Background: an optimization exercise with open tools, aiming at small area, a short achievable clock period and few clock cycles. Do not read the settings as production practice. RTL that was checked went through simulation tests only; none was proved equivalent to the original. The series may have gaps, and a smaller design here may also do less where the tests do not look. For run 2, only the layout was checked, not whether the RTL still works.

### design/flow/constraint.sdc
create_clock -name core_clock -period 33.0 [get_ports {clk}]
set_input_delay 6.6000 -clock core_clock [delete_from_list [all_inputs] [get_ports {clk}]]
set_output_delay 6.6000 -clock core_clock [all_outputs]
set_load 0.01 [all_outputs]
### design/flow/design.v
module IMC(
    clk,
    rst_n,
    IN_VALID,
    IN,
    OUT_VALID,
    OUT
    );
input           clk, rst_n, IN_VALID;
input [ 3:0]  IN;
output  reg OUT_VALID;
output  reg [13:0]  OUT;
parameter 
	s_HOLD = 4'b1111,
	s_RN_0 = 4'b0000,
	s_RN_1 = 4'b0001,
	s_RN_2 = 4'b0010,
	s_RN_3 = 4'b0011,
	s_CALC = 4'b0100,
	s_DET_INVALID = 4'b0101,
	s_ON_0 = 4'b0110,
	s_ON_1 = 4'b0111,
	s_ON_2 = 4'b1000,
	s_ON_3 = 4'b1001;
reg [3:0] current_state, next_state;
reg signed [3:0] a, b, c, d;
wire signed [8:0] det;
wire signed [13:0] e, f, g, h;
assign det = (a*d - b*c);
assign e = $signed({d, 10'b0}) / det;
assign f = -($signed({b, 10'b0}) / det);
assign g = -($signed({c, 10'b0}) / det);
assign h = $signed({a, 10'b0}) / det;
always @(posedge clk) begin
	if(~rst_n) begin
		current_state <= s_RN_0;			
	end else begin
		current_state <= next_state;
	end
end
always @(*) begin
	if(~rst_n) begin
		next_state <= s_RN_0;
	end else begin
		case (current_state)
			s_RN_0:				
				if (IN_VALID) begin
					next_state <= s_RN_1;			
				end else begin
					next_state <= s_RN_0;
				end
			s_RN_1:
				next_state <= s_RN_2;
			s_RN_2:
				next_state <= s_RN_3;				
			s_RN_3:
				next_state <= s_CALC;
			s_CALC:				
				if (det == 0) begin
					next_state <= s_DET_INVALID;	
				end else begin
					next_state <= s_ON_0;
				end
			s_DET_INVALID:
				next_state <= s_RN_0;
			s_ON_0:
				next_state <= s_ON_1;
			s_ON_1:
				next_state <= s_ON_2;
			s_ON_2:
				next_state <= s_ON_3;	
			s_ON_3:
				next_state <= s_RN_0;	
			default : next_state <= s_RN_0;
		endcase
	end
end
always @(posedge clk) begin
	OUT_VALID <= 1'b0;
	OUT <= 14'b0;
	case (current_state)
		s_RN_0:			
			a <= IN;
		s_RN_1:
			b <= IN;
		s_RN_2:
			c <= IN;			
		s_RN_3:
			d <= IN;
		s_CALC: begin				
		end
		s_DET_INVALID: begin
			OUT_VALID <= 1'b1;
			OUT <= 14'b0;
		end
		s_ON_0: begin
			OUT_VALID <= 1'b1;
			OUT <= e[13:0];
		end
		s_ON_1: begin
			OUT_VALID <= 1'b1;
			OUT <= f[13:0];				
		end				
		s_ON_2: begin
			OUT_VALID <= 1'b1;				
			OUT <= g[13:0];
		end				
		s_ON_3: begin
			OUT_VALID <= 1'b1;	
			OUT <= h[13:0];
		end
		default: begin  
			OUT_VALID <= 1'b0;
			OUT <= 0;
		end
	endcase
end
endmodule
### design/flow/config.mk
export PLATFORM = sky130hd
export DESIGN_NAME = IMC
export DESIGN_NICKNAME = IMC
export VERILOG_FILES = /design/flow/design.v
export SDC_FILE = /design/flow/constraint.sdc
export NUM_CORES = 4
export LEC_CHECK = 0
export CAP_MARGIN = 20
export CORE_MARGIN = 2
export CORE_UTILIZATION = 40
export SLEW_MARGIN = 20
### design/flow/run.sh
#!/bin/bash
# synth_recipe.tcl (not shown) runs the flow's synth.tcl, then flattens the netlist and writes it again
# the make line also repeats each setting of config.mk as NAME=value (left out here)
make -C /OpenROAD-flow-scripts/flow DESIGN_CONFIG=/design/flow/config.mk WORK_HOME=/design/flow/orfs CLKGATE_MAP_FILE= SYNTH_SCRIPT=/design/flow/synth_recipe.tcl finish
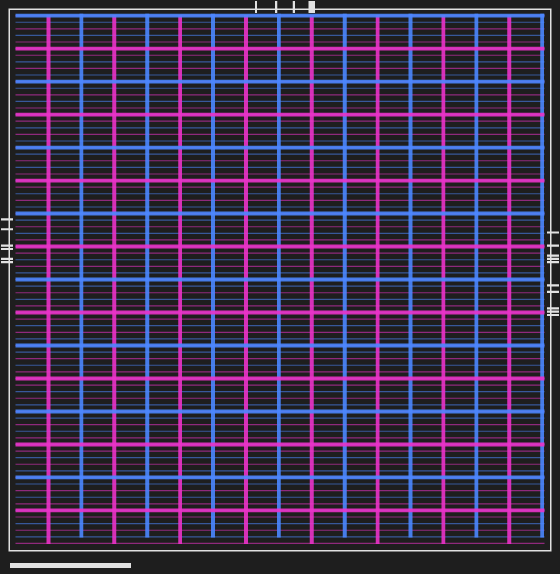
Fig. 1. Floorplan with the power grid (run 1).
Scale bar: 50 um. Pins as bars on the die edge.
- magenta: VSS
- blue: VDD
- rows: 80
- met4 straps: 16
core area: 0.04745 mm^2
Die Height: 222.7 um
die width: 222.7 um

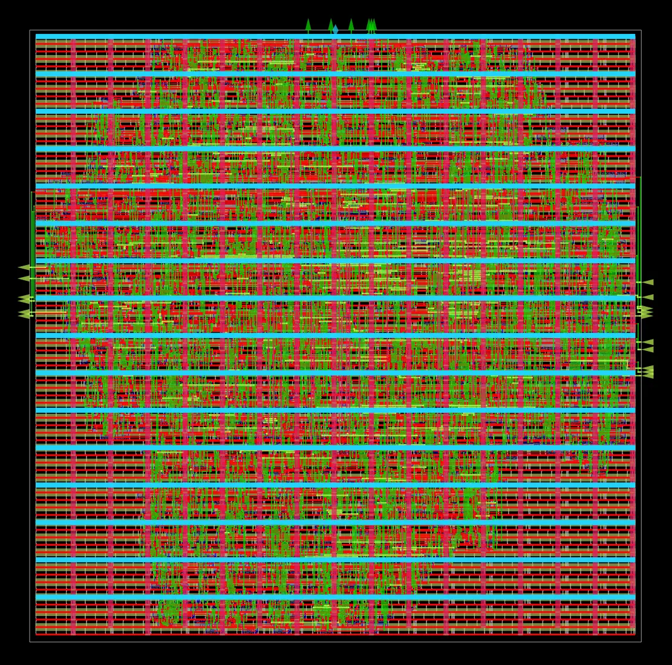
Fig. 2. The whole layout, all layers (run 1).
non-filler cells, final: 3312
Core Rows: 80
fin area: 0.02117 mm^2
fin util: 44.63%

==> summary.txt, run 1 <==
Seq cells post-synth=35; critical path capture point type=flip-flop; DP Wirelength=~49 mm; ys flop type=dfxtp_1; synth cell count leaders=ha_1, nor2_1, nand2_1; kind of critical path=reg2reg; Post-Synthesis Cells=~2600; Detailed Route Iter0 Violations=~1300; Max Transition Viols Final=0; post-synthesis simple-gate area fraction=roughly 21%; Synth Warn #=1; CTS Buffer Depth=2; Synth area leaders=ha_1, xnor2_1, a21oi_1, nor2_1, nand2_1; share of cells above drive strength 1=10.27%; mux share of post-synthesis cell area=5.241%; Seq/Total Area, Yosys=under 10%; Max-cap violations=0; CP Max Fanout=17; share of the synthesized area in the top cell type=21.13%; worst hold path class=reg2reg; critical path's top delay family=compound AO/OA/AOI/OAI gates; status=finished clean; total negative setup slack=0 ps; Crit path arrival time=about 31000 ps; R2R depth=between 100 and 150; ANT nets after route=0; post-synthesis average cell area=between 7 and 8 um^2; initial antenna violation count=0; largest net degree at the start of global routing=79; final setup violation count=0; Clock Sink Count=35; R2R Setup Slk=2100 ps; CP peak stage delay=around 670 ps; gr usage total=about a quarter; P&R area growth vs syn=10.72%; IO Port Bufs=21; Avg WL per Cell=between 15 and 20 um; Fin Clk Skew=7.662 ps; H-tree lvl count=2; CTS buffer count=5; Final Hold Viols=0; # IOs=22; via count=slightly below 20000; fin crit share=93.64%; vias in the first global route=between 15000 and 20000; setup repair bufs after CTS=0; largest family of logic cells by synthesized area=compound AO/OA/AOI/OAI gates; asr flop ratio synth=0%; Reg clk slew, reported paths=~60 ps; number of synthesized flops with an enable pin=16; Worst path slowest cell=fa_2; most frequent cell after synthesis=ha_1; n_diodes=0; worst path buffer plus inverter count=7; first-pass GRT wire length=between 90 and 100 mm; crit start category=flip-flop; fin crit period=between 30000 and 40000 ps; Avg Vias per Cell=between 5 and 6; Synth Area in XOR/XNOR=about 11%; Initial DRT Pass Iterations=5; total wire length=about 62 mm; Req. time, crit path=around 33000 ps; synthesized area=0.01912 mm^2; hold path cells=2; final hold slack=about 630 ps
Testbench counts for the RTL of run 1, summed over its fixed seeds: cycles 119,046.
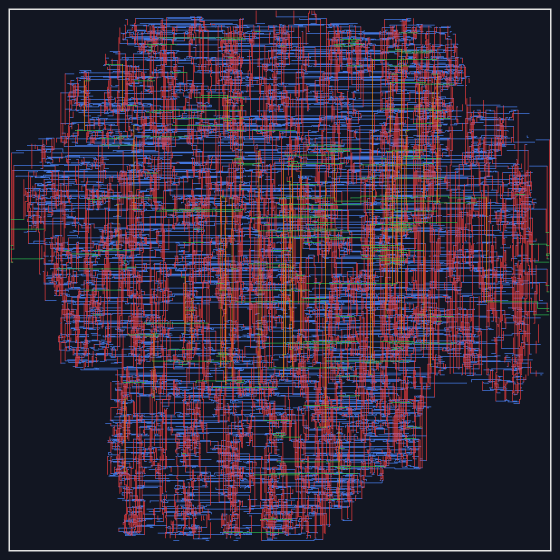
Fig. 3. Wiring by layer (run 1).
- blue: M1 (wire length 29.4 mm)
- orange: M4 (wire length 1850 um)
- green: M3 (wire length 2380 um)
- red: M2 (wire length 28.9 mm)

## run 1: cell families after synthesis
| family | count (synthesis) |
|---|---|
| buffers and inverters | 226 |
| adder cells (fa/ha/maj) | 354 |
| flip-flops | 35 |
| AND/OR/NAND/NOR | 853 |
| AO/OA/AOI/OAI | 824 |
| XOR/XNOR | 228 |
| other | 1 |
| multiplexers | 91 |
## run 1: stage by stage
stage | setup slack (ps) | instances
3_3_place_gp | 1562 | 3277
2_1_floorplan | 2212 | 2656
6_report | 2098 | 3312
5_1_grt | -111.4 | 3312
3_5_place_dp | 786.4 | 3277
4_1_cts | 625.2 | 3285
## run 1: path summary, 6_finish.rpt
kind | startpoint | endpoint
worst max-delay path | a[3] | OUT[13]
worst min-delay path | current_state[1] | current_state[0]
worst max register to register | a[3] | OUT[13]
worst min register to register | current_state[1] | current_state[0]
## run 1: routing by layer
layer  global-route usage (%)  vias up  wire length [um]
met5                        0        -                 0
met4                    6.950        0              1851
met3                    1.322       80              2375
met2                    41.58      455             28880
met1                    32.77     9329             29380
li1                         -     9736                 -
## run 1: cells in the final DEF, fill, tap and decap left out, types with 61 or more instances in the layout
master / count
ha_1: 321
nand2_1: 234
nor2_1: 234
a21oi_1: 183
o21ai_0: 161
xnor2_1: 146
inv_1: 145
a21o_1: 109
buf_4: 84
xor2_1: 71
nor3_1: 66
o21a_1: 61
## run 1: flip-flops by register name, summed over array words and instances (netlist names)
register and cells:
current_state 4, a 4, d 4, OUT 14, b 4, OUT_VALID 1, c 4
## run 1: layout make-up
class                           instances  area (um^2)
Clock buffer                            5        125.1
Clock inverter                          3        43.79
Fill cell                            4846        26270
Inverter                              152        578.1
Multi-Input combinational cell       2395        17910
Sequential cell                        35        860.8
Tap cell                              615        769.5
Timing Repair Buffer                  107        880.8
## run 1: worst register-to-register path: cells and delay by family (launching register included)
kind                       cells  cell delay [ps]
adders and majority gates     21             7320
AOI/OAI and AO/OA             65            13720
xor gates and xnor gates       1              200
muxes                          1              380
and+or+nand+nor               39             7520
DFF                            1              480
buffers and inverters          7             1100
Fig. 4: run 1, track usage over the die
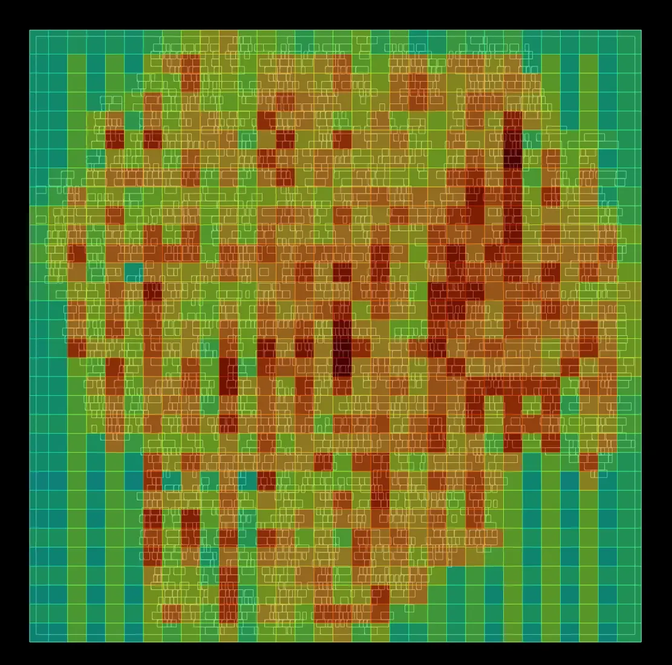

==> inputs of run 2 (changes only) <==
==> design/flow/design.v (replaced) <==
module IMC(
    clk,
    rst_n,
    IN_VALID,
    IN,
    OUT_VALID,
    OUT
    );
input           clk, rst_n, IN_VALID;
input  [ 3:0]   IN;
output reg      OUT_VALID;
output reg [13:0] OUT;
localparam J1 = 3;             
localparam J2 = 4;             
localparam J3 = 10 - J1 - J2;  
reg  [3:0] t;                  
reg  signed [3:0] a, b, c, d;  
wire signed [8:0] det = a * d - b * c;
wire        dneg = det[8];
wire [6:0]  dmag = dneg ? (~det[6:0] + 7'd1) : det[6:0];
wire        nonsing = |det;
reg  [3:0] x;
always @(*) begin
    case (t[1:0])
        2'd0: x = d;
        2'd1: x = b;
        2'd2: x = c;
        default: x = a;
    endcase
end
wire [3:0] xmag = x[3] ? (~x + 4'd1) : x;
wire       xneg = x[3] ^ dneg ^ (t[1:0] == 2'd1 || t[1:0] == 2'd2);
reg  [6:0] D;                  
reg  [7:0] ra;
reg  [3+J1:0] qa;
reg  [7:0] r_s;
integer i;
always @(*) begin
    r_s = 8'd0;
    for (i = 0; i < 4 + J1; i = i + 1) begin
        r_s = {r_s[6:0], (i < 4) ? xmag[3 - i] : 1'b0};
        qa[3 + J1 - i] = (r_s >= {1'b0, dmag});
        if (qa[3 + J1 - i]) r_s = r_s - {1'b0, dmag};
    end
    ra = r_s;
end
reg  [6:0]  rA;
reg  [3+J1:0] qA;
reg         nA;
reg  [7:0] rb;
reg  [J2-1:0] qb;
reg  [7:0] s_b;
always @(*) begin
    s_b = {1'b0, rA};
    for (i = 0; i < J2; i = i + 1) begin
        s_b = {s_b[6:0], 1'b0};
        qb[J2 - 1 - i] = (s_b >= {1'b0, D});
        if (qb[J2 - 1 - i]) s_b = s_b - {1'b0, D};
    end
    rb = s_b;
end
reg  [6:0]  rB;
reg  [3+J1+J2:0] qB;
reg         nB;
reg  [J3-1:0] qc;
reg  [7:0] s_c;
always @(*) begin
    s_c = {1'b0, rB};
    for (i = 0; i < J3; i = i + 1) begin
        s_c = {s_c[6:0], 1'b0};
        qc[J3 - 1 - i] = (s_c >= {1'b0, D});
        if (qc[J3 - 1 - i]) s_c = s_c - {1'b0, D};
    end
end
wire [13:0] qmag = {qB, qc};
wire [13:0] qout = nB ? (~qmag + 14'd1) : qmag;
always @(posedge clk) begin
    if (IN_VALID) begin
        a <= b; b <= c; c <= d; d <= IN;
    end
    D  <= dmag;
    rA <= ra[6:0]; qA <= qa; nA <= xneg;
    rB <= rb[6:0]; qB <= {qA, qb}; nB <= nA;
end
always @(posedge clk) begin
    if (!rst_n) begin
        t <= 4'd0;
        OUT_VALID <= 1'b0;
        OUT <= 14'd0;
    end else begin
        OUT_VALID <= 1'b0;
        OUT <= 14'd0;
        case (t)
            4'd0: t <= IN_VALID ? 4'd1 : 4'd0;
            4'd4: begin
                t <= nonsing ? 4'd5 : 4'd0;
                OUT_VALID <= ~nonsing;
            end
            4'd6, 4'd7, 4'd8, 4'd9: begin
                t <= (t == 4'd9) ? 4'd0 : t + 4'd1;
                OUT_VALID <= 1'b1;
                OUT <= qout;
            end
            default: t <= t + 4'd1;
        endcase
    end
end
endmodule
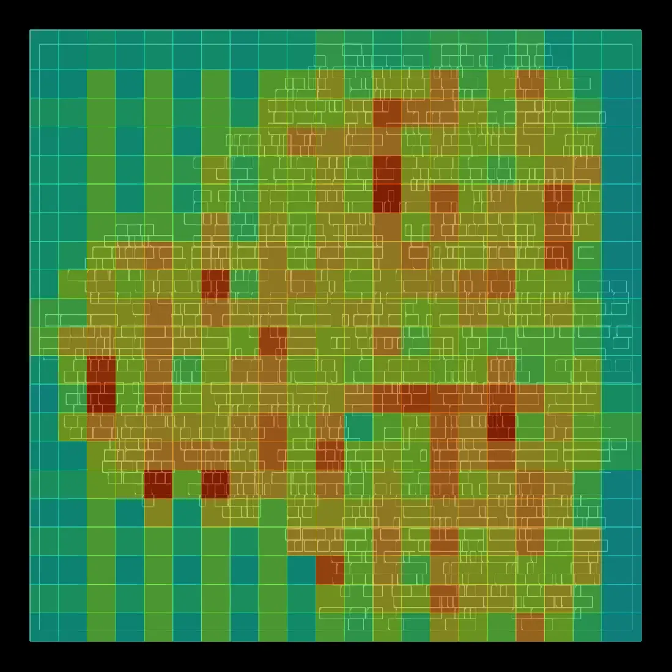
Fig. 5. Track usage over the die (run 2).
met2 usage: 28.98%
GR met3 Demand/Resource: 3.241%
Avg WL per Cell: 15.10 um
fin util: 44.87%

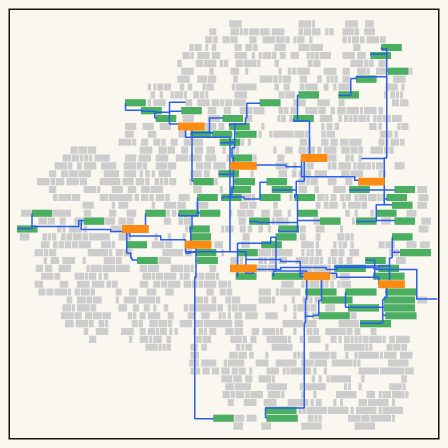
Fig. 6. Clock network drawn from the DEF (run 2).
- green: flip-flops (count 76)
- orange: clock-net drivers (count 9)
- blue: clock wires (length 1140 um)
- routed clock nets: 10

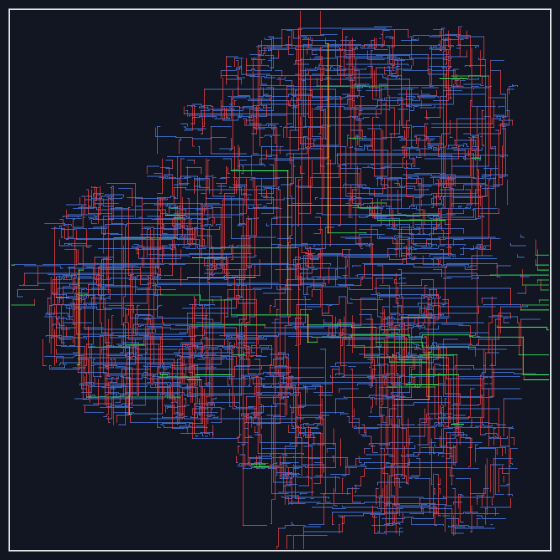
Fig. 7. Wiring by layer (run 2).
- red: M2 (wire length 8240 um)
- green: M3 (wire length 698 um)
- orange: M4 (wire length 166 um)
- blue: M1 (wire length 9430 um)
gr usage total: 17.93%
total wire length: 18.53 mm
via count: 6367

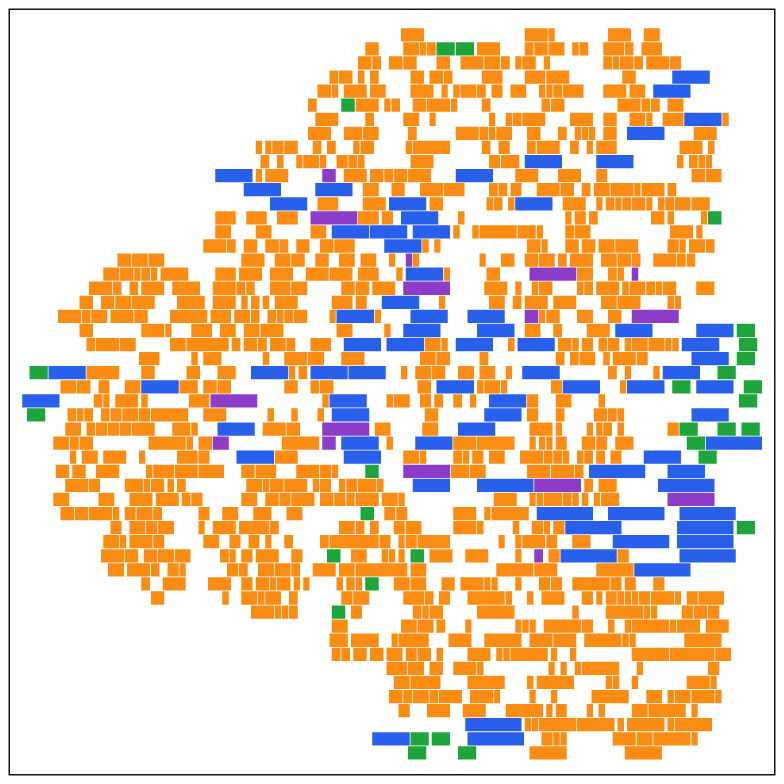
Fig. 8. Cells coloured by class (run 2).
- blue: sequential cells (cells 76; share of their area 19%)
- green: remaining buffers and delay cells (cells 29; share of their area 3.1%)
- purple: clock drivers and dummy loads (cells 16; share of their area 3.1%)
- orange: remaining logic cells (cells 836; share of their area 75%)
Seq area share: 18.52%
fin area: 0.009080 mm^2
core area: 0.02023 mm^2

==> run 2 against run 1 <==
  * Critical path depth fell by 57
  * Worst setup slack gained 13000 ps
  * Area after synthesis down 57%
  * Synthesized cell count decreased by 65%
  * Largest cell class unchanged
  * First-iteration DRC count is 76% lower
  * Wire length is 70% lower
  * Critical path type unchanged
  * Highest routed layer unchanged
  * Critical endpoint is now rA[1]
  * Maximum frequency rose by 69%
  * Register-to-register slack improved by 13000 ps
  * Global-route usage down 6.3 points
  * Clock skew rose by 2.0 ps
==> summary.txt, run 2 <==
CTS tree=yes; CTS Buffer Depth=2 (unchanged); root buffer cell=clkbuf_16; most frequent cells in the layout=ha_1, inv_1, nor2_1; DIE AREA=0.02178 mm^2; share of cells above drive strength 1=8.464% (-1.8 points); status=finished clean; CP Max Fanout=11 (-6); setup repair bufs after CTS=0 (unchanged); Synth Warn #=1 (unchanged); Largest regs=OUT (14), qB (11); IO Port Bufs=21 (unchanged); critical path capture point type=flip-flop; Avg Vias per Cell=5.189 (-12%); fin crit period=18250 ps (-12660 ps); R2R depth=77 (-43%); vias in the first global route=6355 (-66%); CTS buffer count=9 (+4); post-synth top area cell=ha_1; Initial DRT Pass Iterations=5 (unchanged); Final Hold Viols=0 (unchanged); GR Layer Usage met1=25.53% (-7.2 points); Clock Sink Count=76 (+120%); crit start category=flip-flop; Crit path arrival time=18470 ps (-12530 ps); P&R area growth vs syn=10.09%; fin crit share=55.29% (-38 points); placed cells=1211 (-63%); post-synthesis average cell area=8.946 um^2 (+22%); CP peak stage delay=560 ps (-110 ps); Detailed Route Iter0 Violations=304 (-76%); kind of critical path=reg2reg; # IOs=22 (unchanged); initial antenna violation count=0 (unchanged); total negative setup slack=0 ps (unchanged); Seq/Total Area, Yosys=20.39% (+16 points); Peak Freq=0.05481 GHz; final setup violation count=0 (unchanged); ANT nets after route=0 (unchanged); worst hold path class=reg2reg; Die Height=147.6 um (-34%); most frequent cell after synthesis=ha_1; largest net degree at the start of global routing=18 (-77%); Synth area leaders=ha_1, dfxtp_1, fa_1, edfxtp_1, xnor2_1; R2R Setup Slk=14750 ps (+12660 ps); Max-cap violations=0 (unchanged); post-cts resize count=0; RSZ-0062 raised after global routing=false; most common cell after layout, fill and taps aside=ha_1; Core Rows=52 (-35%); hold path cells=0 (-2); number of synthesized flops with an enable pin=16 (unchanged); GRT Residual Overflow=0; non-filler cells, final=1227 (-63%); most common cell type on the critical path=a21o_1; ys flop type=dfxtp_1; die width=147.6 um (-34%); Worst path slowest cell=fa_1; Seq cells post-synth=76 (+120%); synth cell count leaders=ha_1, inv_1, nor2_1; Reg with most FFs=OUT; hold path start=qA[1]; CTS Hold Bufs=0; Initial Util=around 40%; share of the synthesized area in the top cell type=17.60% (-3.5 points); Post-Synthesis Cells=922 (-65%); H-tree lvl count=3 (+1); Req. time, crit path=33230 ps (+130 ps); Worst-Margin Slew=approximately 830 ps; synthesized area=0.008248 mm^2 (-57%); Max Transition Viols Final=0 (unchanged); Residual DRC=0; Netlist cell types=75; Reg clk slew, reported paths=60 ps (about the same); flip-flop count of the largest register after layout=14 (unchanged); first-pass GRT wire length=31.73 mm (-68%); DP Wirelength=14.77 mm (-70%); RR Startpoint=b[3]; Fin Clk Skew=9.694 ps (+2.032 ps); n_diodes=0 (unchanged); Worst-Skew Late Latency=350 ps; hold path endpoint=qB[5]; routability cong.=roughly 0.9; Slew HR=~44%; Reg-to-Reg End=rA[1]; GR peak layer=met2; asr flop ratio synth=0% (unchanged); Final Net Count=around 1100
run 2: kinds of logic (layout without fill, tap and decap cells):
| logic type | Yosys count | after routing | share of synthesized area (%) |
|---|---|---|---|
| adder cells (fa/ha/maj) | 150 | 150 | 25.85 |
| XOR/XNOR | 89 | 89 | 9.724 |
| multiplexers | 44 | 44 | 6.174 |
| buffers and inverters | 113 | 148 | 5.446 |
| flip-flops | 76 | 76 | 20.39 |
| AO/OA/AOI/OAI | 222 | 222 | 18.67 |
| AND/OR/NAND/NOR | 228 | 228 | 13.74 |
run 2: per-layer routing:
layer,part of all wire (%),vias to the layer above,wire length [um]
li1,-,3301,-
met1,51,2934,9427
met2,44,116,8240
met3,3.8,16,697
met4,0.89,0,165
met5,0,-,0
run 2: layout make-up:
cell class / instances / area [um^2]
Tap cell: 270 / 337.8
Sequential cell: 76 / 1682
Clock buffer: 10 / 229.0
Multi-Input combinational cell: 733 / 6125
Inverter: 103 / 396.6
Clock inverter: 6 / 40.04
Fill cell: 1971 / 11150
Timing Repair Buffer: 29 / 270.3
run 2: worst max path at each step:
stage                     from    end  slack [ps]  depth (start not counted)
after floorplan           b[3]  rA[1]       16350                         79
after global placement    b[3]  rA[2]       14980                         77
after detailed placement  b[3]  rA[6]       14540                         77
after CTS                 b[3]  rA[1]       14480                         77
after global routing      b[3]  rA[1]       13350                         77
final                     b[3]  rA[1]       14750                         77
run 2: critical path, delay by kind of cell (launching register included):
| family | cells | cell delay (ps) |
|---|---|---|
| flops | 1 | 490 |
| buf+inv | 5 | 340 |
| mux | 6 | 1760 |
| xor+xnor | 1 | 500 |
| fa+ha+maj | 12 | 4620 |
| simple gates | 17 | 2950 |
| compound gates | 36 | 7490 |
run 2: metrics by stage:
| stage | cell area [um^2] | worst slack, ps | hold slack [ps] |
|---|---|---|---|
| 4_1_cts | 9072 | 14480 | 328.2 |
| 6_report | 9080 | 14750 | 329.2 |
| 3_3_place_gp | 8803 | 14980 | 311.0 |
| 3_5_place_dp | 8803 | 14540 | 313.5 |
| 2_1_floorplan | 8248 | 16350 | 309.6 |
| 5_1_grt | 9080 | 13350 | 334.5 |
Fig. 9: run 2, the whole layout, all layers
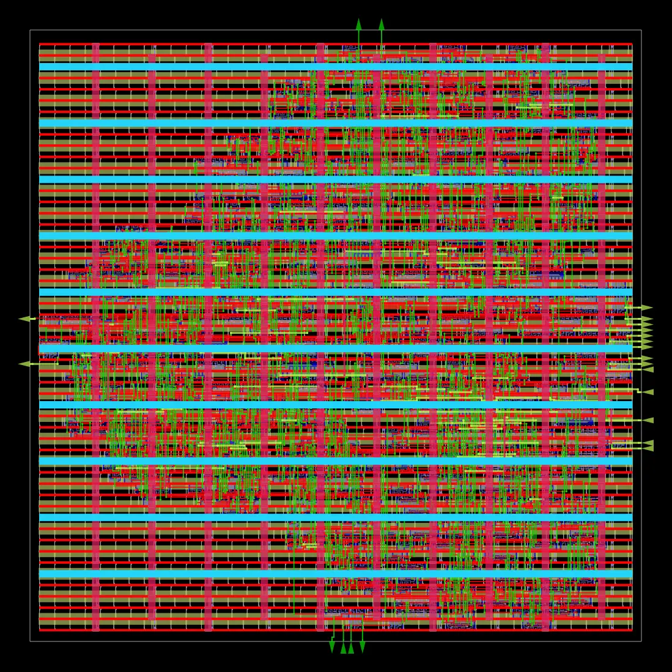

==> run 3: a larger rewrite; changed files in full <==
==> design/flow/design.v <==
module IMC(
    clk,
    rst_n,
    IN_VALID,
    IN,
    OUT_VALID,
    OUT
    );
input           clk, rst_n, IN_VALID;
input  [ 3:0]   IN;
output reg      OUT_VALID;
output reg [13:0] OUT;
reg  [3:0] t;                    
reg  signed [3:0] p3, p2, p1, p0;
wire signed [8:0] det = p3 * p0 - p2 * p1;
wire [6:0]  dmag = det[8] ? (~det[6:0] + 7'd1) : det[6:0];
reg  [16:0] rom;
always @(*) begin
    case (dmag)
        7'd0: rom = 17'd0;
        7'd1: rom = 17'd65536;
        7'd2: rom = 17'd32768;
        7'd3: rom = 17'd21846;
        7'd4: rom = 17'd16384;
        7'd5: rom = 17'd13108;
        7'd6: rom = 17'd10924;
        7'd7: rom = 17'd9364;
        7'd8: rom = 17'd8192;
        7'd9: rom = 17'd7280;
        7'd10: rom = 17'd6554;
        7'd11: rom = 17'd5952;
        7'd12: rom = 17'd5462;
        7'd13: rom = 17'd5040;
        7'd14: rom = 17'd4682;
        7'd15: rom = 17'd4368;
        7'd16: rom = 17'd4096;
        7'd17: rom = 17'd3854;
        7'd18: rom = 17'd3640;
        7'd19: rom = 17'd3448;
        7'd20: rom = 17'd3278;
        7'd21: rom = 17'd3120;
        7'd22: rom = 17'd2976;
        7'd23: rom = 17'd2848;
        7'd24: rom = 17'd2732;
        7'd25: rom = 17'd2616;
        7'd26: rom = 17'd2520;
        7'd27: rom = 17'd2424;
        7'd28: rom = 17'd2342;
        7'd29: rom = 17'd2260;
        7'd30: rom = 17'd2184;
        7'd31: rom = 17'd2112;
        7'd32: rom = 17'd2048;
        7'd33: rom = 17'd1984;
        7'd34: rom = 17'd1920;
        7'd35: rom = 17'd1872;
        7'd36: rom = 17'd1820;
        7'd37: rom = 17'd1772;
        7'd38: rom = 17'd1720;
        7'd39: rom = 17'd1680;
        7'd40: rom = 17'd1639;
        7'd41: rom = 17'd1592;
        7'd42: rom = 17'd1560;
        7'd43: rom = 17'd1524;
        7'd44: rom = 17'd1488;
        7'd45: rom = 17'd1456;
        7'd46: rom = 17'd1424;
        7'd47: rom = 17'd1392;
        7'd48: rom = 17'd1366;
        7'd49: rom = 17'd1336;
        7'd50: rom = 17'd1308;
        7'd51: rom = 17'd1280;
        7'd52: rom = 17'd1260;
        7'd53: rom = 17'd1236;
        7'd54: rom = 17'd1208;
        7'd55: rom = 17'd1191;
        7'd56: rom = 17'd1172;
        7'd57: rom = 17'd1144;
        7'd58: rom = 17'd1128;
        7'd59: rom = 17'd1110;
        7'd60: rom = 17'd1088;
        7'd61: rom = 17'd1072;
        7'd62: rom = 17'd1056;
        7'd63: rom = 17'd1040;
        7'd64: rom = 17'd1024;
        7'd65: rom = 17'd1008;
        7'd66: rom = 17'd992;
        7'd67: rom = 17'd976;
        7'd68: rom = 17'd960;
        7'd69: rom = 17'd950;
        7'd70: rom = 17'd936;
        7'd71: rom = 17'd922;
        7'd72: rom = 17'd910;
        7'd73: rom = 17'd896;
        7'd74: rom = 17'd886;
        7'd75: rom = 17'd872;
        7'd76: rom = 17'd860;
        7'd77: rom = 17'd852;
        7'd78: rom = 17'd840;
        7'd79: rom = 17'd824;
        7'd80: rom = 17'd820;
        7'd81: rom = 17'd808;
        7'd82: rom = 17'd796;
        7'd83: rom = 17'd790;
        7'd84: rom = 17'd780;
        7'd85: rom = 17'd768;
        7'd86: rom = 17'd760;
        7'd87: rom = 17'd752;
        7'd88: rom = 17'd744;
        7'd89: rom = 17'd736;
        7'd90: rom = 17'd728;
        7'd91: rom = 17'd720;
        7'd92: rom = 17'd712;
        7'd93: rom = 17'd704;
        7'd94: rom = 17'd696;
        7'd95: rom = 17'd688;
        7'd96: rom = 17'd684;
        7'd97: rom = 17'd672;
        7'd98: rom = 17'd668;
        7'd99: rom = 17'd662;
        7'd100: rom = 17'd654;
        7'd101: rom = 17'd648;
        7'd102: rom = 17'd640;
        7'd103: rom = 17'd632;
        7'd104: rom = 17'd630;
        7'd105: rom = 17'd624;
        7'd106: rom = 17'd616;
        7'd107: rom = 17'd608;
        7'd108: rom = 17'd604;
        7'd109: rom = 17'd600;
        7'd110: rom = 17'd596;
        7'd111: rom = 17'd590;
        7'd112: rom = 17'd586;
        7'd113: rom = 17'd576;
        7'd114: rom = 17'd568;
        7'd115: rom = 17'd568;
        7'd116: rom = 17'd564;
        7'd117: rom = 17'd560;
        7'd118: rom = 17'd556;
        7'd119: rom = 17'd551;
        7'd120: rom = 17'd544;
        7'd121: rom = 17'd0;
        7'd122: rom = 17'd0;
        7'd123: rom = 17'd0;
        7'd124: rom = 17'd0;
        7'd125: rom = 17'd0;
        7'd126: rom = 17'd0;
        7'd127: rom = 17'd0;
        default: rom = 19'd0;
    endcase
end
reg  [16:0] R;                   
reg         sd;                  
wire [3:0]  m = p3[3] ? (~p3 + 4'd1) : p3;
wire        neg = p3[3] ^ sd ^ (t == 4'd6 || t == 4'd7);
wire [19:0] prod = m * R;
wire [19:0] prod_n = prod - {13'd0, neg, 6'd0};
wire [13:0] qout = prod_n[19:6] ^ {14{neg}};
always @(posedge clk) begin
    if (IN_VALID) begin
        p3 <= p2; p2 <= p1; p1 <= p0; p0 <= IN;
    end else begin
        p3 <= p0; p2 <= p1; p1 <= p3; p0 <= p2;
    end
    if (t == 4'd4) begin
        R  <= rom;
        sd <= det[8];
    end
end
always @(posedge clk) begin
    if (!rst_n) begin
        t <= 4'd0;
        OUT_VALID <= 1'b0;
        OUT <= 14'd0;
    end else begin
        OUT_VALID <= 1'b0;
        OUT <= 14'd0;
        case (t)
            4'd0: t <= IN_VALID ? 4'd1 : 4'd0;
            4'd4: begin
                t <= (|det) ? 4'd5 : 4'd0;
                OUT_VALID <= ~(|det);
            end
            4'd5, 4'd6, 4'd7, 4'd8: begin
                t <= (t == 4'd8) ? 4'd0 : t + 4'd1;
                OUT_VALID <= 1'b1;
                OUT <= qout;
            end
            default: t <= t + 4'd1;
        endcase
    end
end
endmodule
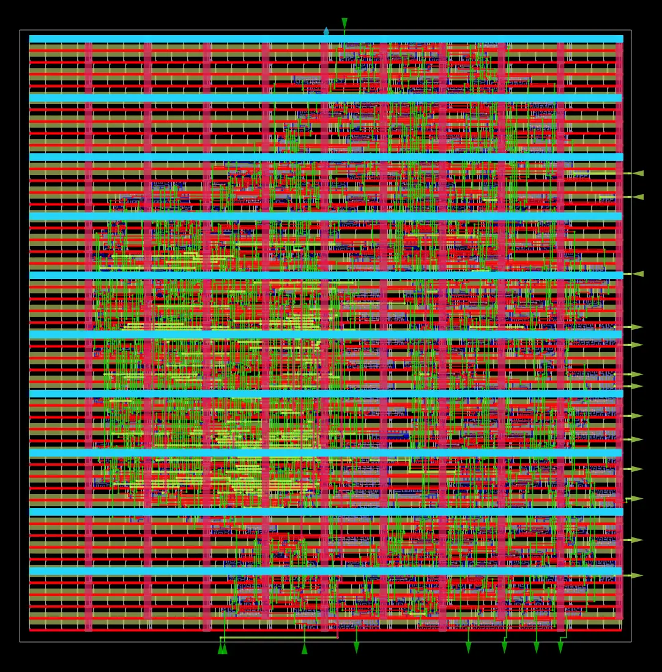
Fig. 10. The whole layout, all layers (run 3).
# IOs: 22
die width: 140.7 um
fin util: 43.40%
DIE AREA: 0.01981 mm^2

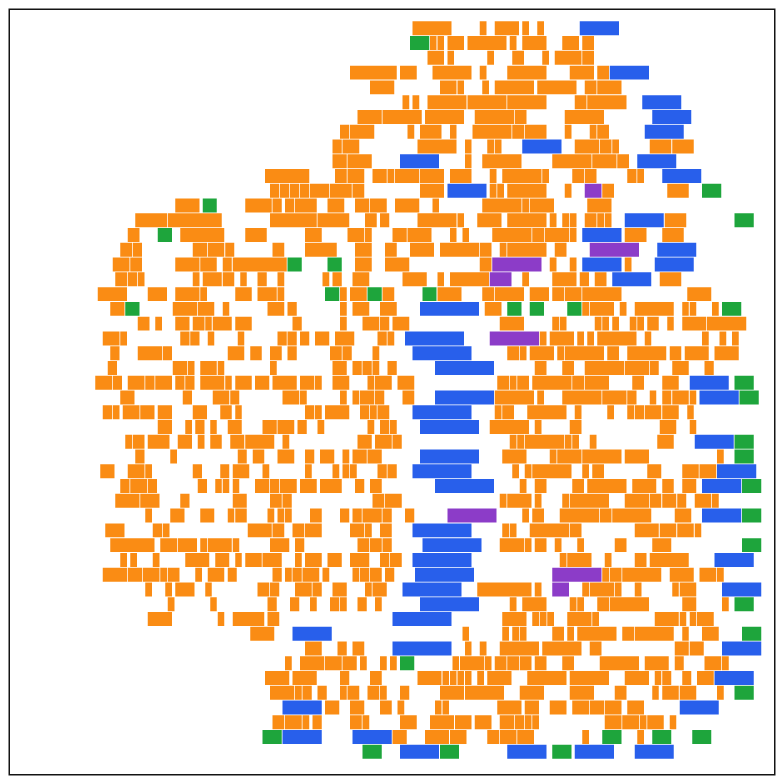
Fig. 11. Cells coloured by class (run 3).
- purple: clock drivers and dummy loads (cells 8; share of their area 2.0%)
- blue: sequential cells (cells 53; share of their area 16%)
- orange: remaining logic cells (cells 768; share of their area 78%)
- green: remaining buffers and delay cells (cells 33; share of their area 3.9%)

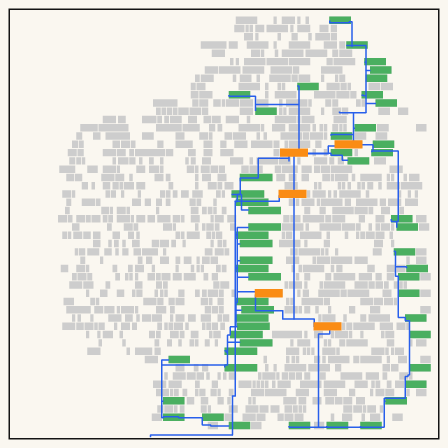
Fig. 12. Clock network drawn from the DEF (run 3).
- green: flip-flops (count 53)
- blue: clock wires (length 762 um)
- orange: clock-net drivers (count 5)
- routed clock nets: 6

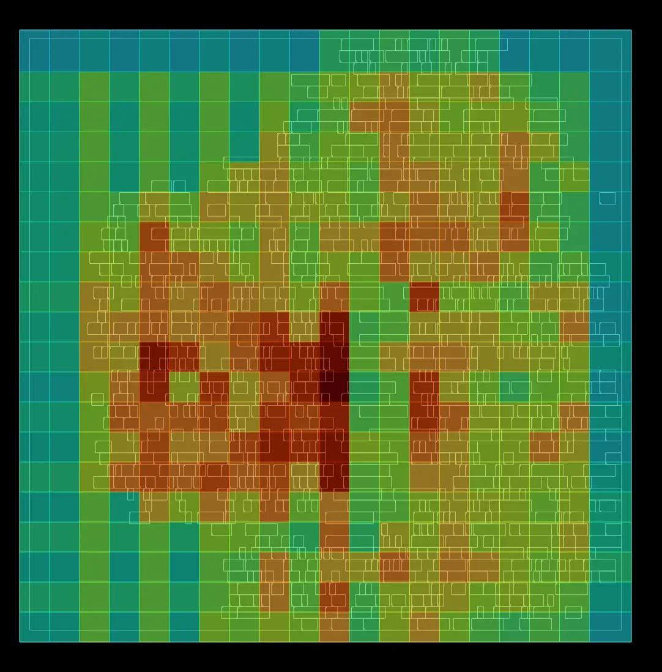
Fig. 13. Track usage over the die (run 3).
GR peak layer: met2
met2 usage: 29.19%
Avg WL per Cell: 16.10 um
GR met3 Demand/Resource: 2.412%

==> run 3 against run 2 <==
  * Clock-buffer cell count shrank 5
  * Core utilization is 1.5 points lower
  * Final area down 11%
  * Flip-flop and latch count shrank 23
  * Sequential share of layout area decreased by 3.1 points
  * Global-route usage grew 0.47 points
  * Clock skew down 2.4 ps
  * Worst hold slack improved by 74 ps
  * Die area decreased by 9.1%
==> summary.txt, run 3 <==
Max-cap violations=0 (unchanged); CP peak stage delay=980 ps (+420 ps); Worst path slowest cell=clkdlybuf4s50_1; Initial Util=40.39% (-0.38 points); Reg clk slew, reported paths=70 ps (about the same); Avg Vias per Cell=5.612 (+8.2%); n_diodes=0 (unchanged); via count=6151 (-3.4%); gr usage total=18.40% (+0.47 points); Final Hold Viols=0 (unchanged); routability cong.=0.8867 (+1.5%); synth cell count leaders=nand2_1, inv_1, ha_1; Initial DRT Pass Iterations=5 (unchanged); Worst-Skew Late Latency=300 ps (-50 ps); root buffer cell=clkbuf_16; Peak Freq=0.1280 GHz (+130%); Largest regs=R (17), OUT (14); CP Max Fanout=15 (+4); fill count=1878 (-4.7%); Synth Warn #=1 (unchanged); Req. time, crit path=33190 ps (-40 ps); Synth area leaders=fa_1, ha_1, dfxtp_1, edfxtp_1, xnor2_1; worst hold path class=reg2reg; multi-input combinational cell area=0.005714 mm^2 (-6.7%); P&R area growth vs syn=7.462%; post-cts resize count=0 (unchanged); dpl ws=24800 ps (+10260 ps); vias in the first global route=5815 (-8.5%); GRT Residual Overflow=0 (unchanged); Detailed Route Iter0 Violations=521 (+71%); fin crit share=23.68% (-32 points); first-pass GRT wire length=29.98 mm (-5.5%); Max Transition Viols Final=0 (unchanged); most common cell after layout, fill and taps aside=nand2_1; total wire length=17.65 mm (-4.8%); DP Wirelength=13.16 mm (-11%); share of cells above drive strength 1=6.845% (-1.6 points); worst path buffer plus inverter count=1 (-4); Crit path arrival time=8000 ps (-10470 ps); fin crit period=7814 ps (-10430 ps); core area=0.01852 mm^2 (-8.5%); DP Area=0.007879 mm^2 (-11%); critical path's top delay family=buffers and inverters; asr flop ratio synth=0% (unchanged); CP cell instances=clkdlybuf4s50_1, mux2_2; IO Port Bufs=21 (unchanged); Seq cells post-synth=53 (-30%); Reg with most FFs=R; register area=0.001241 mm^2 (-26%); CTS tree=yes; Worst-Margin Slew=988.9 ps (+154.9 ps); number of synthesized flops with an enable pin=18 (+2); ANT nets after route=0 (unchanged); initial antenna violation count=0 (unchanged); kind of critical path=in2reg; final setup violation count=0 (unchanged); CTS Buffer Depth=2 (unchanged); H-tree lvl count=2 (-1); most frequent cells in the layout=nand2_1, inv_1, ha_1; Final Net Count=1006 (-9.3%); Core Rows=50 (-3.8%); CTS Hold Bufs=0 (unchanged); Seq/Total Area, Yosys=16.60% (-3.8 points); Residual DRC=0 (unchanged); post-route setup slack=25190 ps (+10430 ps); RSZ-0062 raised after global routing=false; Slew HR=33.85% (-10 points); ys flop type=dfxtp_1; CTS buffer count=5 (-4); critical path capture point type=flip-flop; GR Layer Usage met1=26.20% (+0.67 points); final hold slack=403.3 ps (+74.11 ps); Clock Sink Count=53 (-30%); status=finished clean; most frequent cell after synthesis=nand2_1; crit start category=primary input; Fin Clk Skew=7.294 ps (-2.399 ps); synthesized area=0.007478 mm^2 (-9.3%); post-synthesis average cell area=8.606 um^2 (-3.8%); fin area=0.008036 mm^2 (-11%); Netlist cell types=78 (+4.0%); share of the synthesized area in the top cell type=15.53% (-2.1 points); Post-Synthesis Cells=869 (-5.7%); post-synth top area cell=fa_1; setup repair bufs after CTS=0 (unchanged); total negative setup slack=0 ps (unchanged); largest net degree at the start of global routing=52 (+34); flip-flop count of the largest register after layout=17 (+3)
Testbench counts for the RTL of run 3, summed over its fixed seeds: cycles 118,728.
==> run 3: cell count changes after synthesis, sizes merged, moves of 12 or more <==
| cell | previous run | this run |
|---|---|---|
| clkbuf | 8 | 26 |
| inv | 101 | 89 |
| fa | 34 | 58 |
| dfxtp | 60 | 35 |
| xor2 | 37 | 13 |
| a21oi | 53 | 36 |
| and2 | 24 | 36 |
| a21o | 45 | 7 |
| ha | 116 | 80 |
| nand2 | 51 | 94 |
| mux2 | 30 | 14 |
| o21ai | 42 | 28 |
| buf | 2 | 22 |
==> run 3: metal layers <==
layer	share of wire (%)	up-vias
li1	-	2979
met1	47	2931
met2	45	210
met3	6.1	31
met4	2.3	0
met5	0	-
==> run 3: cell families (layout without fill, tap and decap cells) <==
kind of cell    Yosys count  in the layout  synth area share [%]
mux                      28             28                 4.634
xor+xnor                 60             60                 8.081
fa+ha+maj               138            138                 28.91
flops                    53             53                 16.60
simple gates            277            277                 17.79
compound gates          176            176                 16.36
buf+inv                 137            130                 7.629
==> run 3: area by class of cell <==
class | instances | area share [%]
multi-input combinational | 679 | 71.10
sequential | 53 | 15.44
inverter | 89 | 4.157
timing repair buffer | 33 | 3.737
tap | 234 | 3.643
clock buffer | 5 | 1.557
clock inverter | 3 | 0.3581
==> run 3: per-stage QoR <==
stage | std cells
6_report | 1096
5_1_grt | 1096
4_1_cts | 1096
3_5_place_dp | 1088
3_3_place_gp | 1088
2_1_floorplan | 869
==> run 3: path summary, 6_finish.rpt <==
path | from | endpoint | slack (ps) | cells past startpoint
max | IN_VALID | p0[3] | 25190 | 2
min | p1[0] | p2[0] | 400 | 0
max reg2reg | p3[3] | R[7] | 25290 | 22
min reg2reg | p1[0] | p2[0] | 400 | 0
Fig. 14: run 3, wiring by layer
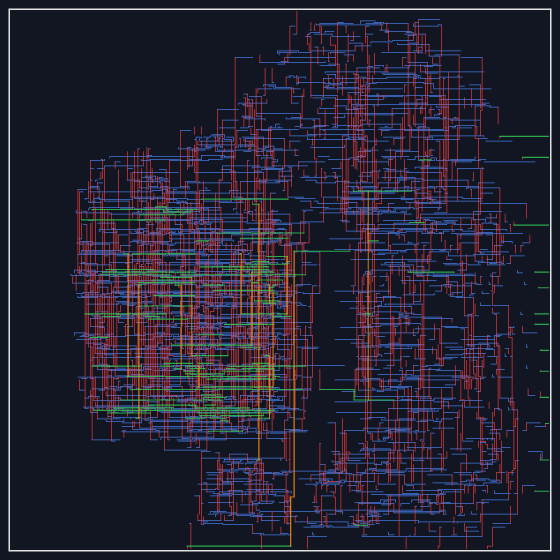

--- run 4 (changed files replaced; the others as in run 3) ---
==> design/flow/design.v <==
module IMC(
    clk,
    rst_n,
    IN_VALID,
    IN,
    OUT_VALID,
    OUT
    );
input           clk, rst_n, IN_VALID;
input  [ 3:0]   IN;
output reg      OUT_VALID;
output reg [13:0] OUT;
reg  [3:0] t;                    
reg  [3:0] p3, p2, p1, p0;
wire dt1;
wire dt2;
wire dt3;
wire dt4;
wire dt5;
wire dt6;
wire dt7;
wire dt8;
wire dt9;
wire dt10;
wire dt11;
wire dt12;
wire dt13;
wire dt14;
wire dt15;
wire dt16;
wire dt17;
wire dt18;
wire dt19;
wire dt20;
wire dt21;
wire dt22;
wire dt23;
wire dt24;
wire dt25;
wire dt26;
wire dt27;
wire dt28;
wire dt29;
wire dt30;
wire dt31;
wire dt32;
wire dt33;
wire dt34;
wire dt35;
wire dt36;
wire dt37;
wire dt38;
wire dt39;
wire dt40;
wire dt41;
wire dt42;
wire dt43;
wire dt44;
wire dt45;
wire dt46;
wire dt47;
wire dt48;
wire dt49;
wire dt50;
assign dt1 = ((p3[0] & p0[2])) ^ ((p3[1] & p0[1])) ^ ((p3[2] & p0[0]));
assign dt2 = (((p3[0] & p0[2])) & ((p3[1] & p0[1]))) | (((p3[0] & p0[2])) & ((p3[2] & p0[0]))) | (((p3[1] & p0[1])) & ((p3[2] & p0[0])));
assign dt3 = (~(p3[0] & p0[3])) ^ ((p3[1] & p0[2])) ^ ((p3[2] & p0[1]));
assign dt4 = ((~(p3[0] & p0[3])) & ((p3[1] & p0[2]))) | ((~(p3[0] & p0[3])) & ((p3[2] & p0[1]))) | (((p3[1] & p0[2])) & ((p3[2] & p0[1])));
assign dt5 = (~(p3[3] & p0[0])) ^ ((p2[0] & p1[3])) ^ (~(p2[1] & p1[2]));
assign dt6 = ((~(p3[3] & p0[0])) & ((p2[0] & p1[3]))) | ((~(p3[3] & p0[0])) & (~(p2[1] & p1[2]))) | (((p2[0] & p1[3])) & (~(p2[1] & p1[2])));
assign dt7 = (~(p3[1] & p0[3])) ^ ((p3[2] & p0[2])) ^ (~(p3[3] & p0[1]));
assign dt8 = ((~(p3[1] & p0[3])) & ((p3[2] & p0[2]))) | ((~(p3[1] & p0[3])) & (~(p3[3] & p0[1]))) | (((p3[2] & p0[2])) & (~(p3[3] & p0[1])));
assign dt9 = ((p2[1] & p1[3])) ^ (~(p2[2] & p1[2])) ^ ((p2[3] & p1[1]));
assign dt10 = (((p2[1] & p1[3])) & (~(p2[2] & p1[2]))) | (((p2[1] & p1[3])) & ((p2[3] & p1[1]))) | ((~(p2[2] & p1[2])) & ((p2[3] & p1[1])));
assign dt11 = ((p3[0] & p0[1])) ^ ((p3[1] & p0[0])) ^ (~(p2[0] & p1[1]));
assign dt12 = (((p3[0] & p0[1])) & ((p3[1] & p0[0]))) | (((p3[0] & p0[1])) & (~(p2[0] & p1[1]))) | (((p3[1] & p0[0])) & (~(p2[0] & p1[1])));
assign dt13 = (~(p2[0] & p1[2])) ^ (~(p2[1] & p1[1])) ^ (~(p2[2] & p1[0]));
assign dt14 = ((~(p2[0] & p1[2])) & (~(p2[1] & p1[1]))) | ((~(p2[0] & p1[2])) & (~(p2[2] & p1[0]))) | ((~(p2[1] & p1[1])) & (~(p2[2] & p1[0])));
assign dt15 = (~(p2[2] & p1[1])) ^ ((p2[3] & p1[0])) ^ (1'b1);
assign dt16 = ((~(p2[2] & p1[1])) & ((p2[3] & p1[0]))) | ((~(p2[2] & p1[1])) & (1'b1)) | (((p2[3] & p1[0])) & (1'b1));
assign dt17 = (dt2) ^ (dt3) ^ (dt5);
assign dt18 = ((dt2) & (dt3)) | ((dt2) & (dt5)) | ((dt3) & (dt5));
assign dt19 = (1'b1) ^ (dt4) ^ (dt6);
assign dt20 = ((1'b1) & (dt4)) | ((1'b1) & (dt6)) | ((dt4) & (dt6));
assign dt21 = (dt7) ^ (dt9) ^ (dt16);
assign dt22 = ((dt7) & (dt9)) | ((dt7) & (dt16)) | ((dt9) & (dt16));
assign dt23 = (~(p3[2] & p0[3])) ^ (~(p3[3] & p0[2])) ^ ((p2[2] & p1[3]));
assign dt24 = ((~(p3[2] & p0[3])) & (~(p3[3] & p0[2]))) | ((~(p3[2] & p0[3])) & ((p2[2] & p1[3]))) | ((~(p3[3] & p0[2])) & ((p2[2] & p1[3])));
assign dt25 = ((p2[3] & p1[2])) ^ (dt8) ^ (dt10);
assign dt26 = (((p2[3] & p1[2])) & (dt8)) | (((p2[3] & p1[2])) & (dt10)) | ((dt8) & (dt10));
assign dt27 = (1'b1) ^ (dt1) ^ (dt12);
assign dt28 = ((1'b1) & (dt1)) | ((1'b1) & (dt12)) | ((dt1) & (dt12));
assign dt29 = (dt14) ^ (dt15) ^ (dt17);
assign dt30 = ((dt14) & (dt15)) | ((dt14) & (dt17)) | ((dt15) & (dt17));
assign dt31 = (dt18) ^ (dt19) ^ (dt21);
assign dt32 = ((dt18) & (dt19)) | ((dt18) & (dt21)) | ((dt19) & (dt21));
assign dt33 = (dt20) ^ (dt22) ^ (dt23);
assign dt34 = ((dt20) & (dt22)) | ((dt20) & (dt23)) | ((dt22) & (dt23));
assign dt35 = ((p3[3] & p0[3])) ^ (~(p2[3] & p1[3])) ^ (dt24);
assign dt36 = (((p3[3] & p0[3])) & (~(p2[3] & p1[3]))) | (((p3[3] & p0[3])) & (dt24)) | ((~(p2[3] & p1[3])) & (dt24));
assign dt37 = ((p3[0] & p0[0])) ^ (~(p2[0] & p1[0])) ^ (1'b1);
assign dt38 = (((p3[0] & p0[0])) & (~(p2[0] & p1[0]))) | (((p3[0] & p0[0])) & (1'b1)) | ((~(p2[0] & p1[0])) & (1'b1));
assign dt39 = (~(p2[1] & p1[0])) ^ (1'b1) ^ (dt11);
assign dt40 = ((~(p2[1] & p1[0])) & (1'b1)) | ((~(p2[1] & p1[0])) & (dt11)) | ((1'b1) & (dt11));
assign dt41 = (dt13) ^ (dt27) ^ (dt40);
assign dt42 = ((dt13) & (dt27)) | ((dt13) & (dt40)) | ((dt27) & (dt40));
assign dt43 = (dt28) ^ (dt29) ^ (dt42);
assign dt44 = ((dt28) & (dt29)) | ((dt28) & (dt42)) | ((dt29) & (dt42));
assign dt45 = (dt30) ^ (dt31) ^ (dt44);
assign dt46 = ((dt30) & (dt31)) | ((dt30) & (dt44)) | ((dt31) & (dt44));
assign dt47 = (dt25) ^ (dt32) ^ (dt33);
assign dt48 = ((dt25) & (dt32)) | ((dt25) & (dt33)) | ((dt32) & (dt33));
assign dt49 = (dt26) ^ (dt34) ^ (dt35);
assign dt50 = ((dt26) & (dt34)) | ((dt26) & (dt35)) | ((dt34) & (dt35));
wire [7:0] det = {dt36,dt48,dt46,dt45,dt43,dt41,dt38,dt37} + {dt50,dt49,dt47,1'b0,1'b0,1'b0,dt39,1'b0};
wire [6:0]  dmag = det[7] ? (~det[6:0] + 7'd1) : det[6:0];
wire        nonsing = |det;
reg  [6:0]  D;                   
reg         sd;                  
wire [16:0] R;                   
wire rg0;
wire rg1;
wire rg2;
wire rg3;
wire rg4;
wire rg5;
wire rg6;
wire rg7;
wire rg8;
wire rg9;
wire rg10;
wire rg11;
wire rg12;
wire rg13;
wire rg14;
wire rg15;
wire rg16;
wire rg17;
wire rg18;
wire rg19;
wire rg20;
wire rg21;
wire rg22;
wire rg23;
wire rg24;
wire rg25;
wire rg26;
wire rg27;
wire rg28;
wire rg29;
wire rg30;
wire rg31;
wire rg32;
wire rg33;
wire rg34;
wire rg35;
wire rg36;
wire rg37;
wire rg38;
wire rg39;
wire rg40;
wire rg41;
wire rg42;
wire rg43;
wire rg44;
wire rg45;
wire rg46;
wire rg47;
wire rg48;
wire rg49;
wire rg50;
wire rg51;
wire rg52;
wire rg53;
wire rg54;
wire rg55;
wire rg56;
wire rg57;
wire rg58;
wire rg59;
wire rg60;
wire rg61;
wire rg62;
wire rg63;
wire rg64;
wire rg65;
wire rg66;
wire rg67;
wire rg68;
wire rg69;
wire rg70;
wire rg71;
wire rg72;
wire rg73;
wire rg74;
wire rg75;
wire rg76;
wire rg77;
wire rg78;
wire rg79;
wire rg80;
wire rg81;
wire rg82;
wire rg83;
wire rg84;
wire rg85;
wire rg86;
wire rg87;
wire rg88;
wire rg89;
wire rg90;
wire rg91;
wire rg92;
wire rg93;
wire rg94;
wire rg95;
wire rg96;
wire rg97;
wire rg98;
wire rg99;
wire rg100;
wire rg101;
wire rg102;
wire rg103;
wire rg104;
wire rg105;
wire rg106;
wire rg107;
wire rg108;
wire rg109;
wire rg110;
wire rg111;
wire rg112;
wire rg113;
wire rg114;
wire rg115;
wire rg116;
wire rg117;
wire rg118;
wire rg119;
wire rg120;
wire rg121;
wire rg122;
wire rg123;
wire rg124;
wire rg125;
wire rg126;
wire rg127;
wire rg128;
wire rg129;
wire rg130;
wire rg131;
wire rg132;
wire rg133;
wire rg134;
wire rg135;
wire rg136;
wire rg137;
wire rg138;
wire rg139;
wire rg140;
wire rg141;
wire rg142;
wire rg143;
wire rg144;
wire rg145;
wire rg146;
wire rg147;
wire rg148;
wire rg149;
wire rg150;
wire rg151;
wire rg152;
wire rg153;
wire rg154;
wire rg155;
wire rg156;
wire rg157;
wire rg158;
wire rg159;
wire rg160;
wire rg161;
wire rg162;
wire rg163;
wire rg164;
wire rg165;
wire rg166;
wire rg167;
wire rg168;
wire rg169;
wire rg170;
wire rg171;
wire rg172;
wire rg173;
wire rg174;
wire rg175;
wire rg176;
wire rg177;
wire rg178;
wire rg179;
wire rg180;
wire rg181;
wire rg182;
wire rg183;
wire rg184;
wire rg185;
wire rg186;
wire rg187;
wire rg188;
wire rg189;
wire rg190;
wire rg191;
wire rg192;
wire rg193;
wire rg194;
wire rg195;
wire rg196;
wire rg197;
wire rg198;
wire rg199;
wire rg200;
wire rg201;
wire rg202;
wire rg203;
wire rg204;
wire rg205;
wire rg206;
wire rg207;
wire rg208;
wire rg209;
wire rg210;
wire rg211;
wire rg212;
wire rg213;
wire rg214;
wire rg215;
wire rg216;
wire rg217;
wire rg218;
wire rg219;
wire rg220;
wire rg221;
wire rg222;
wire rg223;
wire rg224;
wire rg225;
wire rg226;
wire rg227;
wire rg228;
wire rg229;
wire rg230;
wire rg231;
wire rg232;
wire rg233;
wire rg234;
wire rg235;
wire rg236;
wire rg237;
wire rg238;
wire rg239;
wire rg240;
wire rg241;
wire rg242;
wire rg243;
wire rg244;
wire rg245;
wire rg246;
wire rg247;
wire rg248;
wire rg249;
wire rg250;
wire rg251;
wire rg252;
wire rg253;
wire rg254;
wire rg255;
wire rg256;
wire rg257;
wire rg258;
wire rg259;
wire rg260;
wire rg261;
wire rg262;
wire rg263;
wire rg264;
wire rg265;
wire rg266;
wire rg267;
wire rg268;
wire rg269;
wire rg270;
wire rg271;
wire rg272;
wire rg273;
wire rg274;
wire rg275;
wire rg276;
wire rg277;
wire rg278;
wire rg279;
wire rg280;
wire rg281;
wire rg282;
wire rg283;
wire rg284;
wire rg285;
wire rg286;
wire rg287;
wire rg288;
wire rg289;
wire rg290;
wire rg291;
wire rg292;
wire rg293;
wire rg294;
wire rg295;
wire rg296;
wire rg297;
wire rg298;
wire rg299;
wire rg300;
wire rg301;
wire rg302;
wire rg303;
wire rg304;
wire rg305;
wire rg306;
wire rg307;
wire rg308;
wire rg309;
wire rg310;
wire rg311;
wire rg312;
wire rg313;
wire rg314;
wire rg315;
wire rg316;
assign rg292 = ~D[4];
assign rg291 = ~D[3];
assign rg290 = D[0] | ~(D[1]);
assign rg289 = D[2] | ~(D[1]);
assign rg288 = ~(D[2] | rg290);
assign rg287 = ~(D[5] | D[6]);
assign rg286 = ~(D[4] | D[3]);
assign rg285 = rg292 & rg287;
assign rg284 = rg287 & rg286;
assign R[15] = rg288 & rg284;
assign rg283 = D[2] | D[3];
assign rg282 = ~(D[0] & D[2]);
assign rg281 = ~(D[1] | D[3]);
assign rg280 = D[0] | D[1];
assign rg279 = D[1] | D[2];
assign rg278 = ~rg279;
assign rg277 = ~(rg282 & rg281);
assign rg276 = ~(D[1] & D[2]);
assign rg275 = ~(rg291 & rg276);
assign rg274 = D[2] & rg280;
assign rg273 = rg291 & ~(rg274);
assign rg272 = D[0] | D[2];
assign rg271 = D[0] & D[1];
assign rg270 = D[2] | rg271;
assign rg269 = ~(rg273 & rg270);
assign rg268 = D[4] | rg269;
assign R[14] = rg285 & ~(rg269);
assign rg267 = ~(rg291 & rg274);
assign rg266 = D[3] & ~(D[2]);
assign rg265 = D[3] & ~(D[0]);
assign rg264 = D[0] | ~(D[3]);
assign rg263 = rg279 | rg264;
assign rg262 = ~(rg267 & rg263);
assign R[13] = rg285 & rg262;
assign rg261 = D[2] | rg280;
assign rg260 = D[3] & rg261;
assign rg259 = D[0] & ~(D[3]);
assign rg258 = ~(rg291 & rg271);
assign rg257 = ~(D[2] & rg259);
assign rg256 = rg279 & rg259;
assign rg255 = ~(rg279 & rg276);
assign rg254 = ~(rg276 & rg256);
assign rg253 = rg292 & rg254;
assign rg252 = rg292 & ~(rg260);
assign rg251 = rg260 | ~(rg253);
assign rg250 = ~(D[0] | D[3]);
assign rg249 = rg283 | rg280;
assign rg248 = ~(D[4] & rg249);
assign rg247 = rg287 & rg248;
assign R[12] = rg251 & rg247;
assign rg246 = D[4] | rg249;
assign rg245 = D[5] & rg246;
assign rg244 = ~(D[6] | rg245);
assign rg243 = D[1] | ~(D[0]);
assign rg242 = ~(rg290 & rg243);
assign rg241 = ~(rg266 & rg242);
assign rg240 = D[0] | ~(D[2]);
assign rg239 = D[3] | rg240;
assign rg238 = rg276 | ~(rg250);
assign rg237 = ~(rg241 & rg238);
assign rg236 = rg292 ? rg237 : rg249;
assign rg235 = D[5] | rg236;
assign R[11] = rg244 & rg235;
assign rg234 = rg282 & rg272;
assign rg233 = D[3] & rg234;
assign rg232 = ~(rg276 & rg233);
assign rg231 = ~(rg258 & rg232);
assign rg230 = ~(rg292 & rg231);
assign rg229 = D[4] & ~(D[3]);
assign rg228 = rg276 & rg229;
assign rg227 = ~(rg261 & rg228);
assign rg226 = rg230 & rg227;
assign rg225 = D[5] | rg226;
assign rg224 = ~(rg244 & rg225);
assign rg223 = ~(D[6] & rg246);
assign rg222 = ~(D[5] & D[6]);
assign rg221 = rg223 & rg222;
assign R[10] = rg224 & rg221;
assign rg220 = rg283 | ~(rg242);
assign rg219 = rg291 | rg279;
assign rg218 = D[2] ? D[1] : rg242;
assign rg217 = ~(D[2] & rg242);
assign rg216 = ~(rg271 & rg266);
assign rg215 = rg217 & rg216;
assign rg214 = ~(rg229 & rg218);
assign rg213 = rg292 ? rg215 : rg219;
assign rg212 = ~(rg214 & rg213);
assign rg211 = ~(rg287 & rg212);
assign rg210 = D[3] & rg279;
assign rg209 = ~(D[3] & rg270);
assign rg208 = rg292 & rg209;
assign rg207 = D[5] & ~(D[6]);
assign rg206 = rg249 & rg207;
assign rg205 = ~(rg208 & rg206);
assign rg204 = rg221 & rg205;
assign R[9] = ~(rg211 & rg204);
assign rg203 = D[2] & ~(D[1]);
assign rg202 = D[1] | ~(D[2]);
assign rg201 = D[2] ? D[1] : D[0];
assign rg200 = rg265 | rg201;
assign rg199 = ~(D[3] & rg255);
assign rg198 = ~(rg200 & rg199);
assign rg197 = ~(D[4] & rg198);
assign rg196 = D[1] & rg240;
assign rg195 = D[1] ? rg240 : D[2];
assign rg194 = ~(D[3] & rg195);
assign rg193 = ~(rg253 & rg194);
assign rg192 = rg287 & rg197;
assign rg191 = ~(rg193 & rg192);
assign rg190 = ~(rg273 & rg261);
assign rg189 = ~(rg208 & rg190);
assign rg188 = ~(D[4] & rg283);
assign rg187 = rg207 & rg188;
assign rg186 = ~(rg189 & rg187);
assign rg185 = D[4] & rg275;
assign rg184 = ~(D[5] | rg185);
assign rg183 = rg223 | ~(rg184);
assign rg182 = rg186 & rg183;
assign R[8] = ~(rg191 & rg182);
assign rg181 = ~(D[2] & rg271);
assign rg180 = ~(rg210 & rg181);
assign rg179 = ~(rg257 & rg180);
assign rg178 = rg292 & rg272;
assign rg177 = ~(rg179 & rg178);
assign rg176 = ~(rg286 & rg242);
assign rg175 = rg260 | rg188;
assign rg174 = rg176 & rg175;
assign rg173 = ~(rg177 & rg174);
assign rg172 = ~(rg207 & rg173);
assign rg171 = ~(D[3] & rg201);
assign rg170 = rg280 & rg171;
assign rg169 = rg275 & rg170;
assign rg168 = D[2] | rg264;
assign rg167 = D[3] ? rg217 : rg240;
assign rg166 = ~(rg168 & rg167);
assign rg165 = D[4] & rg287;
assign rg164 = D[4] ? rg166 : rg169;
assign rg163 = ~(rg287 & rg164);
assign rg162 = rg291 ? rg261 : rg278;
assign rg161 = ~(rg292 & rg162);
assign rg160 = ~(rg184 & rg161);
assign rg159 = ~(rg286 & rg181);
assign rg158 = ~(D[5] & rg159);
assign rg157 = D[6] & rg158;
assign rg156 = ~(rg160 & rg157);
assign rg155 = rg172 & rg163;
assign R[7] = ~(rg156 & rg155);
assign rg154 = ~(rg190 & rg180);
assign rg153 = ~(rg292 & rg154);
assign rg152 = rg291 | rg276;
assign rg151 = ~(rg185 & rg152);
assign rg150 = rg153 & rg151;
assign rg149 = D[5] | rg150;
assign rg148 = ~(D[1] & D[4]);
assign rg147 = rg188 & rg148;
assign rg146 = D[6] & ~(rg147);
assign rg145 = rg157 | rg146;
assign rg144 = ~(rg149 & rg145);
assign rg143 = D[2] ^ rg280;
assign rg142 = ~(rg280 & rg202);
assign rg141 = rg291 ? rg142 : rg143;
assign rg140 = ~(rg240 & rg210);
assign rg139 = ~(rg269 & rg140);
assign rg138 = D[5] ? rg141 : rg139;
assign rg137 = ~(rg276 & rg259);
assign rg136 = rg291 | rg242;
assign rg135 = ~(rg137 & rg136);
assign rg134 = rg283 | ~(rg271);
assign rg133 = rg233 | ~(rg134);
assign rg132 = D[5] ? rg135 : rg133;
assign rg131 = rg292 ? rg132 : rg138;
assign rg130 = D[6] | rg131;
assign R[6] = rg144 & rg130;
assign rg129 = D[5] | ~(rg176);
assign rg128 = D[3] & ~(D[4]);
assign rg127 = ~(rg196 & rg128);
assign rg126 = D[4] & rg289;
assign rg125 = ~(rg202 & rg126);
assign rg124 = ~(rg127 & rg125);
assign rg123 = rg129 | rg124;
assign rg122 = D[2] & ~(rg271);
assign rg121 = ~(rg289 & rg286);
assign rg120 = rg122 | rg121;
assign rg119 = rg128 & ~(D[2]);
assign rg118 = D[5] & ~(rg119);
assign rg117 = rg120 & rg118;
assign rg116 = ~(rg147 & rg117);
assign rg115 = D[6] & rg116;
assign rg114 = ~(rg123 & rg115);
assign rg113 = ~(rg279 & rg265);
assign rg112 = rg292 & rg113;
assign rg111 = ~(rg291 & rg217);
assign rg110 = ~(rg112 & rg111);
assign rg109 = D[2] & rg243;
assign rg108 = D[0] & ~(rg279);
assign rg107 = rg109 | rg108;
assign rg106 = D[3] | rg107;
assign rg105 = D[4] & rg136;
assign rg104 = ~(rg106 & rg105);
assign rg103 = ~(rg110 & rg104);
assign rg102 = ~(rg207 & rg103);
assign rg101 = D[0] ? D[2] : D[1];
assign rg100 = ~(D[3] & rg101);
assign rg99 = ~(rg165 & rg100);
assign rg98 = rg283 & ~(rg271);
assign rg97 = rg264 & rg98;
assign rg96 = ~(rg285 & rg97);
assign rg95 = ~(rg99 & rg96);
assign rg94 = ~(rg277 & rg95);
assign rg93 = rg114 & rg94;
assign R[5] = ~(rg102 & rg93);
assign rg92 = ~(rg229 | rg128);
assign rg91 = rg292 & ~(rg250);
assign rg90 = ~(D[2] & rg290);
assign rg89 = ~(D[3] & rg90);
assign rg88 = rg288 | rg89;
assign rg87 = ~(rg91 & rg88);
assign rg86 = rg272 | ~(rg229);
assign rg85 = rg148 & rg86;
assign rg84 = rg87 & rg85;
assign rg83 = D[5] | rg84;
assign rg82 = rg196 ? D[3] : rg92;
assign rg81 = D[5] & ~(rg82);
assign rg80 = ~(rg125 & rg81);
assign rg79 = ~(rg83 & rg80);
assign rg78 = ~(D[6] & rg79);
assign rg77 = ~(D[1] & rg234);
assign rg76 = ~(rg260 & rg77);
assign rg75 = rg292 & ~(rg256);
assign rg74 = ~(rg76 & rg75);
assign rg73 = rg243 | ~(rg283);
assign rg72 = ~(rg126 & rg73);
assign rg293 = rg287 & rg72;
assign rg294 = ~(rg74 & rg293);
assign rg295 = rg258 & rg239;
assign rg296 = ~(rg252 & rg295);
assign rg297 = rg264 & ~(rg259);
assign rg298 = ~(D[1] & rg297);
assign rg299 = D[4] & rg243;
assign rg300 = rg279 & rg299;
assign rg301 = ~(rg298 & rg300);
assign rg302 = rg207 & rg301;
assign rg303 = ~(rg296 & rg302);
assign rg304 = rg294 & rg303;
assign R[4] = ~(rg78 & rg304);
assign rg305 = ~(rg190 & rg89);
assign rg306 = ~(rg287 & rg305);
assign rg307 = ~(rg239 & rg220);
assign rg308 = ~(rg207 & rg307);
assign rg309 = ~(rg306 & rg308);
assign rg310 = ~(D[4] & rg309);
assign rg311 = ~(D[4] & rg264);
assign rg312 = rg307 | rg311;
assign rg313 = rg292 & rg276;
assign rg314 = ~(rg136 & rg313);
assign rg315 = D[6] & rg314;
assign rg316 = ~(rg312 & rg315);
assign rg0 = ~(rg222 & rg316);
assign rg1 = ~(rg282 & rg201);
assign rg2 = D[3] | rg1;
assign rg3 = rg88 & rg2;
assign rg4 = ~(rg292 & rg3);
assign rg5 = rg229 & ~(rg108);
assign rg6 = ~(rg90 & rg5);
assign rg7 = D[5] & rg6;
assign rg8 = ~(rg4 & rg7);
assign rg9 = ~(rg0 & rg8);
assign rg10 = ~(rg286 & rg122);
assign rg11 = ~(rg241 & rg10);
assign rg12 = ~(rg207 & rg11);
assign rg13 = ~(rg285 & rg283);
assign rg14 = rg290 | rg13;
assign rg15 = rg12 & rg14;
assign rg16 = rg9 & rg15;
assign R[3] = ~(rg310 & rg16);
assign rg17 = rg275 | ~(rg299);
assign rg18 = rg201 | ~(rg91);
assign rg19 = ~(rg17 & rg18);
assign rg20 = D[5] | rg19;
assign rg21 = rg291 ? rg276 : rg289;
assign rg22 = rg292 & rg243;
assign rg23 = ~(rg21 & rg22);
assign rg24 = ~(rg229 & rg109);
assign rg25 = D[5] & rg23;
assign rg26 = ~(rg24 & rg25);
assign rg27 = D[6] & rg26;
assign rg28 = ~(rg20 & rg27);
assign rg29 = ~(rg229 & rg1);
assign rg30 = ~(rg286 & rg203);
assign rg31 = D[2] | rg136;
assign rg32 = rg29 & rg30;
assign rg33 = ~(rg31 & rg32);
assign rg34 = ~(rg207 & rg33);
assign rg35 = ~(D[3] & rg142);
assign rg36 = rg277 | ~(rg272);
assign rg37 = D[4] & rg36;
assign rg38 = ~(rg35 & rg37);
assign rg39 = ~(rg265 & rg203);
assign rg40 = rg292 & rg134;
assign rg41 = rg39 & rg40;
assign rg42 = ~(rg267 & rg41);
assign rg43 = rg287 & rg38;
assign rg44 = ~(rg42 & rg43);
assign rg45 = rg28 & rg44;
assign R[2] = ~(rg34 & rg45);
assign rg46 = D[1] ? rg282 : rg272;
assign rg47 = rg92 | rg46;
assign rg48 = ~(rg268 & rg47);
assign rg49 = ~(D[5] & rg48);
assign rg50 = D[4] | ~(D[6]);
assign rg51 = D[2] ? rg259 : rg265;
assign rg52 = rg50 | rg51;
assign rg53 = D[4] & D[6];
assign rg54 = ~(rg134 & rg53);
assign rg55 = rg52 & rg54;
assign rg56 = ~(rg222 & rg55);
assign rg57 = ~(rg49 & rg56);
assign rg58 = D[3] | rg46;
assign rg59 = D[4] & rg216;
assign rg60 = ~(rg58 & rg59);
assign rg61 = ~(rg292 & rg263);
assign rg62 = D[5] & rg61;
assign rg63 = ~(rg60 & rg62);
assign rg64 = ~(rg37 & rg39);
assign rg65 = rg134 & rg112;
assign rg66 = ~(D[5] | rg65);
assign rg67 = ~(rg64 & rg66);
assign rg68 = ~(rg63 & rg67);
assign rg69 = D[6] | rg68;
assign R[1] = rg57 & rg69;
assign rg70 = rg276 | ~(rg259);
assign rg71 = D[4] ? rg70 : D[6];
assign R[0] = rg62 & ~(rg71);
assign R[16] = rg284 & rg278;
wire        res = (t != 4'd4);   
wire [3:0]  m = (p3[3] ? (~p3 + 4'd1) : p3) & {4{res}};
wire        neg = res & (p3[3] ^ sd ^ (t == 4'd6 || t == 4'd7));
wire mu1;
wire mu2;
wire mu3;
wire mu4;
wire mu5;
wire mu6;
wire mu7;
wire mu8;
wire mu9;
wire mu10;
wire mu11;
wire mu12;
wire mu13;
wire mu14;
wire mu15;
wire mu16;
wire mu17;
wire mu18;
wire mu19;
wire mu20;
wire mu21;
wire mu22;
wire mu23;
wire mu24;
wire mu25;
wire mu26;
wire mu27;
wire mu28;
wire mu29;
wire mu30;
wire mu31;
wire mu32;
wire mu33;
wire mu34;
wire mu35;
wire mu36;
wire mu37;
wire mu38;
wire mu39;
wire mu40;
wire mu41;
wire mu42;
wire mu43;
wire mu44;
wire mu45;
wire mu46;
wire mu47;
wire mu48;
wire mu49;
wire mu50;
wire mu51;
wire mu52;
wire mu53;
wire mu54;
wire mu55;
wire mu56;
wire mu57;
wire mu58;
wire mu59;
wire mu60;
assign mu1 = ((m[1] & R[5])) ^ ((m[0] & R[6])) ^ ((m[2] & R[4]) | (m[3] & R[3]));
assign mu2 = (((m[1] & R[5])) & ((m[0] & R[6]))) | (((m[1] & R[5])) & ((m[2] & R[4]) | (m[3] & R[3]))) | (((m[0] & R[6])) & ((m[2] & R[4]) | (m[3] & R[3])));
assign mu3 = ((m[1] & R[6])) ^ ((m[0] & R[7])) ^ ((m[2] & R[5]) | (m[3] & R[4]));
assign mu4 = (((m[1] & R[6])) & ((m[0] & R[7]))) | (((m[1] & R[6])) & ((m[2] & R[5]) | (m[3] & R[4]))) | (((m[0] & R[7])) & ((m[2] & R[5]) | (m[3] & R[4])));
assign mu5 = ((m[1] & R[7])) ^ ((m[0] & R[8])) ^ ((m[2] & R[6]) | (m[3] & R[5]));
assign mu6 = (((m[1] & R[7])) & ((m[0] & R[8]))) | (((m[1] & R[7])) & ((m[2] & R[6]) | (m[3] & R[5]))) | (((m[0] & R[8])) & ((m[2] & R[6]) | (m[3] & R[5])));
assign mu7 = ((m[1] & R[8])) ^ ((m[0] & R[9])) ^ ((m[2] & R[7]) | (m[3] & R[6]));
assign mu8 = (((m[1] & R[8])) & ((m[0] & R[9]))) | (((m[1] & R[8])) & ((m[2] & R[7]) | (m[3] & R[6]))) | (((m[0] & R[9])) & ((m[2] & R[7]) | (m[3] & R[6])));
assign mu9 = ((m[1] & R[9])) ^ ((m[0] & R[10])) ^ ((m[2] & R[8]) | (m[3] & R[7]));
assign mu10 = (((m[1] & R[9])) & ((m[0] & R[10]))) | (((m[1] & R[9])) & ((m[2] & R[8]) | (m[3] & R[7]))) | (((m[0] & R[10])) & ((m[2] & R[8]) | (m[3] & R[7])));
assign mu11 = ((m[1] & R[10])) ^ ((m[0] & R[11])) ^ ((m[2] & R[9]) | (m[3] & R[8]));
assign mu12 = (((m[1] & R[10])) & ((m[0] & R[11]))) | (((m[1] & R[10])) & ((m[2] & R[9]) | (m[3] & R[8]))) | (((m[0] & R[11])) & ((m[2] & R[9]) | (m[3] & R[8])));
assign mu13 = ((m[1] & R[11])) ^ ((m[0] & R[12])) ^ ((m[2] & R[10]) | (m[3] & R[9]));
assign mu14 = (((m[1] & R[11])) & ((m[0] & R[12]))) | (((m[1] & R[11])) & ((m[2] & R[10]) | (m[3] & R[9]))) | (((m[0] & R[12])) & ((m[2] & R[10]) | (m[3] & R[9])));
assign mu15 = ((m[1] & R[12])) ^ ((m[0] & R[13])) ^ ((m[2] & R[11]) | (m[3] & R[10]));
assign mu16 = (((m[1] & R[12])) & ((m[0] & R[13]))) | (((m[1] & R[12])) & ((m[2] & R[11]) | (m[3] & R[10]))) | (((m[0] & R[13])) & ((m[2] & R[11]) | (m[3] & R[10])));
assign mu17 = ((m[1] & R[13])) ^ ((m[0] & R[14])) ^ ((m[2] & R[12]) | (m[3] & R[11]));
assign mu18 = (((m[1] & R[13])) & ((m[0] & R[14]))) | (((m[1] & R[13])) & ((m[2] & R[12]) | (m[3] & R[11]))) | (((m[0] & R[14])) & ((m[2] & R[12]) | (m[3] & R[11])));
assign mu19 = ((m[1] & R[14])) ^ ((m[0] & R[15])) ^ ((m[2] & R[13]) | (m[3] & R[12]));
assign mu20 = (((m[1] & R[14])) & ((m[0] & R[15]))) | (((m[1] & R[14])) & ((m[2] & R[13]) | (m[3] & R[12]))) | (((m[0] & R[15])) & ((m[2] & R[13]) | (m[3] & R[12])));
assign mu21 = ((m[1] & R[15])) ^ ((m[0] & R[16])) ^ ((m[2] & R[14]) | (m[3] & R[13]));
assign mu22 = (((m[1] & R[15])) & ((m[0] & R[16]))) | (((m[1] & R[15])) & ((m[2] & R[14]) | (m[3] & R[13]))) | (((m[0] & R[16])) & ((m[2] & R[14]) | (m[3] & R[13])));
assign mu23 = ((m[1] & R[16])) ^ ((m[2] & R[15]) | (m[3] & R[14])) ^ (neg);
assign mu24 = (((m[1] & R[16])) & ((m[2] & R[15]) | (m[3] & R[14]))) | (((m[1] & R[16])) & (neg)) | (((m[2] & R[15]) | (m[3] & R[14])) & (neg));
assign mu25 = ((m[1] & R[1])) ^ ((m[0] & R[2])) ^ ((m[2] & R[0]));
assign mu26 = (((m[1] & R[1])) & ((m[0] & R[2]))) | (((m[1] & R[1])) & ((m[2] & R[0]))) | (((m[0] & R[2])) & ((m[2] & R[0])));
assign mu27 = ((m[1] & R[2])) ^ ((m[0] & R[3])) ^ ((m[2] & R[1]) | (m[3] & R[0]));
assign mu28 = (((m[1] & R[2])) & ((m[0] & R[3]))) | (((m[1] & R[2])) & ((m[2] & R[1]) | (m[3] & R[0]))) | (((m[0] & R[3])) & ((m[2] & R[1]) | (m[3] & R[0])));
assign mu29 = ((m[1] & R[3])) ^ ((m[0] & R[4])) ^ ((m[2] & R[2]) | (m[3] & R[1]));
assign mu30 = (((m[1] & R[3])) & ((m[0] & R[4]))) | (((m[1] & R[3])) & ((m[2] & R[2]) | (m[3] & R[1]))) | (((m[0] & R[4])) & ((m[2] & R[2]) | (m[3] & R[1])));
assign mu31 = ((m[1] & R[4])) ^ ((m[0] & R[5])) ^ ((m[2] & R[3]) | (m[3] & R[2]));
assign mu32 = (((m[1] & R[4])) & ((m[0] & R[5]))) | (((m[1] & R[4])) & ((m[2] & R[3]) | (m[3] & R[2]))) | (((m[0] & R[5])) & ((m[2] & R[3]) | (m[3] & R[2])));
assign mu33 = (neg) ^ (mu1) ^ (mu32);
assign mu34 = ((neg) & (mu1)) | ((neg) & (mu32)) | ((mu1) & (mu32));
assign mu35 = (neg) ^ (mu2) ^ (mu3);
assign mu36 = ((neg) & (mu2)) | ((neg) & (mu3)) | ((mu2) & (mu3));
assign mu37 = (neg) ^ (mu4) ^ (mu5);
assign mu38 = ((neg) & (mu4)) | ((neg) & (mu5)) | ((mu4) & (mu5));
assign mu39 = (neg) ^ (mu6) ^ (mu7);
assign mu40 = ((neg) & (mu6)) | ((neg) & (mu7)) | ((mu6) & (mu7));
assign mu41 = (neg) ^ (mu8) ^ (mu9);
assign mu42 = ((neg) & (mu8)) | ((neg) & (mu9)) | ((mu8) & (mu9));
assign mu43 = (neg) ^ (mu10) ^ (mu11);
assign mu44 = ((neg) & (mu10)) | ((neg) & (mu11)) | ((mu10) & (mu11));
assign mu45 = (neg) ^ (mu12) ^ (mu13);
assign mu46 = ((neg) & (mu12)) | ((neg) & (mu13)) | ((mu12) & (mu13));
assign mu47 = (neg) ^ (mu14) ^ (mu15);
assign mu48 = ((neg) & (mu14)) | ((neg) & (mu15)) | ((mu14) & (mu15));
assign mu49 = (neg) ^ (mu16) ^ (mu17);
assign mu50 = ((neg) & (mu16)) | ((neg) & (mu17)) | ((mu16) & (mu17));
assign mu51 = (neg) ^ (mu18) ^ (mu19);
assign mu52 = ((neg) & (mu18)) | ((neg) & (mu19)) | ((mu18) & (mu19));
assign mu53 = (neg) ^ (mu20) ^ (mu21);
assign mu54 = ((neg) & (mu20)) | ((neg) & (mu21)) | ((mu20) & (mu21));
assign mu55 = (mu22) ^ (mu23) ^ (mu54);
assign mu56 = ((mu22) & (mu23)) | ((mu22) & (mu54)) | ((mu23) & (mu54));
assign mu57 = ((m[2] & R[16]) | (m[3] & R[15])) ^ (neg) ^ (mu24);
assign mu58 = (((m[2] & R[16]) | (m[3] & R[15])) & (neg)) | (((m[2] & R[16]) | (m[3] & R[15])) & (mu24)) | ((neg) & (mu24));
assign mu59 = ((m[3] & R[16])) ^ (neg) ^ (mu58);
assign mu60 = (((m[3] & R[16])) & (neg)) | (((m[3] & R[16])) & (mu58)) | ((neg) & (mu58));
wire [19:0] prod = {mu59,mu56,mu55,mu52,mu50,mu48,mu46,mu44,mu42,mu40,mu38,mu36,mu34,mu33,mu30,mu28,mu26,mu25,(m[1] & R[0]),(m[0] & R[0])} + {1'b0,mu57,1'b0,mu53,mu51,mu49,mu47,mu45,mu43,mu41,mu39,mu37,mu35,1'b0,mu31,mu29,mu27,1'b0,(m[0] & R[1]),1'b0};
wire [13:0] qout = prod[19:6] ^ {14{neg}};
always @(posedge clk) begin
    if (IN_VALID) begin
        p3 <= p2; p2 <= p1; p1 <= p0; p0 <= IN;
    end else begin
        p3 <= p0; p2 <= p1; p1 <= p3; p0 <= p2;
    end
    if (t == 4'd4) begin
        D  <= dmag;
        sd <= det[7];
    end
    OUT <= qout;
end
always @(posedge clk) begin
    if (!rst_n) begin
        t <= 4'd0;
        OUT_VALID <= 1'b0;
    end else begin
        OUT_VALID <= 1'b0;
        case (t)
            4'd0: t <= IN_VALID ? 4'd1 : 4'd0;
            4'd4: begin
                t <= nonsing ? 4'd5 : 4'd0;
                OUT_VALID <= ~nonsing;
            end
            4'd5, 4'd6, 4'd7, 4'd8: begin
                t <= (t == 4'd8) ? 4'd0 : t + 4'd1;
                OUT_VALID <= 1'b1;
            end
            default: t <= t + 4'd1;
        endcase
    end
end
endmodule
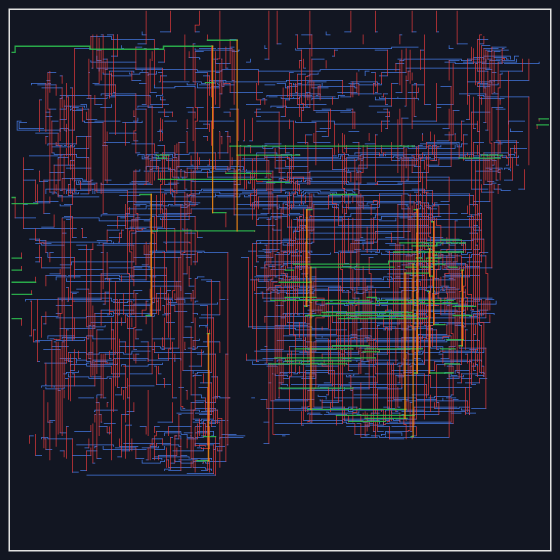
Fig. 15. Wiring by layer (run 4).
- orange: M4 (wire length 362 um)
- red: M2 (wire length 6630 um)
- green: M3 (wire length 701 um)
- blue: M1 (wire length 6160 um)

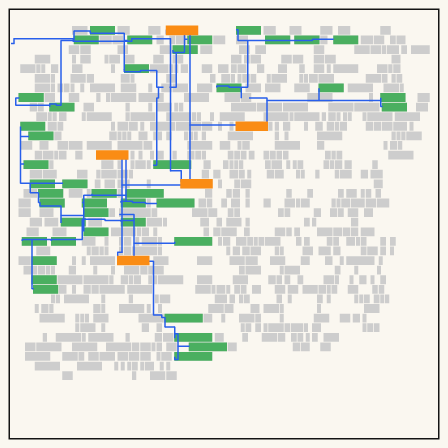
Fig. 16. Clock network drawn from the DEF (run 4).
- orange: clock-net drivers (count 5)
- green: flip-flops (count 43)
- blue: clock wires (length 687 um)
- routed clock nets: 6

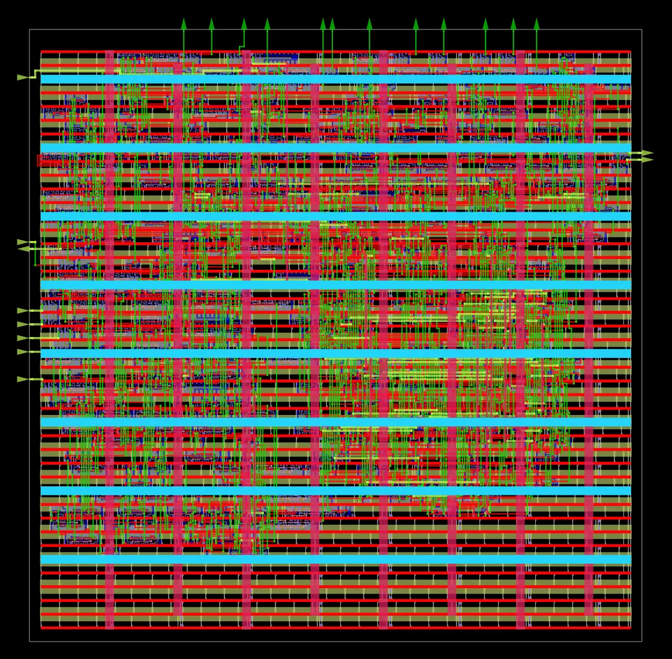
Fig. 17. The whole layout, all layers (run 4).
total wire length: 13.86 mm
die width: 121.4 um
Core Rows: 42
fin area: 0.006023 mm^2

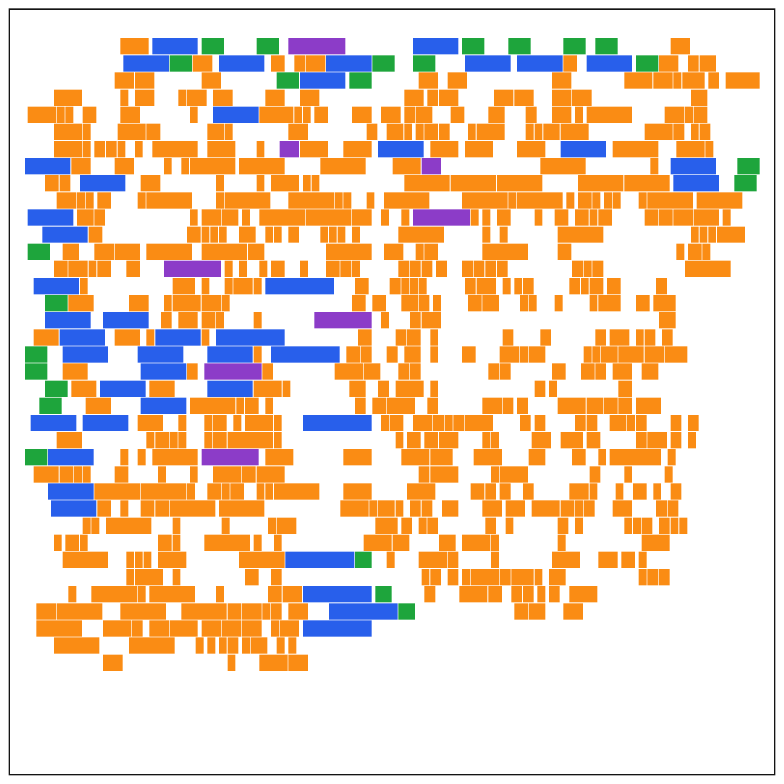
Fig. 18. Cells coloured by class (run 4).
- blue: sequential cells (cells 43; share of their area 16%)
- purple: clock drivers and dummy loads (cells 8; share of their area 2.9%)
- orange: remaining logic cells (cells 592; share of their area 77%)
- green: remaining buffers and delay cells (cells 24; share of their area 4.0%)
fin util: 45.13%
core area: 0.01335 mm^2
Seq area share: 15.62%

==> run 4 against run 3 <==
  * Critical path type is now reg2out
  * Highest routed layer unchanged
  * Worst hold slack gained 1.9 ps
  * Worst setup slack better by 75 ps
  * Non-clock buffer count decreased by 9
  * Final cell count shrank 23%
==> summary.txt, run 4 <==
status=finished clean; Avg WL per Cell=16.44 um (+2.1%); Initial Util=41.28% (+0.90 points); Fin Clk Skew=5.805 ps (-1.489 ps); met3 WL=701 um (-35%); vias in the first global route=4681 (-20%); non-filler cells, final=843 (-23%); placed cells=835 (-23%); CTS Buffer Depth=2 (unchanged); fill count=1340 (-29%); post-cts resize count=0 (unchanged); hold path start=p1[0]; Seq cells post-synth=43 (-19%); Worst-Skew Late Latency=300 ps (about the same); hold path cells=0 (unchanged); RSZ-0062 raised after global routing=false; Avg Vias per Cell=5.664 (+0.93%); Worst-Margin Slew=1036 ps (+46.79 ps); n_diodes=0 (unchanged); Residual DRC=0 (unchanged); CP cell instances=clkdlybuf4s50_1; routability cong.=0.9455 (+6.6%); Initial DRT Pass Iterations=5 (unchanged); R2R depth=21 (-4.5%); Slew HR=30.95% (-2.9 points); CP peak stage delay=530 ps (-450 ps); Synth area leaders=fa_1, dfxtp_1, ha_1, xnor2_1, nor2_1; asr flop ratio synth=0% (unchanged); CTS tree=yes; Reg-to-Reg End=OUT[13]; final setup violation count=0 (unchanged); metal2 WL=6.627 mm (-16%); fin crit share=23.45% (-0.23 points); largest net degree at the start of global routing=51 (-1.9%); Detailed Route Iter0 Violations=402 (-23%); share of cells above drive strength 1=5.847% (-1.0 points); total negative setup slack=0 ps (unchanged); initial antenna violation count=0 (unchanged); Req. time, crit path=26400 ps (-6790 ps); most common cell after layout, fill and taps aside=nor2_1; hold path endpoint=p2[0]; kind of critical path=reg2out; flip-flop count of the largest register after layout=14 (-3); most frequent cells in the layout=nor2_1, nand2_1, inv_1; most frequent cell after synthesis=nor2_1; Netlist cell types=73 (-6.4%); Post-Synthesis Cells=664 (-24%); critical path's top delay family=buffers and inverters; IO Port Bufs=21 (unchanged); Peak Freq=0.1292 GHz (+0.97%); Max Used Layer=met4; ANT nets after route=0 (unchanged); DP Area=0.005856 mm^2 (-26%); synthesized area=0.005510 mm^2 (-26%); ys flop type=dfxtp_1; CTS buffer count=5 (unchanged); GRT Residual Overflow=0 (unchanged); Max-cap violations=0 (unchanged); DIE AREA=0.01473 mm^2 (-26%); Final Net Count=773 (-23%)
Testbench counts for the RTL of run 4, summed over its fixed seeds: cycles 118,728.
run 4: changes by cell type after synthesis, moves of 14 or more:
cell     delta
and2_1     -16
buf_2      -14
ha_1       -29
inv_1      -32
nand2_1    -29
run 4: worst max path at each step:
stage,startpoint,endpoint,slack (ps),depth (start not counted)
floorplan,IN_VALID,p0[1],25400,3
detailed placement,IN_VALID,t[0],25020,4
finish,OUT_VALID,OUT_VALID,25260,1
CTS,OUT[2],OUT[2],25240,1
global route,OUT[11],OUT[11],25220,1
global placement,IN_VALID,t[0],25060,4
run 4: logic make-up after synthesis:
group,after synthesis,share of synthesized area (%)
AO/OA/AOI/OAI,157,18.55
XOR/XNOR,43,6.835
adder cells (fa/ha/maj),100,29.38
buffers and inverters,87,5.972
flip-flops,43,17.08
multiplexers,15,3.202
AND/OR/NAND/NOR,219,18.98
run 4: final cells by class:
type | instances | area (um^2) | area share (%)
multi-input cells | 534 | 4244 | 70.46
clock inverters | 2 | 17.52 | 0.2908
repair buffers | 24 | 232.7 | 3.864
inverters | 58 | 217.7 | 3.614
flip-flops and latches | 43 | 940.9 | 15.62
clock buffers | 6 | 150.1 | 2.493
well taps | 176 | 220.2 | 3.656
run 4: metal layers:
layer	global-route usage, %	vias up
li1	-	2284
met1	26.49	2323
met2	32.58	138
met3	2.914	30
met4	6.825	0
met5	0	-
run 4: through the flow:
stage / setup slack [ps] / util, % / hold slack, ps
2_1_floorplan: 25400 / - / 363.2
3_3_place_gp: 25060 / 43.87 / 397.5
3_5_place_dp: 25020 / 43.87 / 393.9
4_1_cts: 25240 / 45.13 / 407.2
5_1_grt: 25220 / 45.13 / 420.0
6_report: 25260 / 45.13 / 405.3
Fig. 19: run 4, track usage over the die
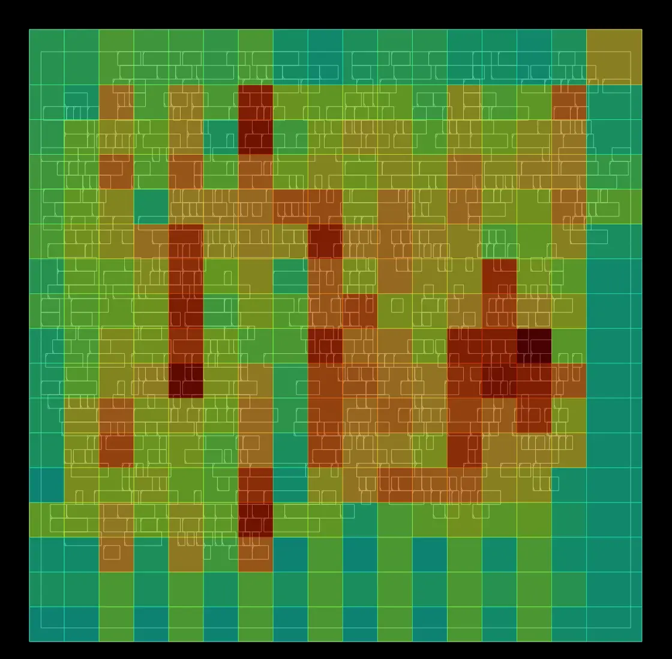

## Run 5: large edit since run 4, in outline
design/flow/design.v: 929 -> 1125 lines; modules unchanged: 0
  IMC: edited, 929 -> 1125 lines
--- a/design/flow/config.mk
+++ b/design/flow/config.mk
@@ -6,4 +6,5 @@
 export NUM_CORES = 4
 export LEC_CHECK = 0
+export ABC_AREA = 1
 export CAP_MARGIN = 20
 export CORE_MARGIN = 2
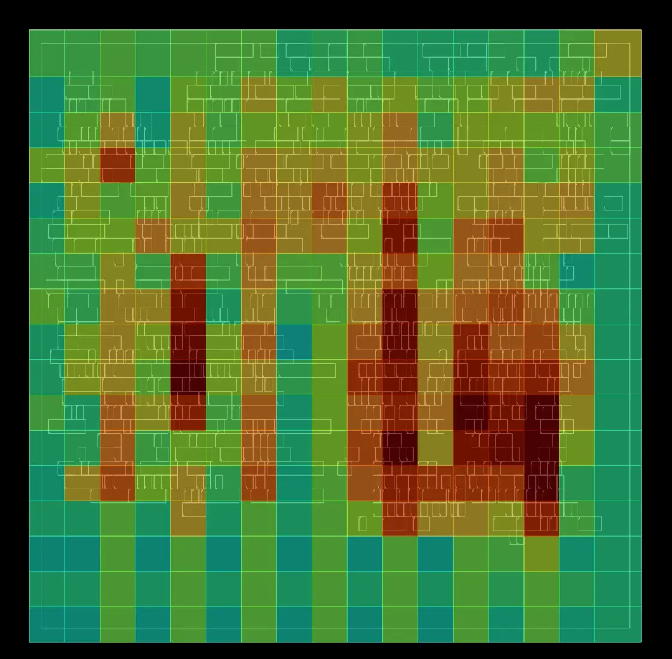
Fig. 20. Track usage over the die (run 5).
Avg WL per Cell: 14.79 um
GR Layer Usage met1: 24.44%

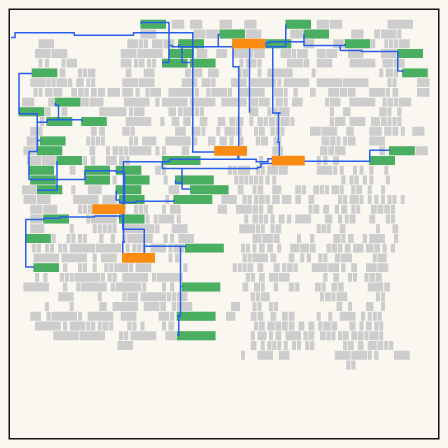
Fig. 21. Clock network drawn from the DEF (run 5).
- orange: clock-net drivers (count 5)
- green: flip-flops (count 43)
- blue: clock wires (length 699 um)
- routed clock nets: 6

==> run 5 against run 4 <==
  * Still clean
  * Sequential share of layout area is 0.48 points higher
  * Flip-flop and latch count stayed put
  * Final cell count is 9.4% higher
  * Worst hold slack better by 7.0 ps
  * Clock-buffer cell count stayed put
  * Synthesized cell count is 11% higher
  * First-iteration DRC count is 8.0% higher
  * Critical path type unchanged
  * Largest cell class unchanged
==> summary.txt, run 5 <==
Worst-Skew Late Latency=290 ps (about the same); most common cell after layout, fill and taps aside=nand2_1; Worst-Margin Slew=964.0 ps (-71.66 ps); ys flop type=dfxtp_1; Max-cap violations=0 (unchanged); CTS Buffer Depth=2 (unchanged); RSZ-0062 raised after global routing=false; post-cts resize count=0 (unchanged); total wire length=13.64 mm (-1.6%); CP peak stage delay=530 ps (about the same); largest net degree at the start of global routing=32 (-37%); most frequent cell after synthesis=nand2_1; fin area=0.005843 mm^2 (-3.0%); Avg Vias per Cell=5.425 (-4.2%); Initial Util=40.67% (-0.62 points); status=finished clean; Seq cells post-synth=43 (unchanged); DIE AREA=0.01430 mm^2 (-2.9%); Req. time, crit path=26400 ps (about the same); Netlist cell types=48 (-34%); Detailed Route Iter0 Violations=434 (+8.0%); IO Port Bufs=21 (unchanged); Stages on worst setup path=1 (unchanged); Critical path origin=OUT_VALID; core area=0.01314 mm^2 (-1.6%); asr flop ratio synth=0% (unchanged); critical path's top delay family=buffers and inverters; Fin Clk Skew=3.166 ps (-2.639 ps); R2R depth=33 (+57%); Post-Synthesis Cells=737 (+11%); Slew HR=35.49% (+4.5 points); total negative setup slack=0 ps (unchanged); most frequent cells in the layout=nand2_1, inv_1, nor2_1; synthesized area=0.005343 mm^2 (-3.0%); Final Net Count=838 (+8.4%); Core Rows=42 (unchanged); fin util=44.48% (-0.65 points); Residual DRC=0 (unchanged); DP Area=0.005674 mm^2 (-3.1%); routability cong.=1.006 (+6.3%); flip-flop count of the largest register after layout=14 (unchanged); n_diodes=0 (unchanged); initial antenna violation count=0 (unchanged); die width=119.6 um (-1.5%); Reg-to-Reg End=OUT[13]; fin crit share=23.43% (about the same)
Testbench counts for the RTL of run 5, summed over its fixed seeds: cycles 118,728.
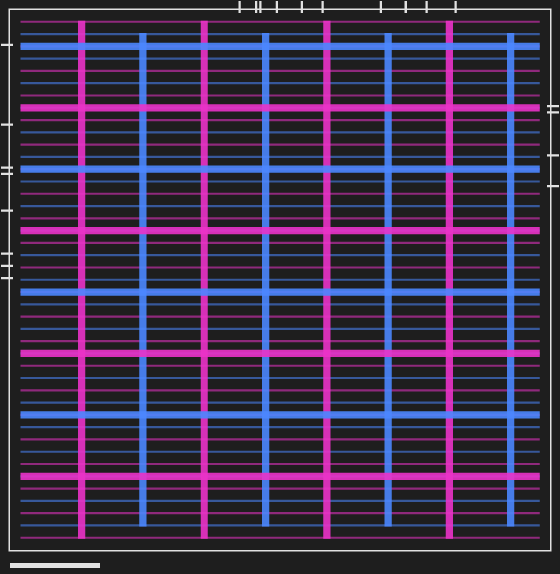
Fig. 22. Floorplan with the power grid (run 5).
Scale bar: 20 um. Pins as bars on the die edge.
- magenta: VSS
- blue: VDD
- met5 straps: 8
- met1 rails: 43

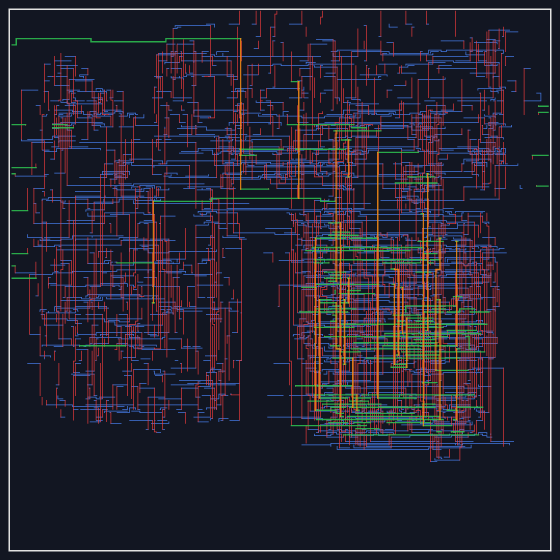
Fig. 23. Wiring by layer (run 5).
- red: M2 (wire length 6270 um)
- green: M3 (wire length 994 um)
- blue: M1 (wire length 5810 um)
- orange: M4 (wire length 560 um)

-- run 5: how the worst min path moves through the flow --
| stage | startpoint | to | slack, ps | cells past startpoint |
|---|---|---|---|---|
| final | p1[0] | p2[0] | 410 | 0 |
| after global routing | p1[0] | p2[0] | 430 | 0 |
| after CTS | p1[0] | p2[0] | 410 | 0 |
| after detailed placement | p1[0] | p2[0] | 410 | 0 |
| after global placement | p1[0] | p2[0] | 400 | 0 |
| after floorplan | p1[0] | p2[0] | 380 | 0 |
-- run 5: logic make-up after synthesis --
| family | Yosys count | share of synthesized area, % |
|---|---|---|
| xor+xnor | 36 | 5.902 |
| compound gates | 129 | 14.92 |
| fa+ha+maj | 86 | 25.34 |
| flops | 43 | 17.61 |
| mux | 9 | 1.897 |
| buf+inv | 151 | 11.26 |
| simple gates | 283 | 23.07 |
-- run 5: cell type report --
type | count | area [um^2]
clock buffer | 6 | 150.1
clock inverter | 2 | 16.27
fill | 1375 | 7295
inverter | 128 | 480.5
multi-input combinational | 543 | 3802
sequential | 43 | 940.9
tap | 176 | 220.2
timing repair buffer | 24 | 232.7
-- run 5: per-layer routing --
metal / part of all wire, % / vias up / routed length, um / global-route usage (%)
met4: 4.1 / 0 / 560 / 9.265
met2: 46 / 239 / 6274 / 32.18
li1: - / 2403 / - / -
met1: 43 / 2310 / 5809 / 24.44
met3: 7.3 / 50 / 994 / 3.565
met5: 0 / - / 0 / 0
-- run 5: through the flow --
step	setup WS, ps	std cells	hold WS (ps)
floorplan	26040	737	375.8
global placement	25580	914	403.5
detailed placement	25520	914	409.4
CTS	25250	922	414.6
global route	25220	922	429.5
finish	25270	922	412.3
Fig. 24: run 5, cells coloured by class
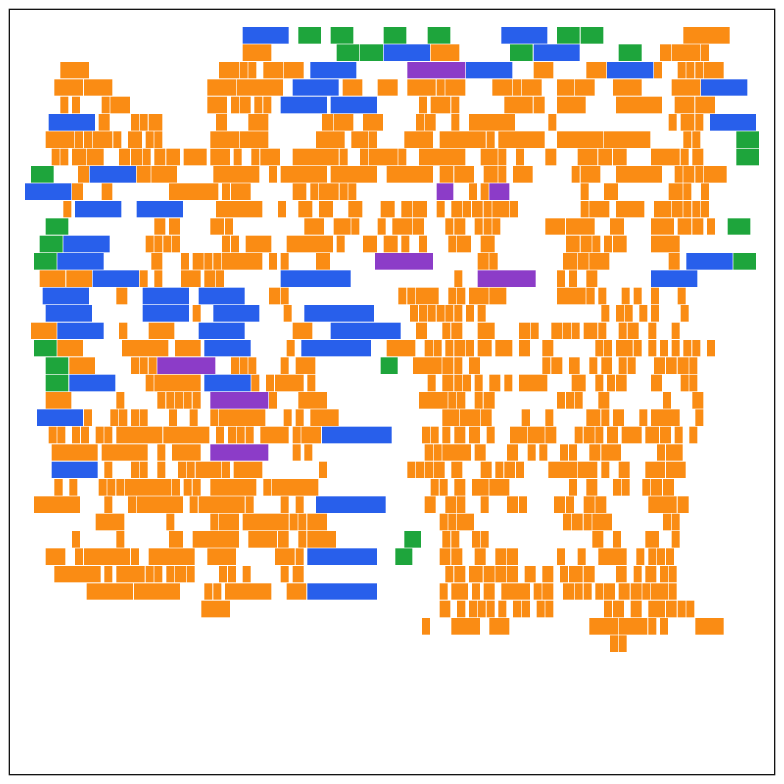

==> inputs of run 6 (changes only) <==
==> design/flow/flow/run.sh (new file) <==
#!/bin/bash
# Layout flow: the standard synthesis, then the combinational logic between
# the (unchanged) flip-flops is mapped again by ABC for area; the rest is the
# standard ORFS layout, with the port buffers made of buf_2 cells.
set -euo pipefail
HERE=$(pwd)
F=$HERE/flow
LIB=$FLOW_HOME/platforms/sky130hd/lib/sky130_fd_sc_hd__tt_025C_1v80.lib
RES=$HERE/orfs/results/sky130hd/IMC/base
YOSYS=$FLOW_HOME/../tools/install/yosys/bin/yosys
[[ -x $YOSYS ]] || YOSYS=yosys

# 1. standard synthesis
bash standard.sh synth > synth.log 2>&1

# 2. re-map the combinational logic
cp $RES/1_2_yosys.v $HERE/standard_netlist.v
{
  echo "read_liberty -ignore_miss_func $LIB"
  echo "blackbox $(tr '\n' ' ' < $F/seq_cells.txt)"
  echo "read_verilog $HERE/standard_netlist.v"
  echo "hierarchy -top $FLOW_TOP"
  echo "flatten"
  echo "hierarchy -top $FLOW_TOP"
  echo "opt -purge"
  echo "abc -liberty $LIB -script $F/area.abc $(sed 's/^/-dont_use /' $F/dont_use.txt | tr '\n' ' ')"
  echo "opt_clean -purge"
  echo "hilomap -singleton -hicell sky130_fd_sc_hd__conb_1 HI -locell sky130_fd_sc_hd__conb_1 LO"
  echo "splitnets"
  echo "opt_clean -purge"
  echo "stat -liberty $LIB"
  echo "write_verilog -noattr -noexpr -nohex -nodec $HERE/resynth.v"
} > $HERE/resynth.ys
$YOSYS -s $HERE/resynth.ys > resynth.log 2>&1
cp $HERE/resynth.v $RES/1_2_yosys.v
rm -f $RES/1_synth.odb $RES/1_synth.sdc
touch $RES/1_2_yosys.v

# 3. the standard layout from the new netlist
bash standard.sh BUFFER_PORTS_ARGS="-buffer_cell sky130_fd_sc_hd__buf_2" finish > layout.log 2>&1
==> design/flow/flow/area.abc (new file) <==
strash
dc2
dch -f
amap
==> design/flow/flow/dont_use.txt (new file) <==
sky130_fd_sc_hd__lpflow_bleeder_1
sky130_fd_sc_hd__lpflow_clkbufkapwr_1
sky130_fd_sc_hd__lpflow_clkbufkapwr_16
sky130_fd_sc_hd__lpflow_clkbufkapwr_2
sky130_fd_sc_hd__lpflow_clkbufkapwr_4
sky130_fd_sc_hd__lpflow_clkbufkapwr_8
sky130_fd_sc_hd__lpflow_clkinvkapwr_1
sky130_fd_sc_hd__lpflow_clkinvkapwr_16
sky130_fd_sc_hd__lpflow_clkinvkapwr_2
sky130_fd_sc_hd__lpflow_clkinvkapwr_4
sky130_fd_sc_hd__lpflow_clkinvkapwr_8
sky130_fd_sc_hd__lpflow_decapkapwr_12
sky130_fd_sc_hd__lpflow_decapkapwr_3
sky130_fd_sc_hd__lpflow_decapkapwr_4
sky130_fd_sc_hd__lpflow_decapkapwr_6
sky130_fd_sc_hd__lpflow_decapkapwr_8
sky130_fd_sc_hd__lpflow_inputiso0n_1
sky130_fd_sc_hd__lpflow_inputiso0p_1
sky130_fd_sc_hd__lpflow_inputiso1n_1
sky130_fd_sc_hd__lpflow_inputiso1p_1
sky130_fd_sc_hd__lpflow_inputisolatch_1
sky130_fd_sc_hd__lpflow_isobufsrc_1
sky130_fd_sc_hd__lpflow_isobufsrc_16
sky130_fd_sc_hd__lpflow_isobufsrc_2
sky130_fd_sc_hd__lpflow_isobufsrc_4
sky130_fd_sc_hd__lpflow_isobufsrc_8
sky130_fd_sc_hd__lpflow_isobufsrckapwr_16
sky130_fd_sc_hd__lpflow_lsbuf_lh_hl_isowell_tap_1
sky130_fd_sc_hd__lpflow_lsbuf_lh_hl_isowell_tap_2
sky130_fd_sc_hd__lpflow_lsbuf_lh_hl_isowell_tap_4
sky130_fd_sc_hd__lpflow_lsbuf_lh_isowell_4
sky130_fd_sc_hd__lpflow_lsbuf_lh_isowell_tap_1
sky130_fd_sc_hd__lpflow_lsbuf_lh_isowell_tap_2
sky130_fd_sc_hd__lpflow_lsbuf_lh_isowell_tap_4
sky130_fd_sc_hd__probe_p_8
sky130_fd_sc_hd__probec_p_8
==> design/flow/flow/seq_cells.txt (new file) <==
sky130_fd_sc_hd__dfbbn_1
sky130_fd_sc_hd__dfbbn_2
sky130_fd_sc_hd__dfbbp_1
sky130_fd_sc_hd__dfrbp_1
sky130_fd_sc_hd__dfrbp_2
sky130_fd_sc_hd__dfrtn_1
sky130_fd_sc_hd__dfrtp_1
sky130_fd_sc_hd__dfrtp_2
sky130_fd_sc_hd__dfrtp_4
sky130_fd_sc_hd__dfsbp_1
sky130_fd_sc_hd__dfsbp_2
sky130_fd_sc_hd__dfstp_1
sky130_fd_sc_hd__dfstp_2
sky130_fd_sc_hd__dfstp_4
sky130_fd_sc_hd__dfxbp_1
sky130_fd_sc_hd__dfxbp_2
sky130_fd_sc_hd__dfxtp_1
sky130_fd_sc_hd__dfxtp_2
sky130_fd_sc_hd__dfxtp_4
sky130_fd_sc_hd__dlclkp_1
sky130_fd_sc_hd__dlclkp_2
sky130_fd_sc_hd__dlclkp_4
sky130_fd_sc_hd__dlrbn_1
sky130_fd_sc_hd__dlrbn_2
sky130_fd_sc_hd__dlrbp_1
sky130_fd_sc_hd__dlrbp_2
sky130_fd_sc_hd__dlrtn_1
sky130_fd_sc_hd__dlrtn_2
sky130_fd_sc_hd__dlrtn_4
sky130_fd_sc_hd__dlrtp_1
sky130_fd_sc_hd__dlrtp_2
sky130_fd_sc_hd__dlrtp_4
sky130_fd_sc_hd__dlxbn_1
sky130_fd_sc_hd__dlxbn_2
sky130_fd_sc_hd__dlxbp_1
sky130_fd_sc_hd__dlxtn_1
sky130_fd_sc_hd__dlxtn_2
sky130_fd_sc_hd__dlxtn_4
sky130_fd_sc_hd__dlxtp_1
sky130_fd_sc_hd__edfxbp_1
sky130_fd_sc_hd__edfxtp_1
sky130_fd_sc_hd__lpflow_inputisolatch_1
sky130_fd_sc_hd__sdfbbn_1
sky130_fd_sc_hd__sdfbbn_2
sky130_fd_sc_hd__sdfbbp_1
sky130_fd_sc_hd__sdfrbp_1
sky130_fd_sc_hd__sdfrbp_2
sky130_fd_sc_hd__sdfrtn_1
sky130_fd_sc_hd__sdfrtp_1
sky130_fd_sc_hd__sdfrtp_2
sky130_fd_sc_hd__sdfrtp_4
sky130_fd_sc_hd__sdfsbp_1
sky130_fd_sc_hd__sdfsbp_2
sky130_fd_sc_hd__sdfstp_1
sky130_fd_sc_hd__sdfstp_2
sky130_fd_sc_hd__sdfstp_4
sky130_fd_sc_hd__sdfxbp_1
sky130_fd_sc_hd__sdfxbp_2
sky130_fd_sc_hd__sdfxtp_1
sky130_fd_sc_hd__sdfxtp_2
sky130_fd_sc_hd__sdfxtp_4
sky130_fd_sc_hd__sdlclkp_1
sky130_fd_sc_hd__sdlclkp_2
sky130_fd_sc_hd__sdlclkp_4
sky130_fd_sc_hd__sedfxbp_1
sky130_fd_sc_hd__sedfxbp_2
sky130_fd_sc_hd__sedfxtp_1
sky130_fd_sc_hd__sedfxtp_2
sky130_fd_sc_hd__sedfxtp_4
==> design/flow/standard.sh (new file) <==
#!/bin/bash
# synth_recipe.tcl (not shown) runs the flow's synth.tcl, then flattens the netlist and writes it again
# the make line also repeats each setting of config.mk as NAME=value (left out here)
make -C /OpenROAD-flow-scripts/flow DESIGN_CONFIG=/design/flow/config.mk WORK_HOME=/design/flow/orfs CLKGATE_MAP_FILE= SYNTH_SCRIPT=/design/flow/synth_recipe.tcl "${@:-finish}"
==> design/flow/config.mk (replaced) <==
export PLATFORM = sky130hd
export DESIGN_NAME = IMC
export DESIGN_NICKNAME = IMC
export VERILOG_FILES = /design/flow/design.v
export SDC_FILE = /design/flow/constraint.sdc
export NUM_CORES = 4
export LEC_CHECK = 0
export CAP_MARGIN = 20
export CORE_MARGIN = 2
export CORE_UTILIZATION = 70
export SLEW_MARGIN = 20
removed: design/flow/run.sh
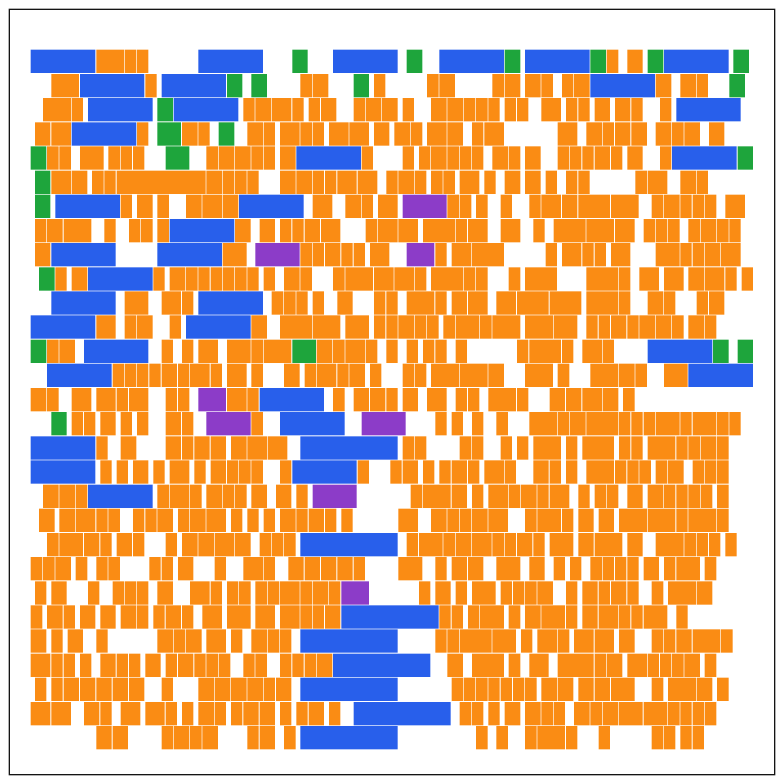
Fig. 25. Cells coloured by class (run 6).
- green: remaining buffers and delay cells (cells 24; share of their area 2.6%)
- orange: remaining logic cells (cells 785; share of their area 77%)
- blue: sequential cells (cells 43; share of their area 19%)
- purple: clock drivers and dummy loads (cells 8; share of their area 1.9%)
fin util: 78.61%
Core Rows: 29
core area: 0.006422 mm^2
fin area: 0.005049 mm^2

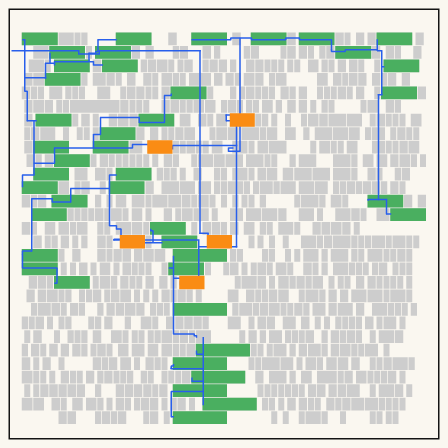
Fig. 26. Clock network drawn from the DEF (run 6).
- orange: clock-net drivers (count 5)
- green: flip-flops (count 43)
- blue: clock wires (length 550 um)
- routed clock nets: 6
Worst-Skew Late Latency: 310 ps

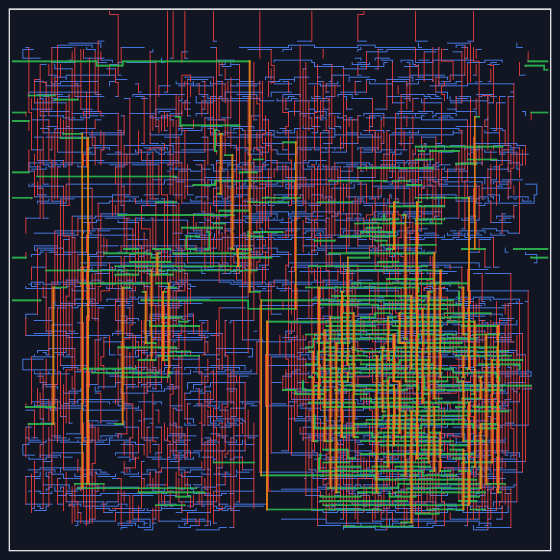
Fig. 27. Wiring by layer (run 6).
- red: M2 (wire length 6100 um)
- blue: M1 (wire length 5420 um)
- green: M3 (wire length 1700 um)
- orange: M4 (wire length 1010 um)

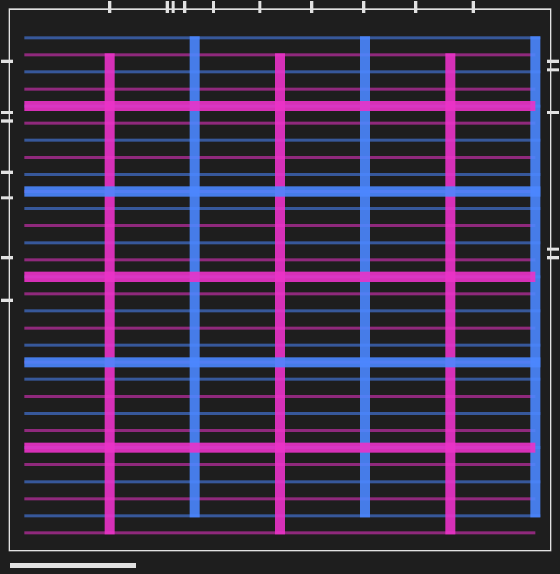
Fig. 28. Floorplan with the power grid (run 6).
Scale bar: 20 um. Pins as bars on the die edge.
- blue: VDD
- magenta: VSS
- met5 straps: 5
- rows: 29
- met1 rails: 30
- met4 straps: 6
- signal pins: 22
die width: 86.04 um

==> run 6 against run 5 <==
  * Still clean
  * Core utilization is 34 points higher
  * Area after synthesis down 12%
  * Global-route usage up 19 points
  * Final area decreased by 14%
  * Register-to-register slack worse by 430 ps
  * Maximum frequency increased by 4.1%
  * Worst hold slack worse by 50 ps
  * Via count up 23%
  * Die area fell by 48%
  * Largest cell class unchanged
==> summary.txt, run 6 <==
gr usage total=between 30% and 40%; post-cts resize count=0 (unchanged); R2R depth=34 (+3.0%); Avg Vias per Cell=6.584 (+21%); Final Net Count=866 (+3.3%); total wire length=14.23 mm (+4.3%); Synth Warn #=1; Slew HR=31.78% (-3.7 points); CP peak stage delay=930 ps (+400 ps); n_diodes=0 (unchanged); Req. time, crit path=33200 ps (+6800 ps); routability cong.=1.246 (+24%); H-tree lvl count=2; ANT nets after route=0; CTS tree=yes; flip-flop count of the largest register after layout=14 (unchanged); root buffer cell=clkbuf_8; largest net degree at the start of global routing=36 (+13%); Fin Clk Skew=12.67 ps (+9.499 ps); # IOs=22; DIE AREA=0.007402 mm^2 (-48%); Worst path slowest cell=edfxtp_1; most frequent cells in the layout=nor2_1, o21ai_0, clkinv_1; Detailed Route Iter0 Violations=829 (+91%); Worst-Margin Slew=1019 ps (+55.48 ps); DP Wirelength=around 10 mm; CTS Hold Bufs=0; initial antenna violation count=0 (unchanged); status=finished clean; setup repair bufs after CTS=0; GRT Residual Overflow=0; P&R area growth vs syn=7.171%; Post-Synthesis Cells=828 (+12%); Final Hold Viols=0; Largest regs=OUT (14), D (7); final setup violation count=0; CTS Buffer Depth=2 (unchanged); final hold slack=362.5 ps (-49.78 ps); most common cell type on the critical path=nor2_1; CTS buffer count=5; most common cell after layout, fill and taps aside=nor2_1; Crit path arrival time=approximately 7600 ps; total negative setup slack=0 ps (unchanged); crit start category=flip-flop; Reg clk slew, reported paths=~100 ps; first-pass GRT wire length=23.71 mm; Avg WL per Cell=15.19 um (+2.7%); fin crit share=22.52% (-0.91 points); Clock Sink Count=43; fin crit period=7432 ps; critical path capture point type=flip-flop; Max-cap violations=0 (unchanged); Initial DRT Pass Iterations=12; Initial Util=73.35% (+33 points); RSZ-0062 raised after global routing=false; hold path cells=0 (unchanged); synthesized area=0.004711 mm^2 (-12%); Residual DRC=0 (unchanged); share of cells above drive strength 1=~3.8%; worst hold path class=reg2reg; Max Transition Viols Final=0; vias in the first global route=roughly 5500; post-synthesis average cell area=about 5.7 um^2; CP Max Fanout=27; Peak Freq=0.1345 GHz; kind of critical path=reg2reg; IO Port Bufs=21 (unchanged); via count=approximately 6200; Reg with most FFs=OUT
## run 6: worst paths after layout
check / endpoint / slack [ps] / from
max: OUT[13] / 25570 / D[3]
min: p2[1] / 360 / p1[1]
max reg2reg: OUT[13] / 25570 / D[3]
min reg2reg: p2[1] / 360 / p1[1]
## run 6: cell type report
class,instances,area [um^2]
clock buffer,5,68.82
timing repair buffer,24,127.6
tap,77,96.34
fill,529,1374
inverter,91,341.6
multi-input combinational,694,3447
sequential,43,940.9
clock inverter,3,26.28
## run 6: metal layers
layer,up-vias,GRT usage (%),share of wire (%)
li1,3023,-,-
met2,460,62.72,43
met3,128,10.39,12
met1,2558,46.36,38
met4,0,22.08,7.1
met5,-,0,0
## run 6: critical path: cells and delay by family (launching register included)
kind | cells | cell delay, ps
and+or+nand+nor | 17 | 2290
DFF | 1 | 930
buffers and inverters | 3 | 1190
AOI/OAI and AO/OA | 14 | 2940
## run 6: per-stage QoR
| step | area, um^2 | cells | setup WS (ps) | util (%) |
|---|---|---|---|---|
| floorplan | 4711 | 828 | 25660 | - |
| global placement | 4954 | 929 | 25490 | 77.13 |
| detailed placement | 4954 | 929 | 25410 | 77.13 |
| CTS | 5049 | 937 | 25630 | 78.61 |
| global route | 5049 | 937 | 24880 | 78.61 |
| finish | 5049 | 937 | 25570 | 78.61 |
==> inputs of run 7 (changes only) <==
--- a/design/flow/config.mk
+++ b/design/flow/config.mk
@@ -8,4 +8,5 @@
 export CAP_MARGIN = 20
 export CORE_MARGIN = 2
 export CORE_UTILIZATION = 70
+export CTS_BUF_LIST = sky130_fd_sc_hd__clkbuf_8
 export SLEW_MARGIN = 20
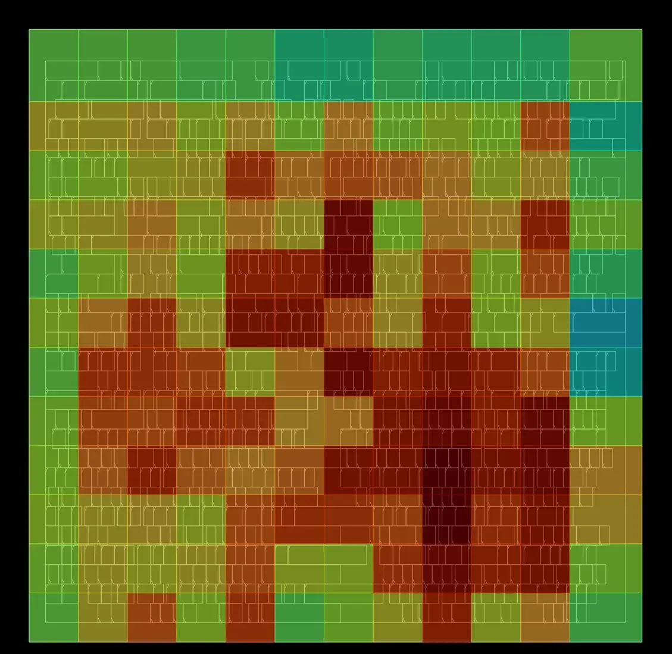
Fig. 29. Track usage over the die (run 7).
gr usage total: 38.81%
Avg WL per Cell: 15.19 um
GR Layer Usage met1: 46.36%
GR met3 Demand/Resource: 10.39%
met2 usage: 62.72%

==> run 7 against run 6 <==
  * Final area did not move
  * Core utilization unchanged
  * Die area is the same
  * Register-to-register slack about the same
  * Highest routed layer unchanged
  * Worst hold slack unchanged
  * Maximum frequency stayed put
  * Area after synthesis is the same
  * Clock skew unchanged
  * Non-clock buffer count unchanged
  * Sequential share of layout area unchanged
  * Flip-flop and latch count is the same
==> summary.txt, run 7 <==
most common cell after layout, fill and taps aside=nor2_1; hold path endpoint=p2[1]; CTS Hold Bufs=0 (unchanged); # IOs=22 (unchanged); RSZ-0062 raised after global routing=false; Final Hold Viols=0 (unchanged); Max Transition Viols Final=0 (unchanged); initial antenna violation count=0 (unchanged); n_diodes=0 (unchanged); hold path start=p1[1]; Stages on worst setup path=34 (unchanged); CP Max Fanout=27 (unchanged); Reg with most FFs=OUT; Worst path slowest cell=edfxtp_1; setup repair bufs after CTS=0 (unchanged); critical path capture point type=flip-flop; final setup violation count=0 (unchanged); fin crit share=22.52% (unchanged); CTS Buffer Depth=2 (unchanged); Core Rows=29 (unchanged); CTS buffer count=5 (unchanged); Fin Clk Skew=12.67 ps (unchanged); most common cell type on the critical path=nor2_1; ANT nets after route=0 (unchanged); die width=86.04 um (unchanged); CTS tree=yes; vias in the first global route=5481 (unchanged); kind of critical path=reg2reg; Worst-Skew Late Latency=310 ps (about the same); R2R Setup Slk=25570 ps (about the same); IO Port Bufs=21 (unchanged); share of cells above drive strength 1=3.837% (unchanged); post-cts resize count=0 (unchanged); Initial Util=73.35% (unchanged); R2R depth=34 (unchanged); most frequent cells in the layout=nor2_1, o21ai_0, clkinv_1; Worst-Margin Slew=1019 ps (unchanged); Post-Synthesis Cells=828 (unchanged); core area=0.006422 mm^2 (unchanged); largest net degree at the start of global routing=36 (unchanged); worst path buffer plus inverter count=3 (unchanged); Avg Vias per Cell=6.584 (unchanged); Peak Freq=0.1345 GHz (unchanged); worst hold path class=reg2reg; Max-cap violations=0 (unchanged); crit start category=flip-flop; Initial DRT Pass Iterations=12 (unchanged); Synth Warn #=1 (unchanged); P&R area growth vs syn=7.171% (unchanged); H-tree lvl count=2 (unchanged); hold path cells=0 (unchanged); status=finished clean; Slew HR=31.78% (unchanged); via count=6169 (unchanged); synthesized area=0.004711 mm^2 (unchanged); routability cong.=1.246 (unchanged); Crit path arrival time=7630 ps (about the same); Final Net Count=866 (unchanged); Reg-to-Reg End=OUT[13]; fin crit period=7432 ps (unchanged); Clock Sink Count=43 (unchanged); post-synthesis average cell area=5.689 um^2 (unchanged)
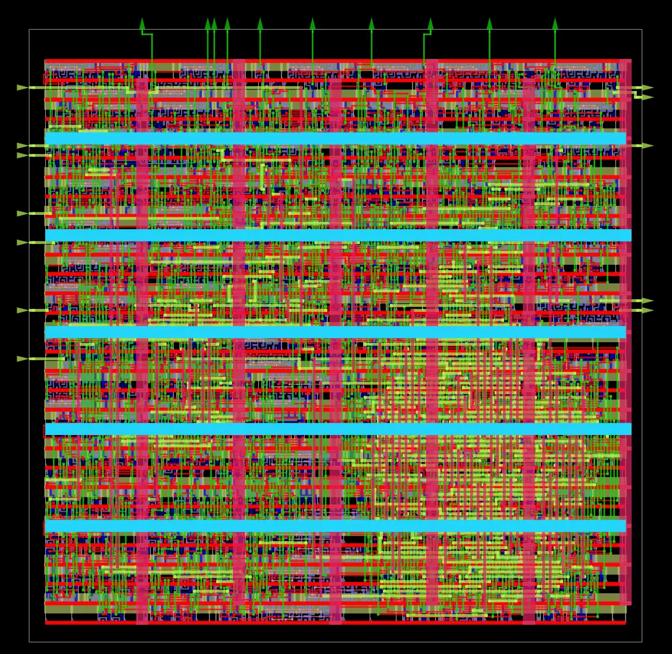
Fig. 30. The whole layout, all layers (run 7).
total wire length: 14.23 mm
Die Height: 86.04 um
non-filler cells, final: 937
DIE AREA: 0.007402 mm^2

==> run 7: cell counts in the layout (fill, tap and decap cells not counted) <==
No cell type changed its count.
==> run 7: cell type report <==
type | instances | area [um^2]
tap | 77 | 96.34
sequential | 43 | 940.9
fill | 529 | 1374
timing repair buffer | 24 | 127.6
multi-input combinational | 694 | 3447
clock buffer | 5 | 68.82
clock inverter | 3 | 26.28
inverter | 91 | 341.6
==> run 7: how the worst max path moves through the flow <==
stage | start | endpoint | slack [ps]
floorplan | rst_n | t[3] | 25660
global route | D[3] | OUT[12] | 24880
finish | D[3] | OUT[13] | 25570
CTS | OUT[10] | OUT[10] | 25630
detailed placement | rst_n | t[3] | 25410
global placement | rst_n | t[3] | 25490
==> run 7: through the flow <==
| stage | cells | setup WS, ps | hold slack, ps | util [%] | cell area (um^2) |
|---|---|---|---|---|---|
| after floorplan | 828 | 25660 | 338.0 | - | 4711 |
| after global placement | 929 | 25490 | 342.6 | 77.13 | 4954 |
| after detailed placement | 929 | 25410 | 351.0 | 77.13 | 4954 |
| after CTS | 937 | 25630 | 362.1 | 78.61 | 5049 |
| after global routing | 937 | 24880 | 375.2 | 78.61 | 5049 |
| final | 937 | 25570 | 362.5 | 78.61 | 5049 |
==> run 7: routing by layer <==
metal	vias up	share of wire [%]	wire length, um	GRT usage (%)
met3	128	12	1702	10.39
met4	0	7.1	1009	22.08
met1	2558	38	5417	46.36
met2	460	43	6100	62.72
li1	3023	-	-	-
met5	-	0	0	0

-- static timing again, ports no longer ideal --
No port has a modelled driver above. Below, the same layouts with a new extraction and two added sets of constraints. Step 1 (the two cells are an assumption about what drives the block):
set clk [get_ports {clk}]
set_driving_cell -lib_cell sky130_fd_sc_hd__clkbuf_16 $clk
set_driving_cell -lib_cell sky130_fd_sc_hd__buf_2 [delete_from_list [all_inputs] $clk]
Step 2 also shifts input and output timing later by t, the mid clock arrival at the registers, as if the neighbouring blocks saw the same clock. Slacks: ideal ports / drivers / drivers and shift; pairs: ideal ports / drivers.
| run | shift t [ns] | setup WS [ns] | hold WS [ns] | worst data-port slew with drivers (ns) |
|---|---|---|---|---|
| run 1 | 0.336 | 2.098 / 2.098 / 2.098 | 0.632 / 0.632 / 0.632 | 0.06 |
| run 2 | 0.377 | 14.754 / 14.754 / 14.754 | 0.329 / 0.329 / 0.329 | 0.04 |
| run 3 | 0.338 | 25.186 / 25.204 / 24.867 | 0.403 / 0.403 / 0.403 | 0.03 |
| run 4 | 0.329 | 25.261 / 25.224 / 25.015 | 0.405 / 0.405 / 0.405 | 0.03 |
| run 5 | 0.326 | 25.266 / 25.230 / 25.524 | 0.412 / 0.412 / 0.412 | 0.03 |
| run 6 | 0.336 | 25.568 / 25.568 / 25.419 | 0.363 / 0.363 / 0.363 | 0.03 |
| run 7 | 0.336 | 25.568 / 25.568 / 25.419 | 0.363 / 0.363 / 0.363 | 0.03 |
After both steps setup and hold are still met in every run listed. For run 3, which loses most, drivers alone change the setup slack by +0.018 ns; drivers and shift together by -0.319 ns.
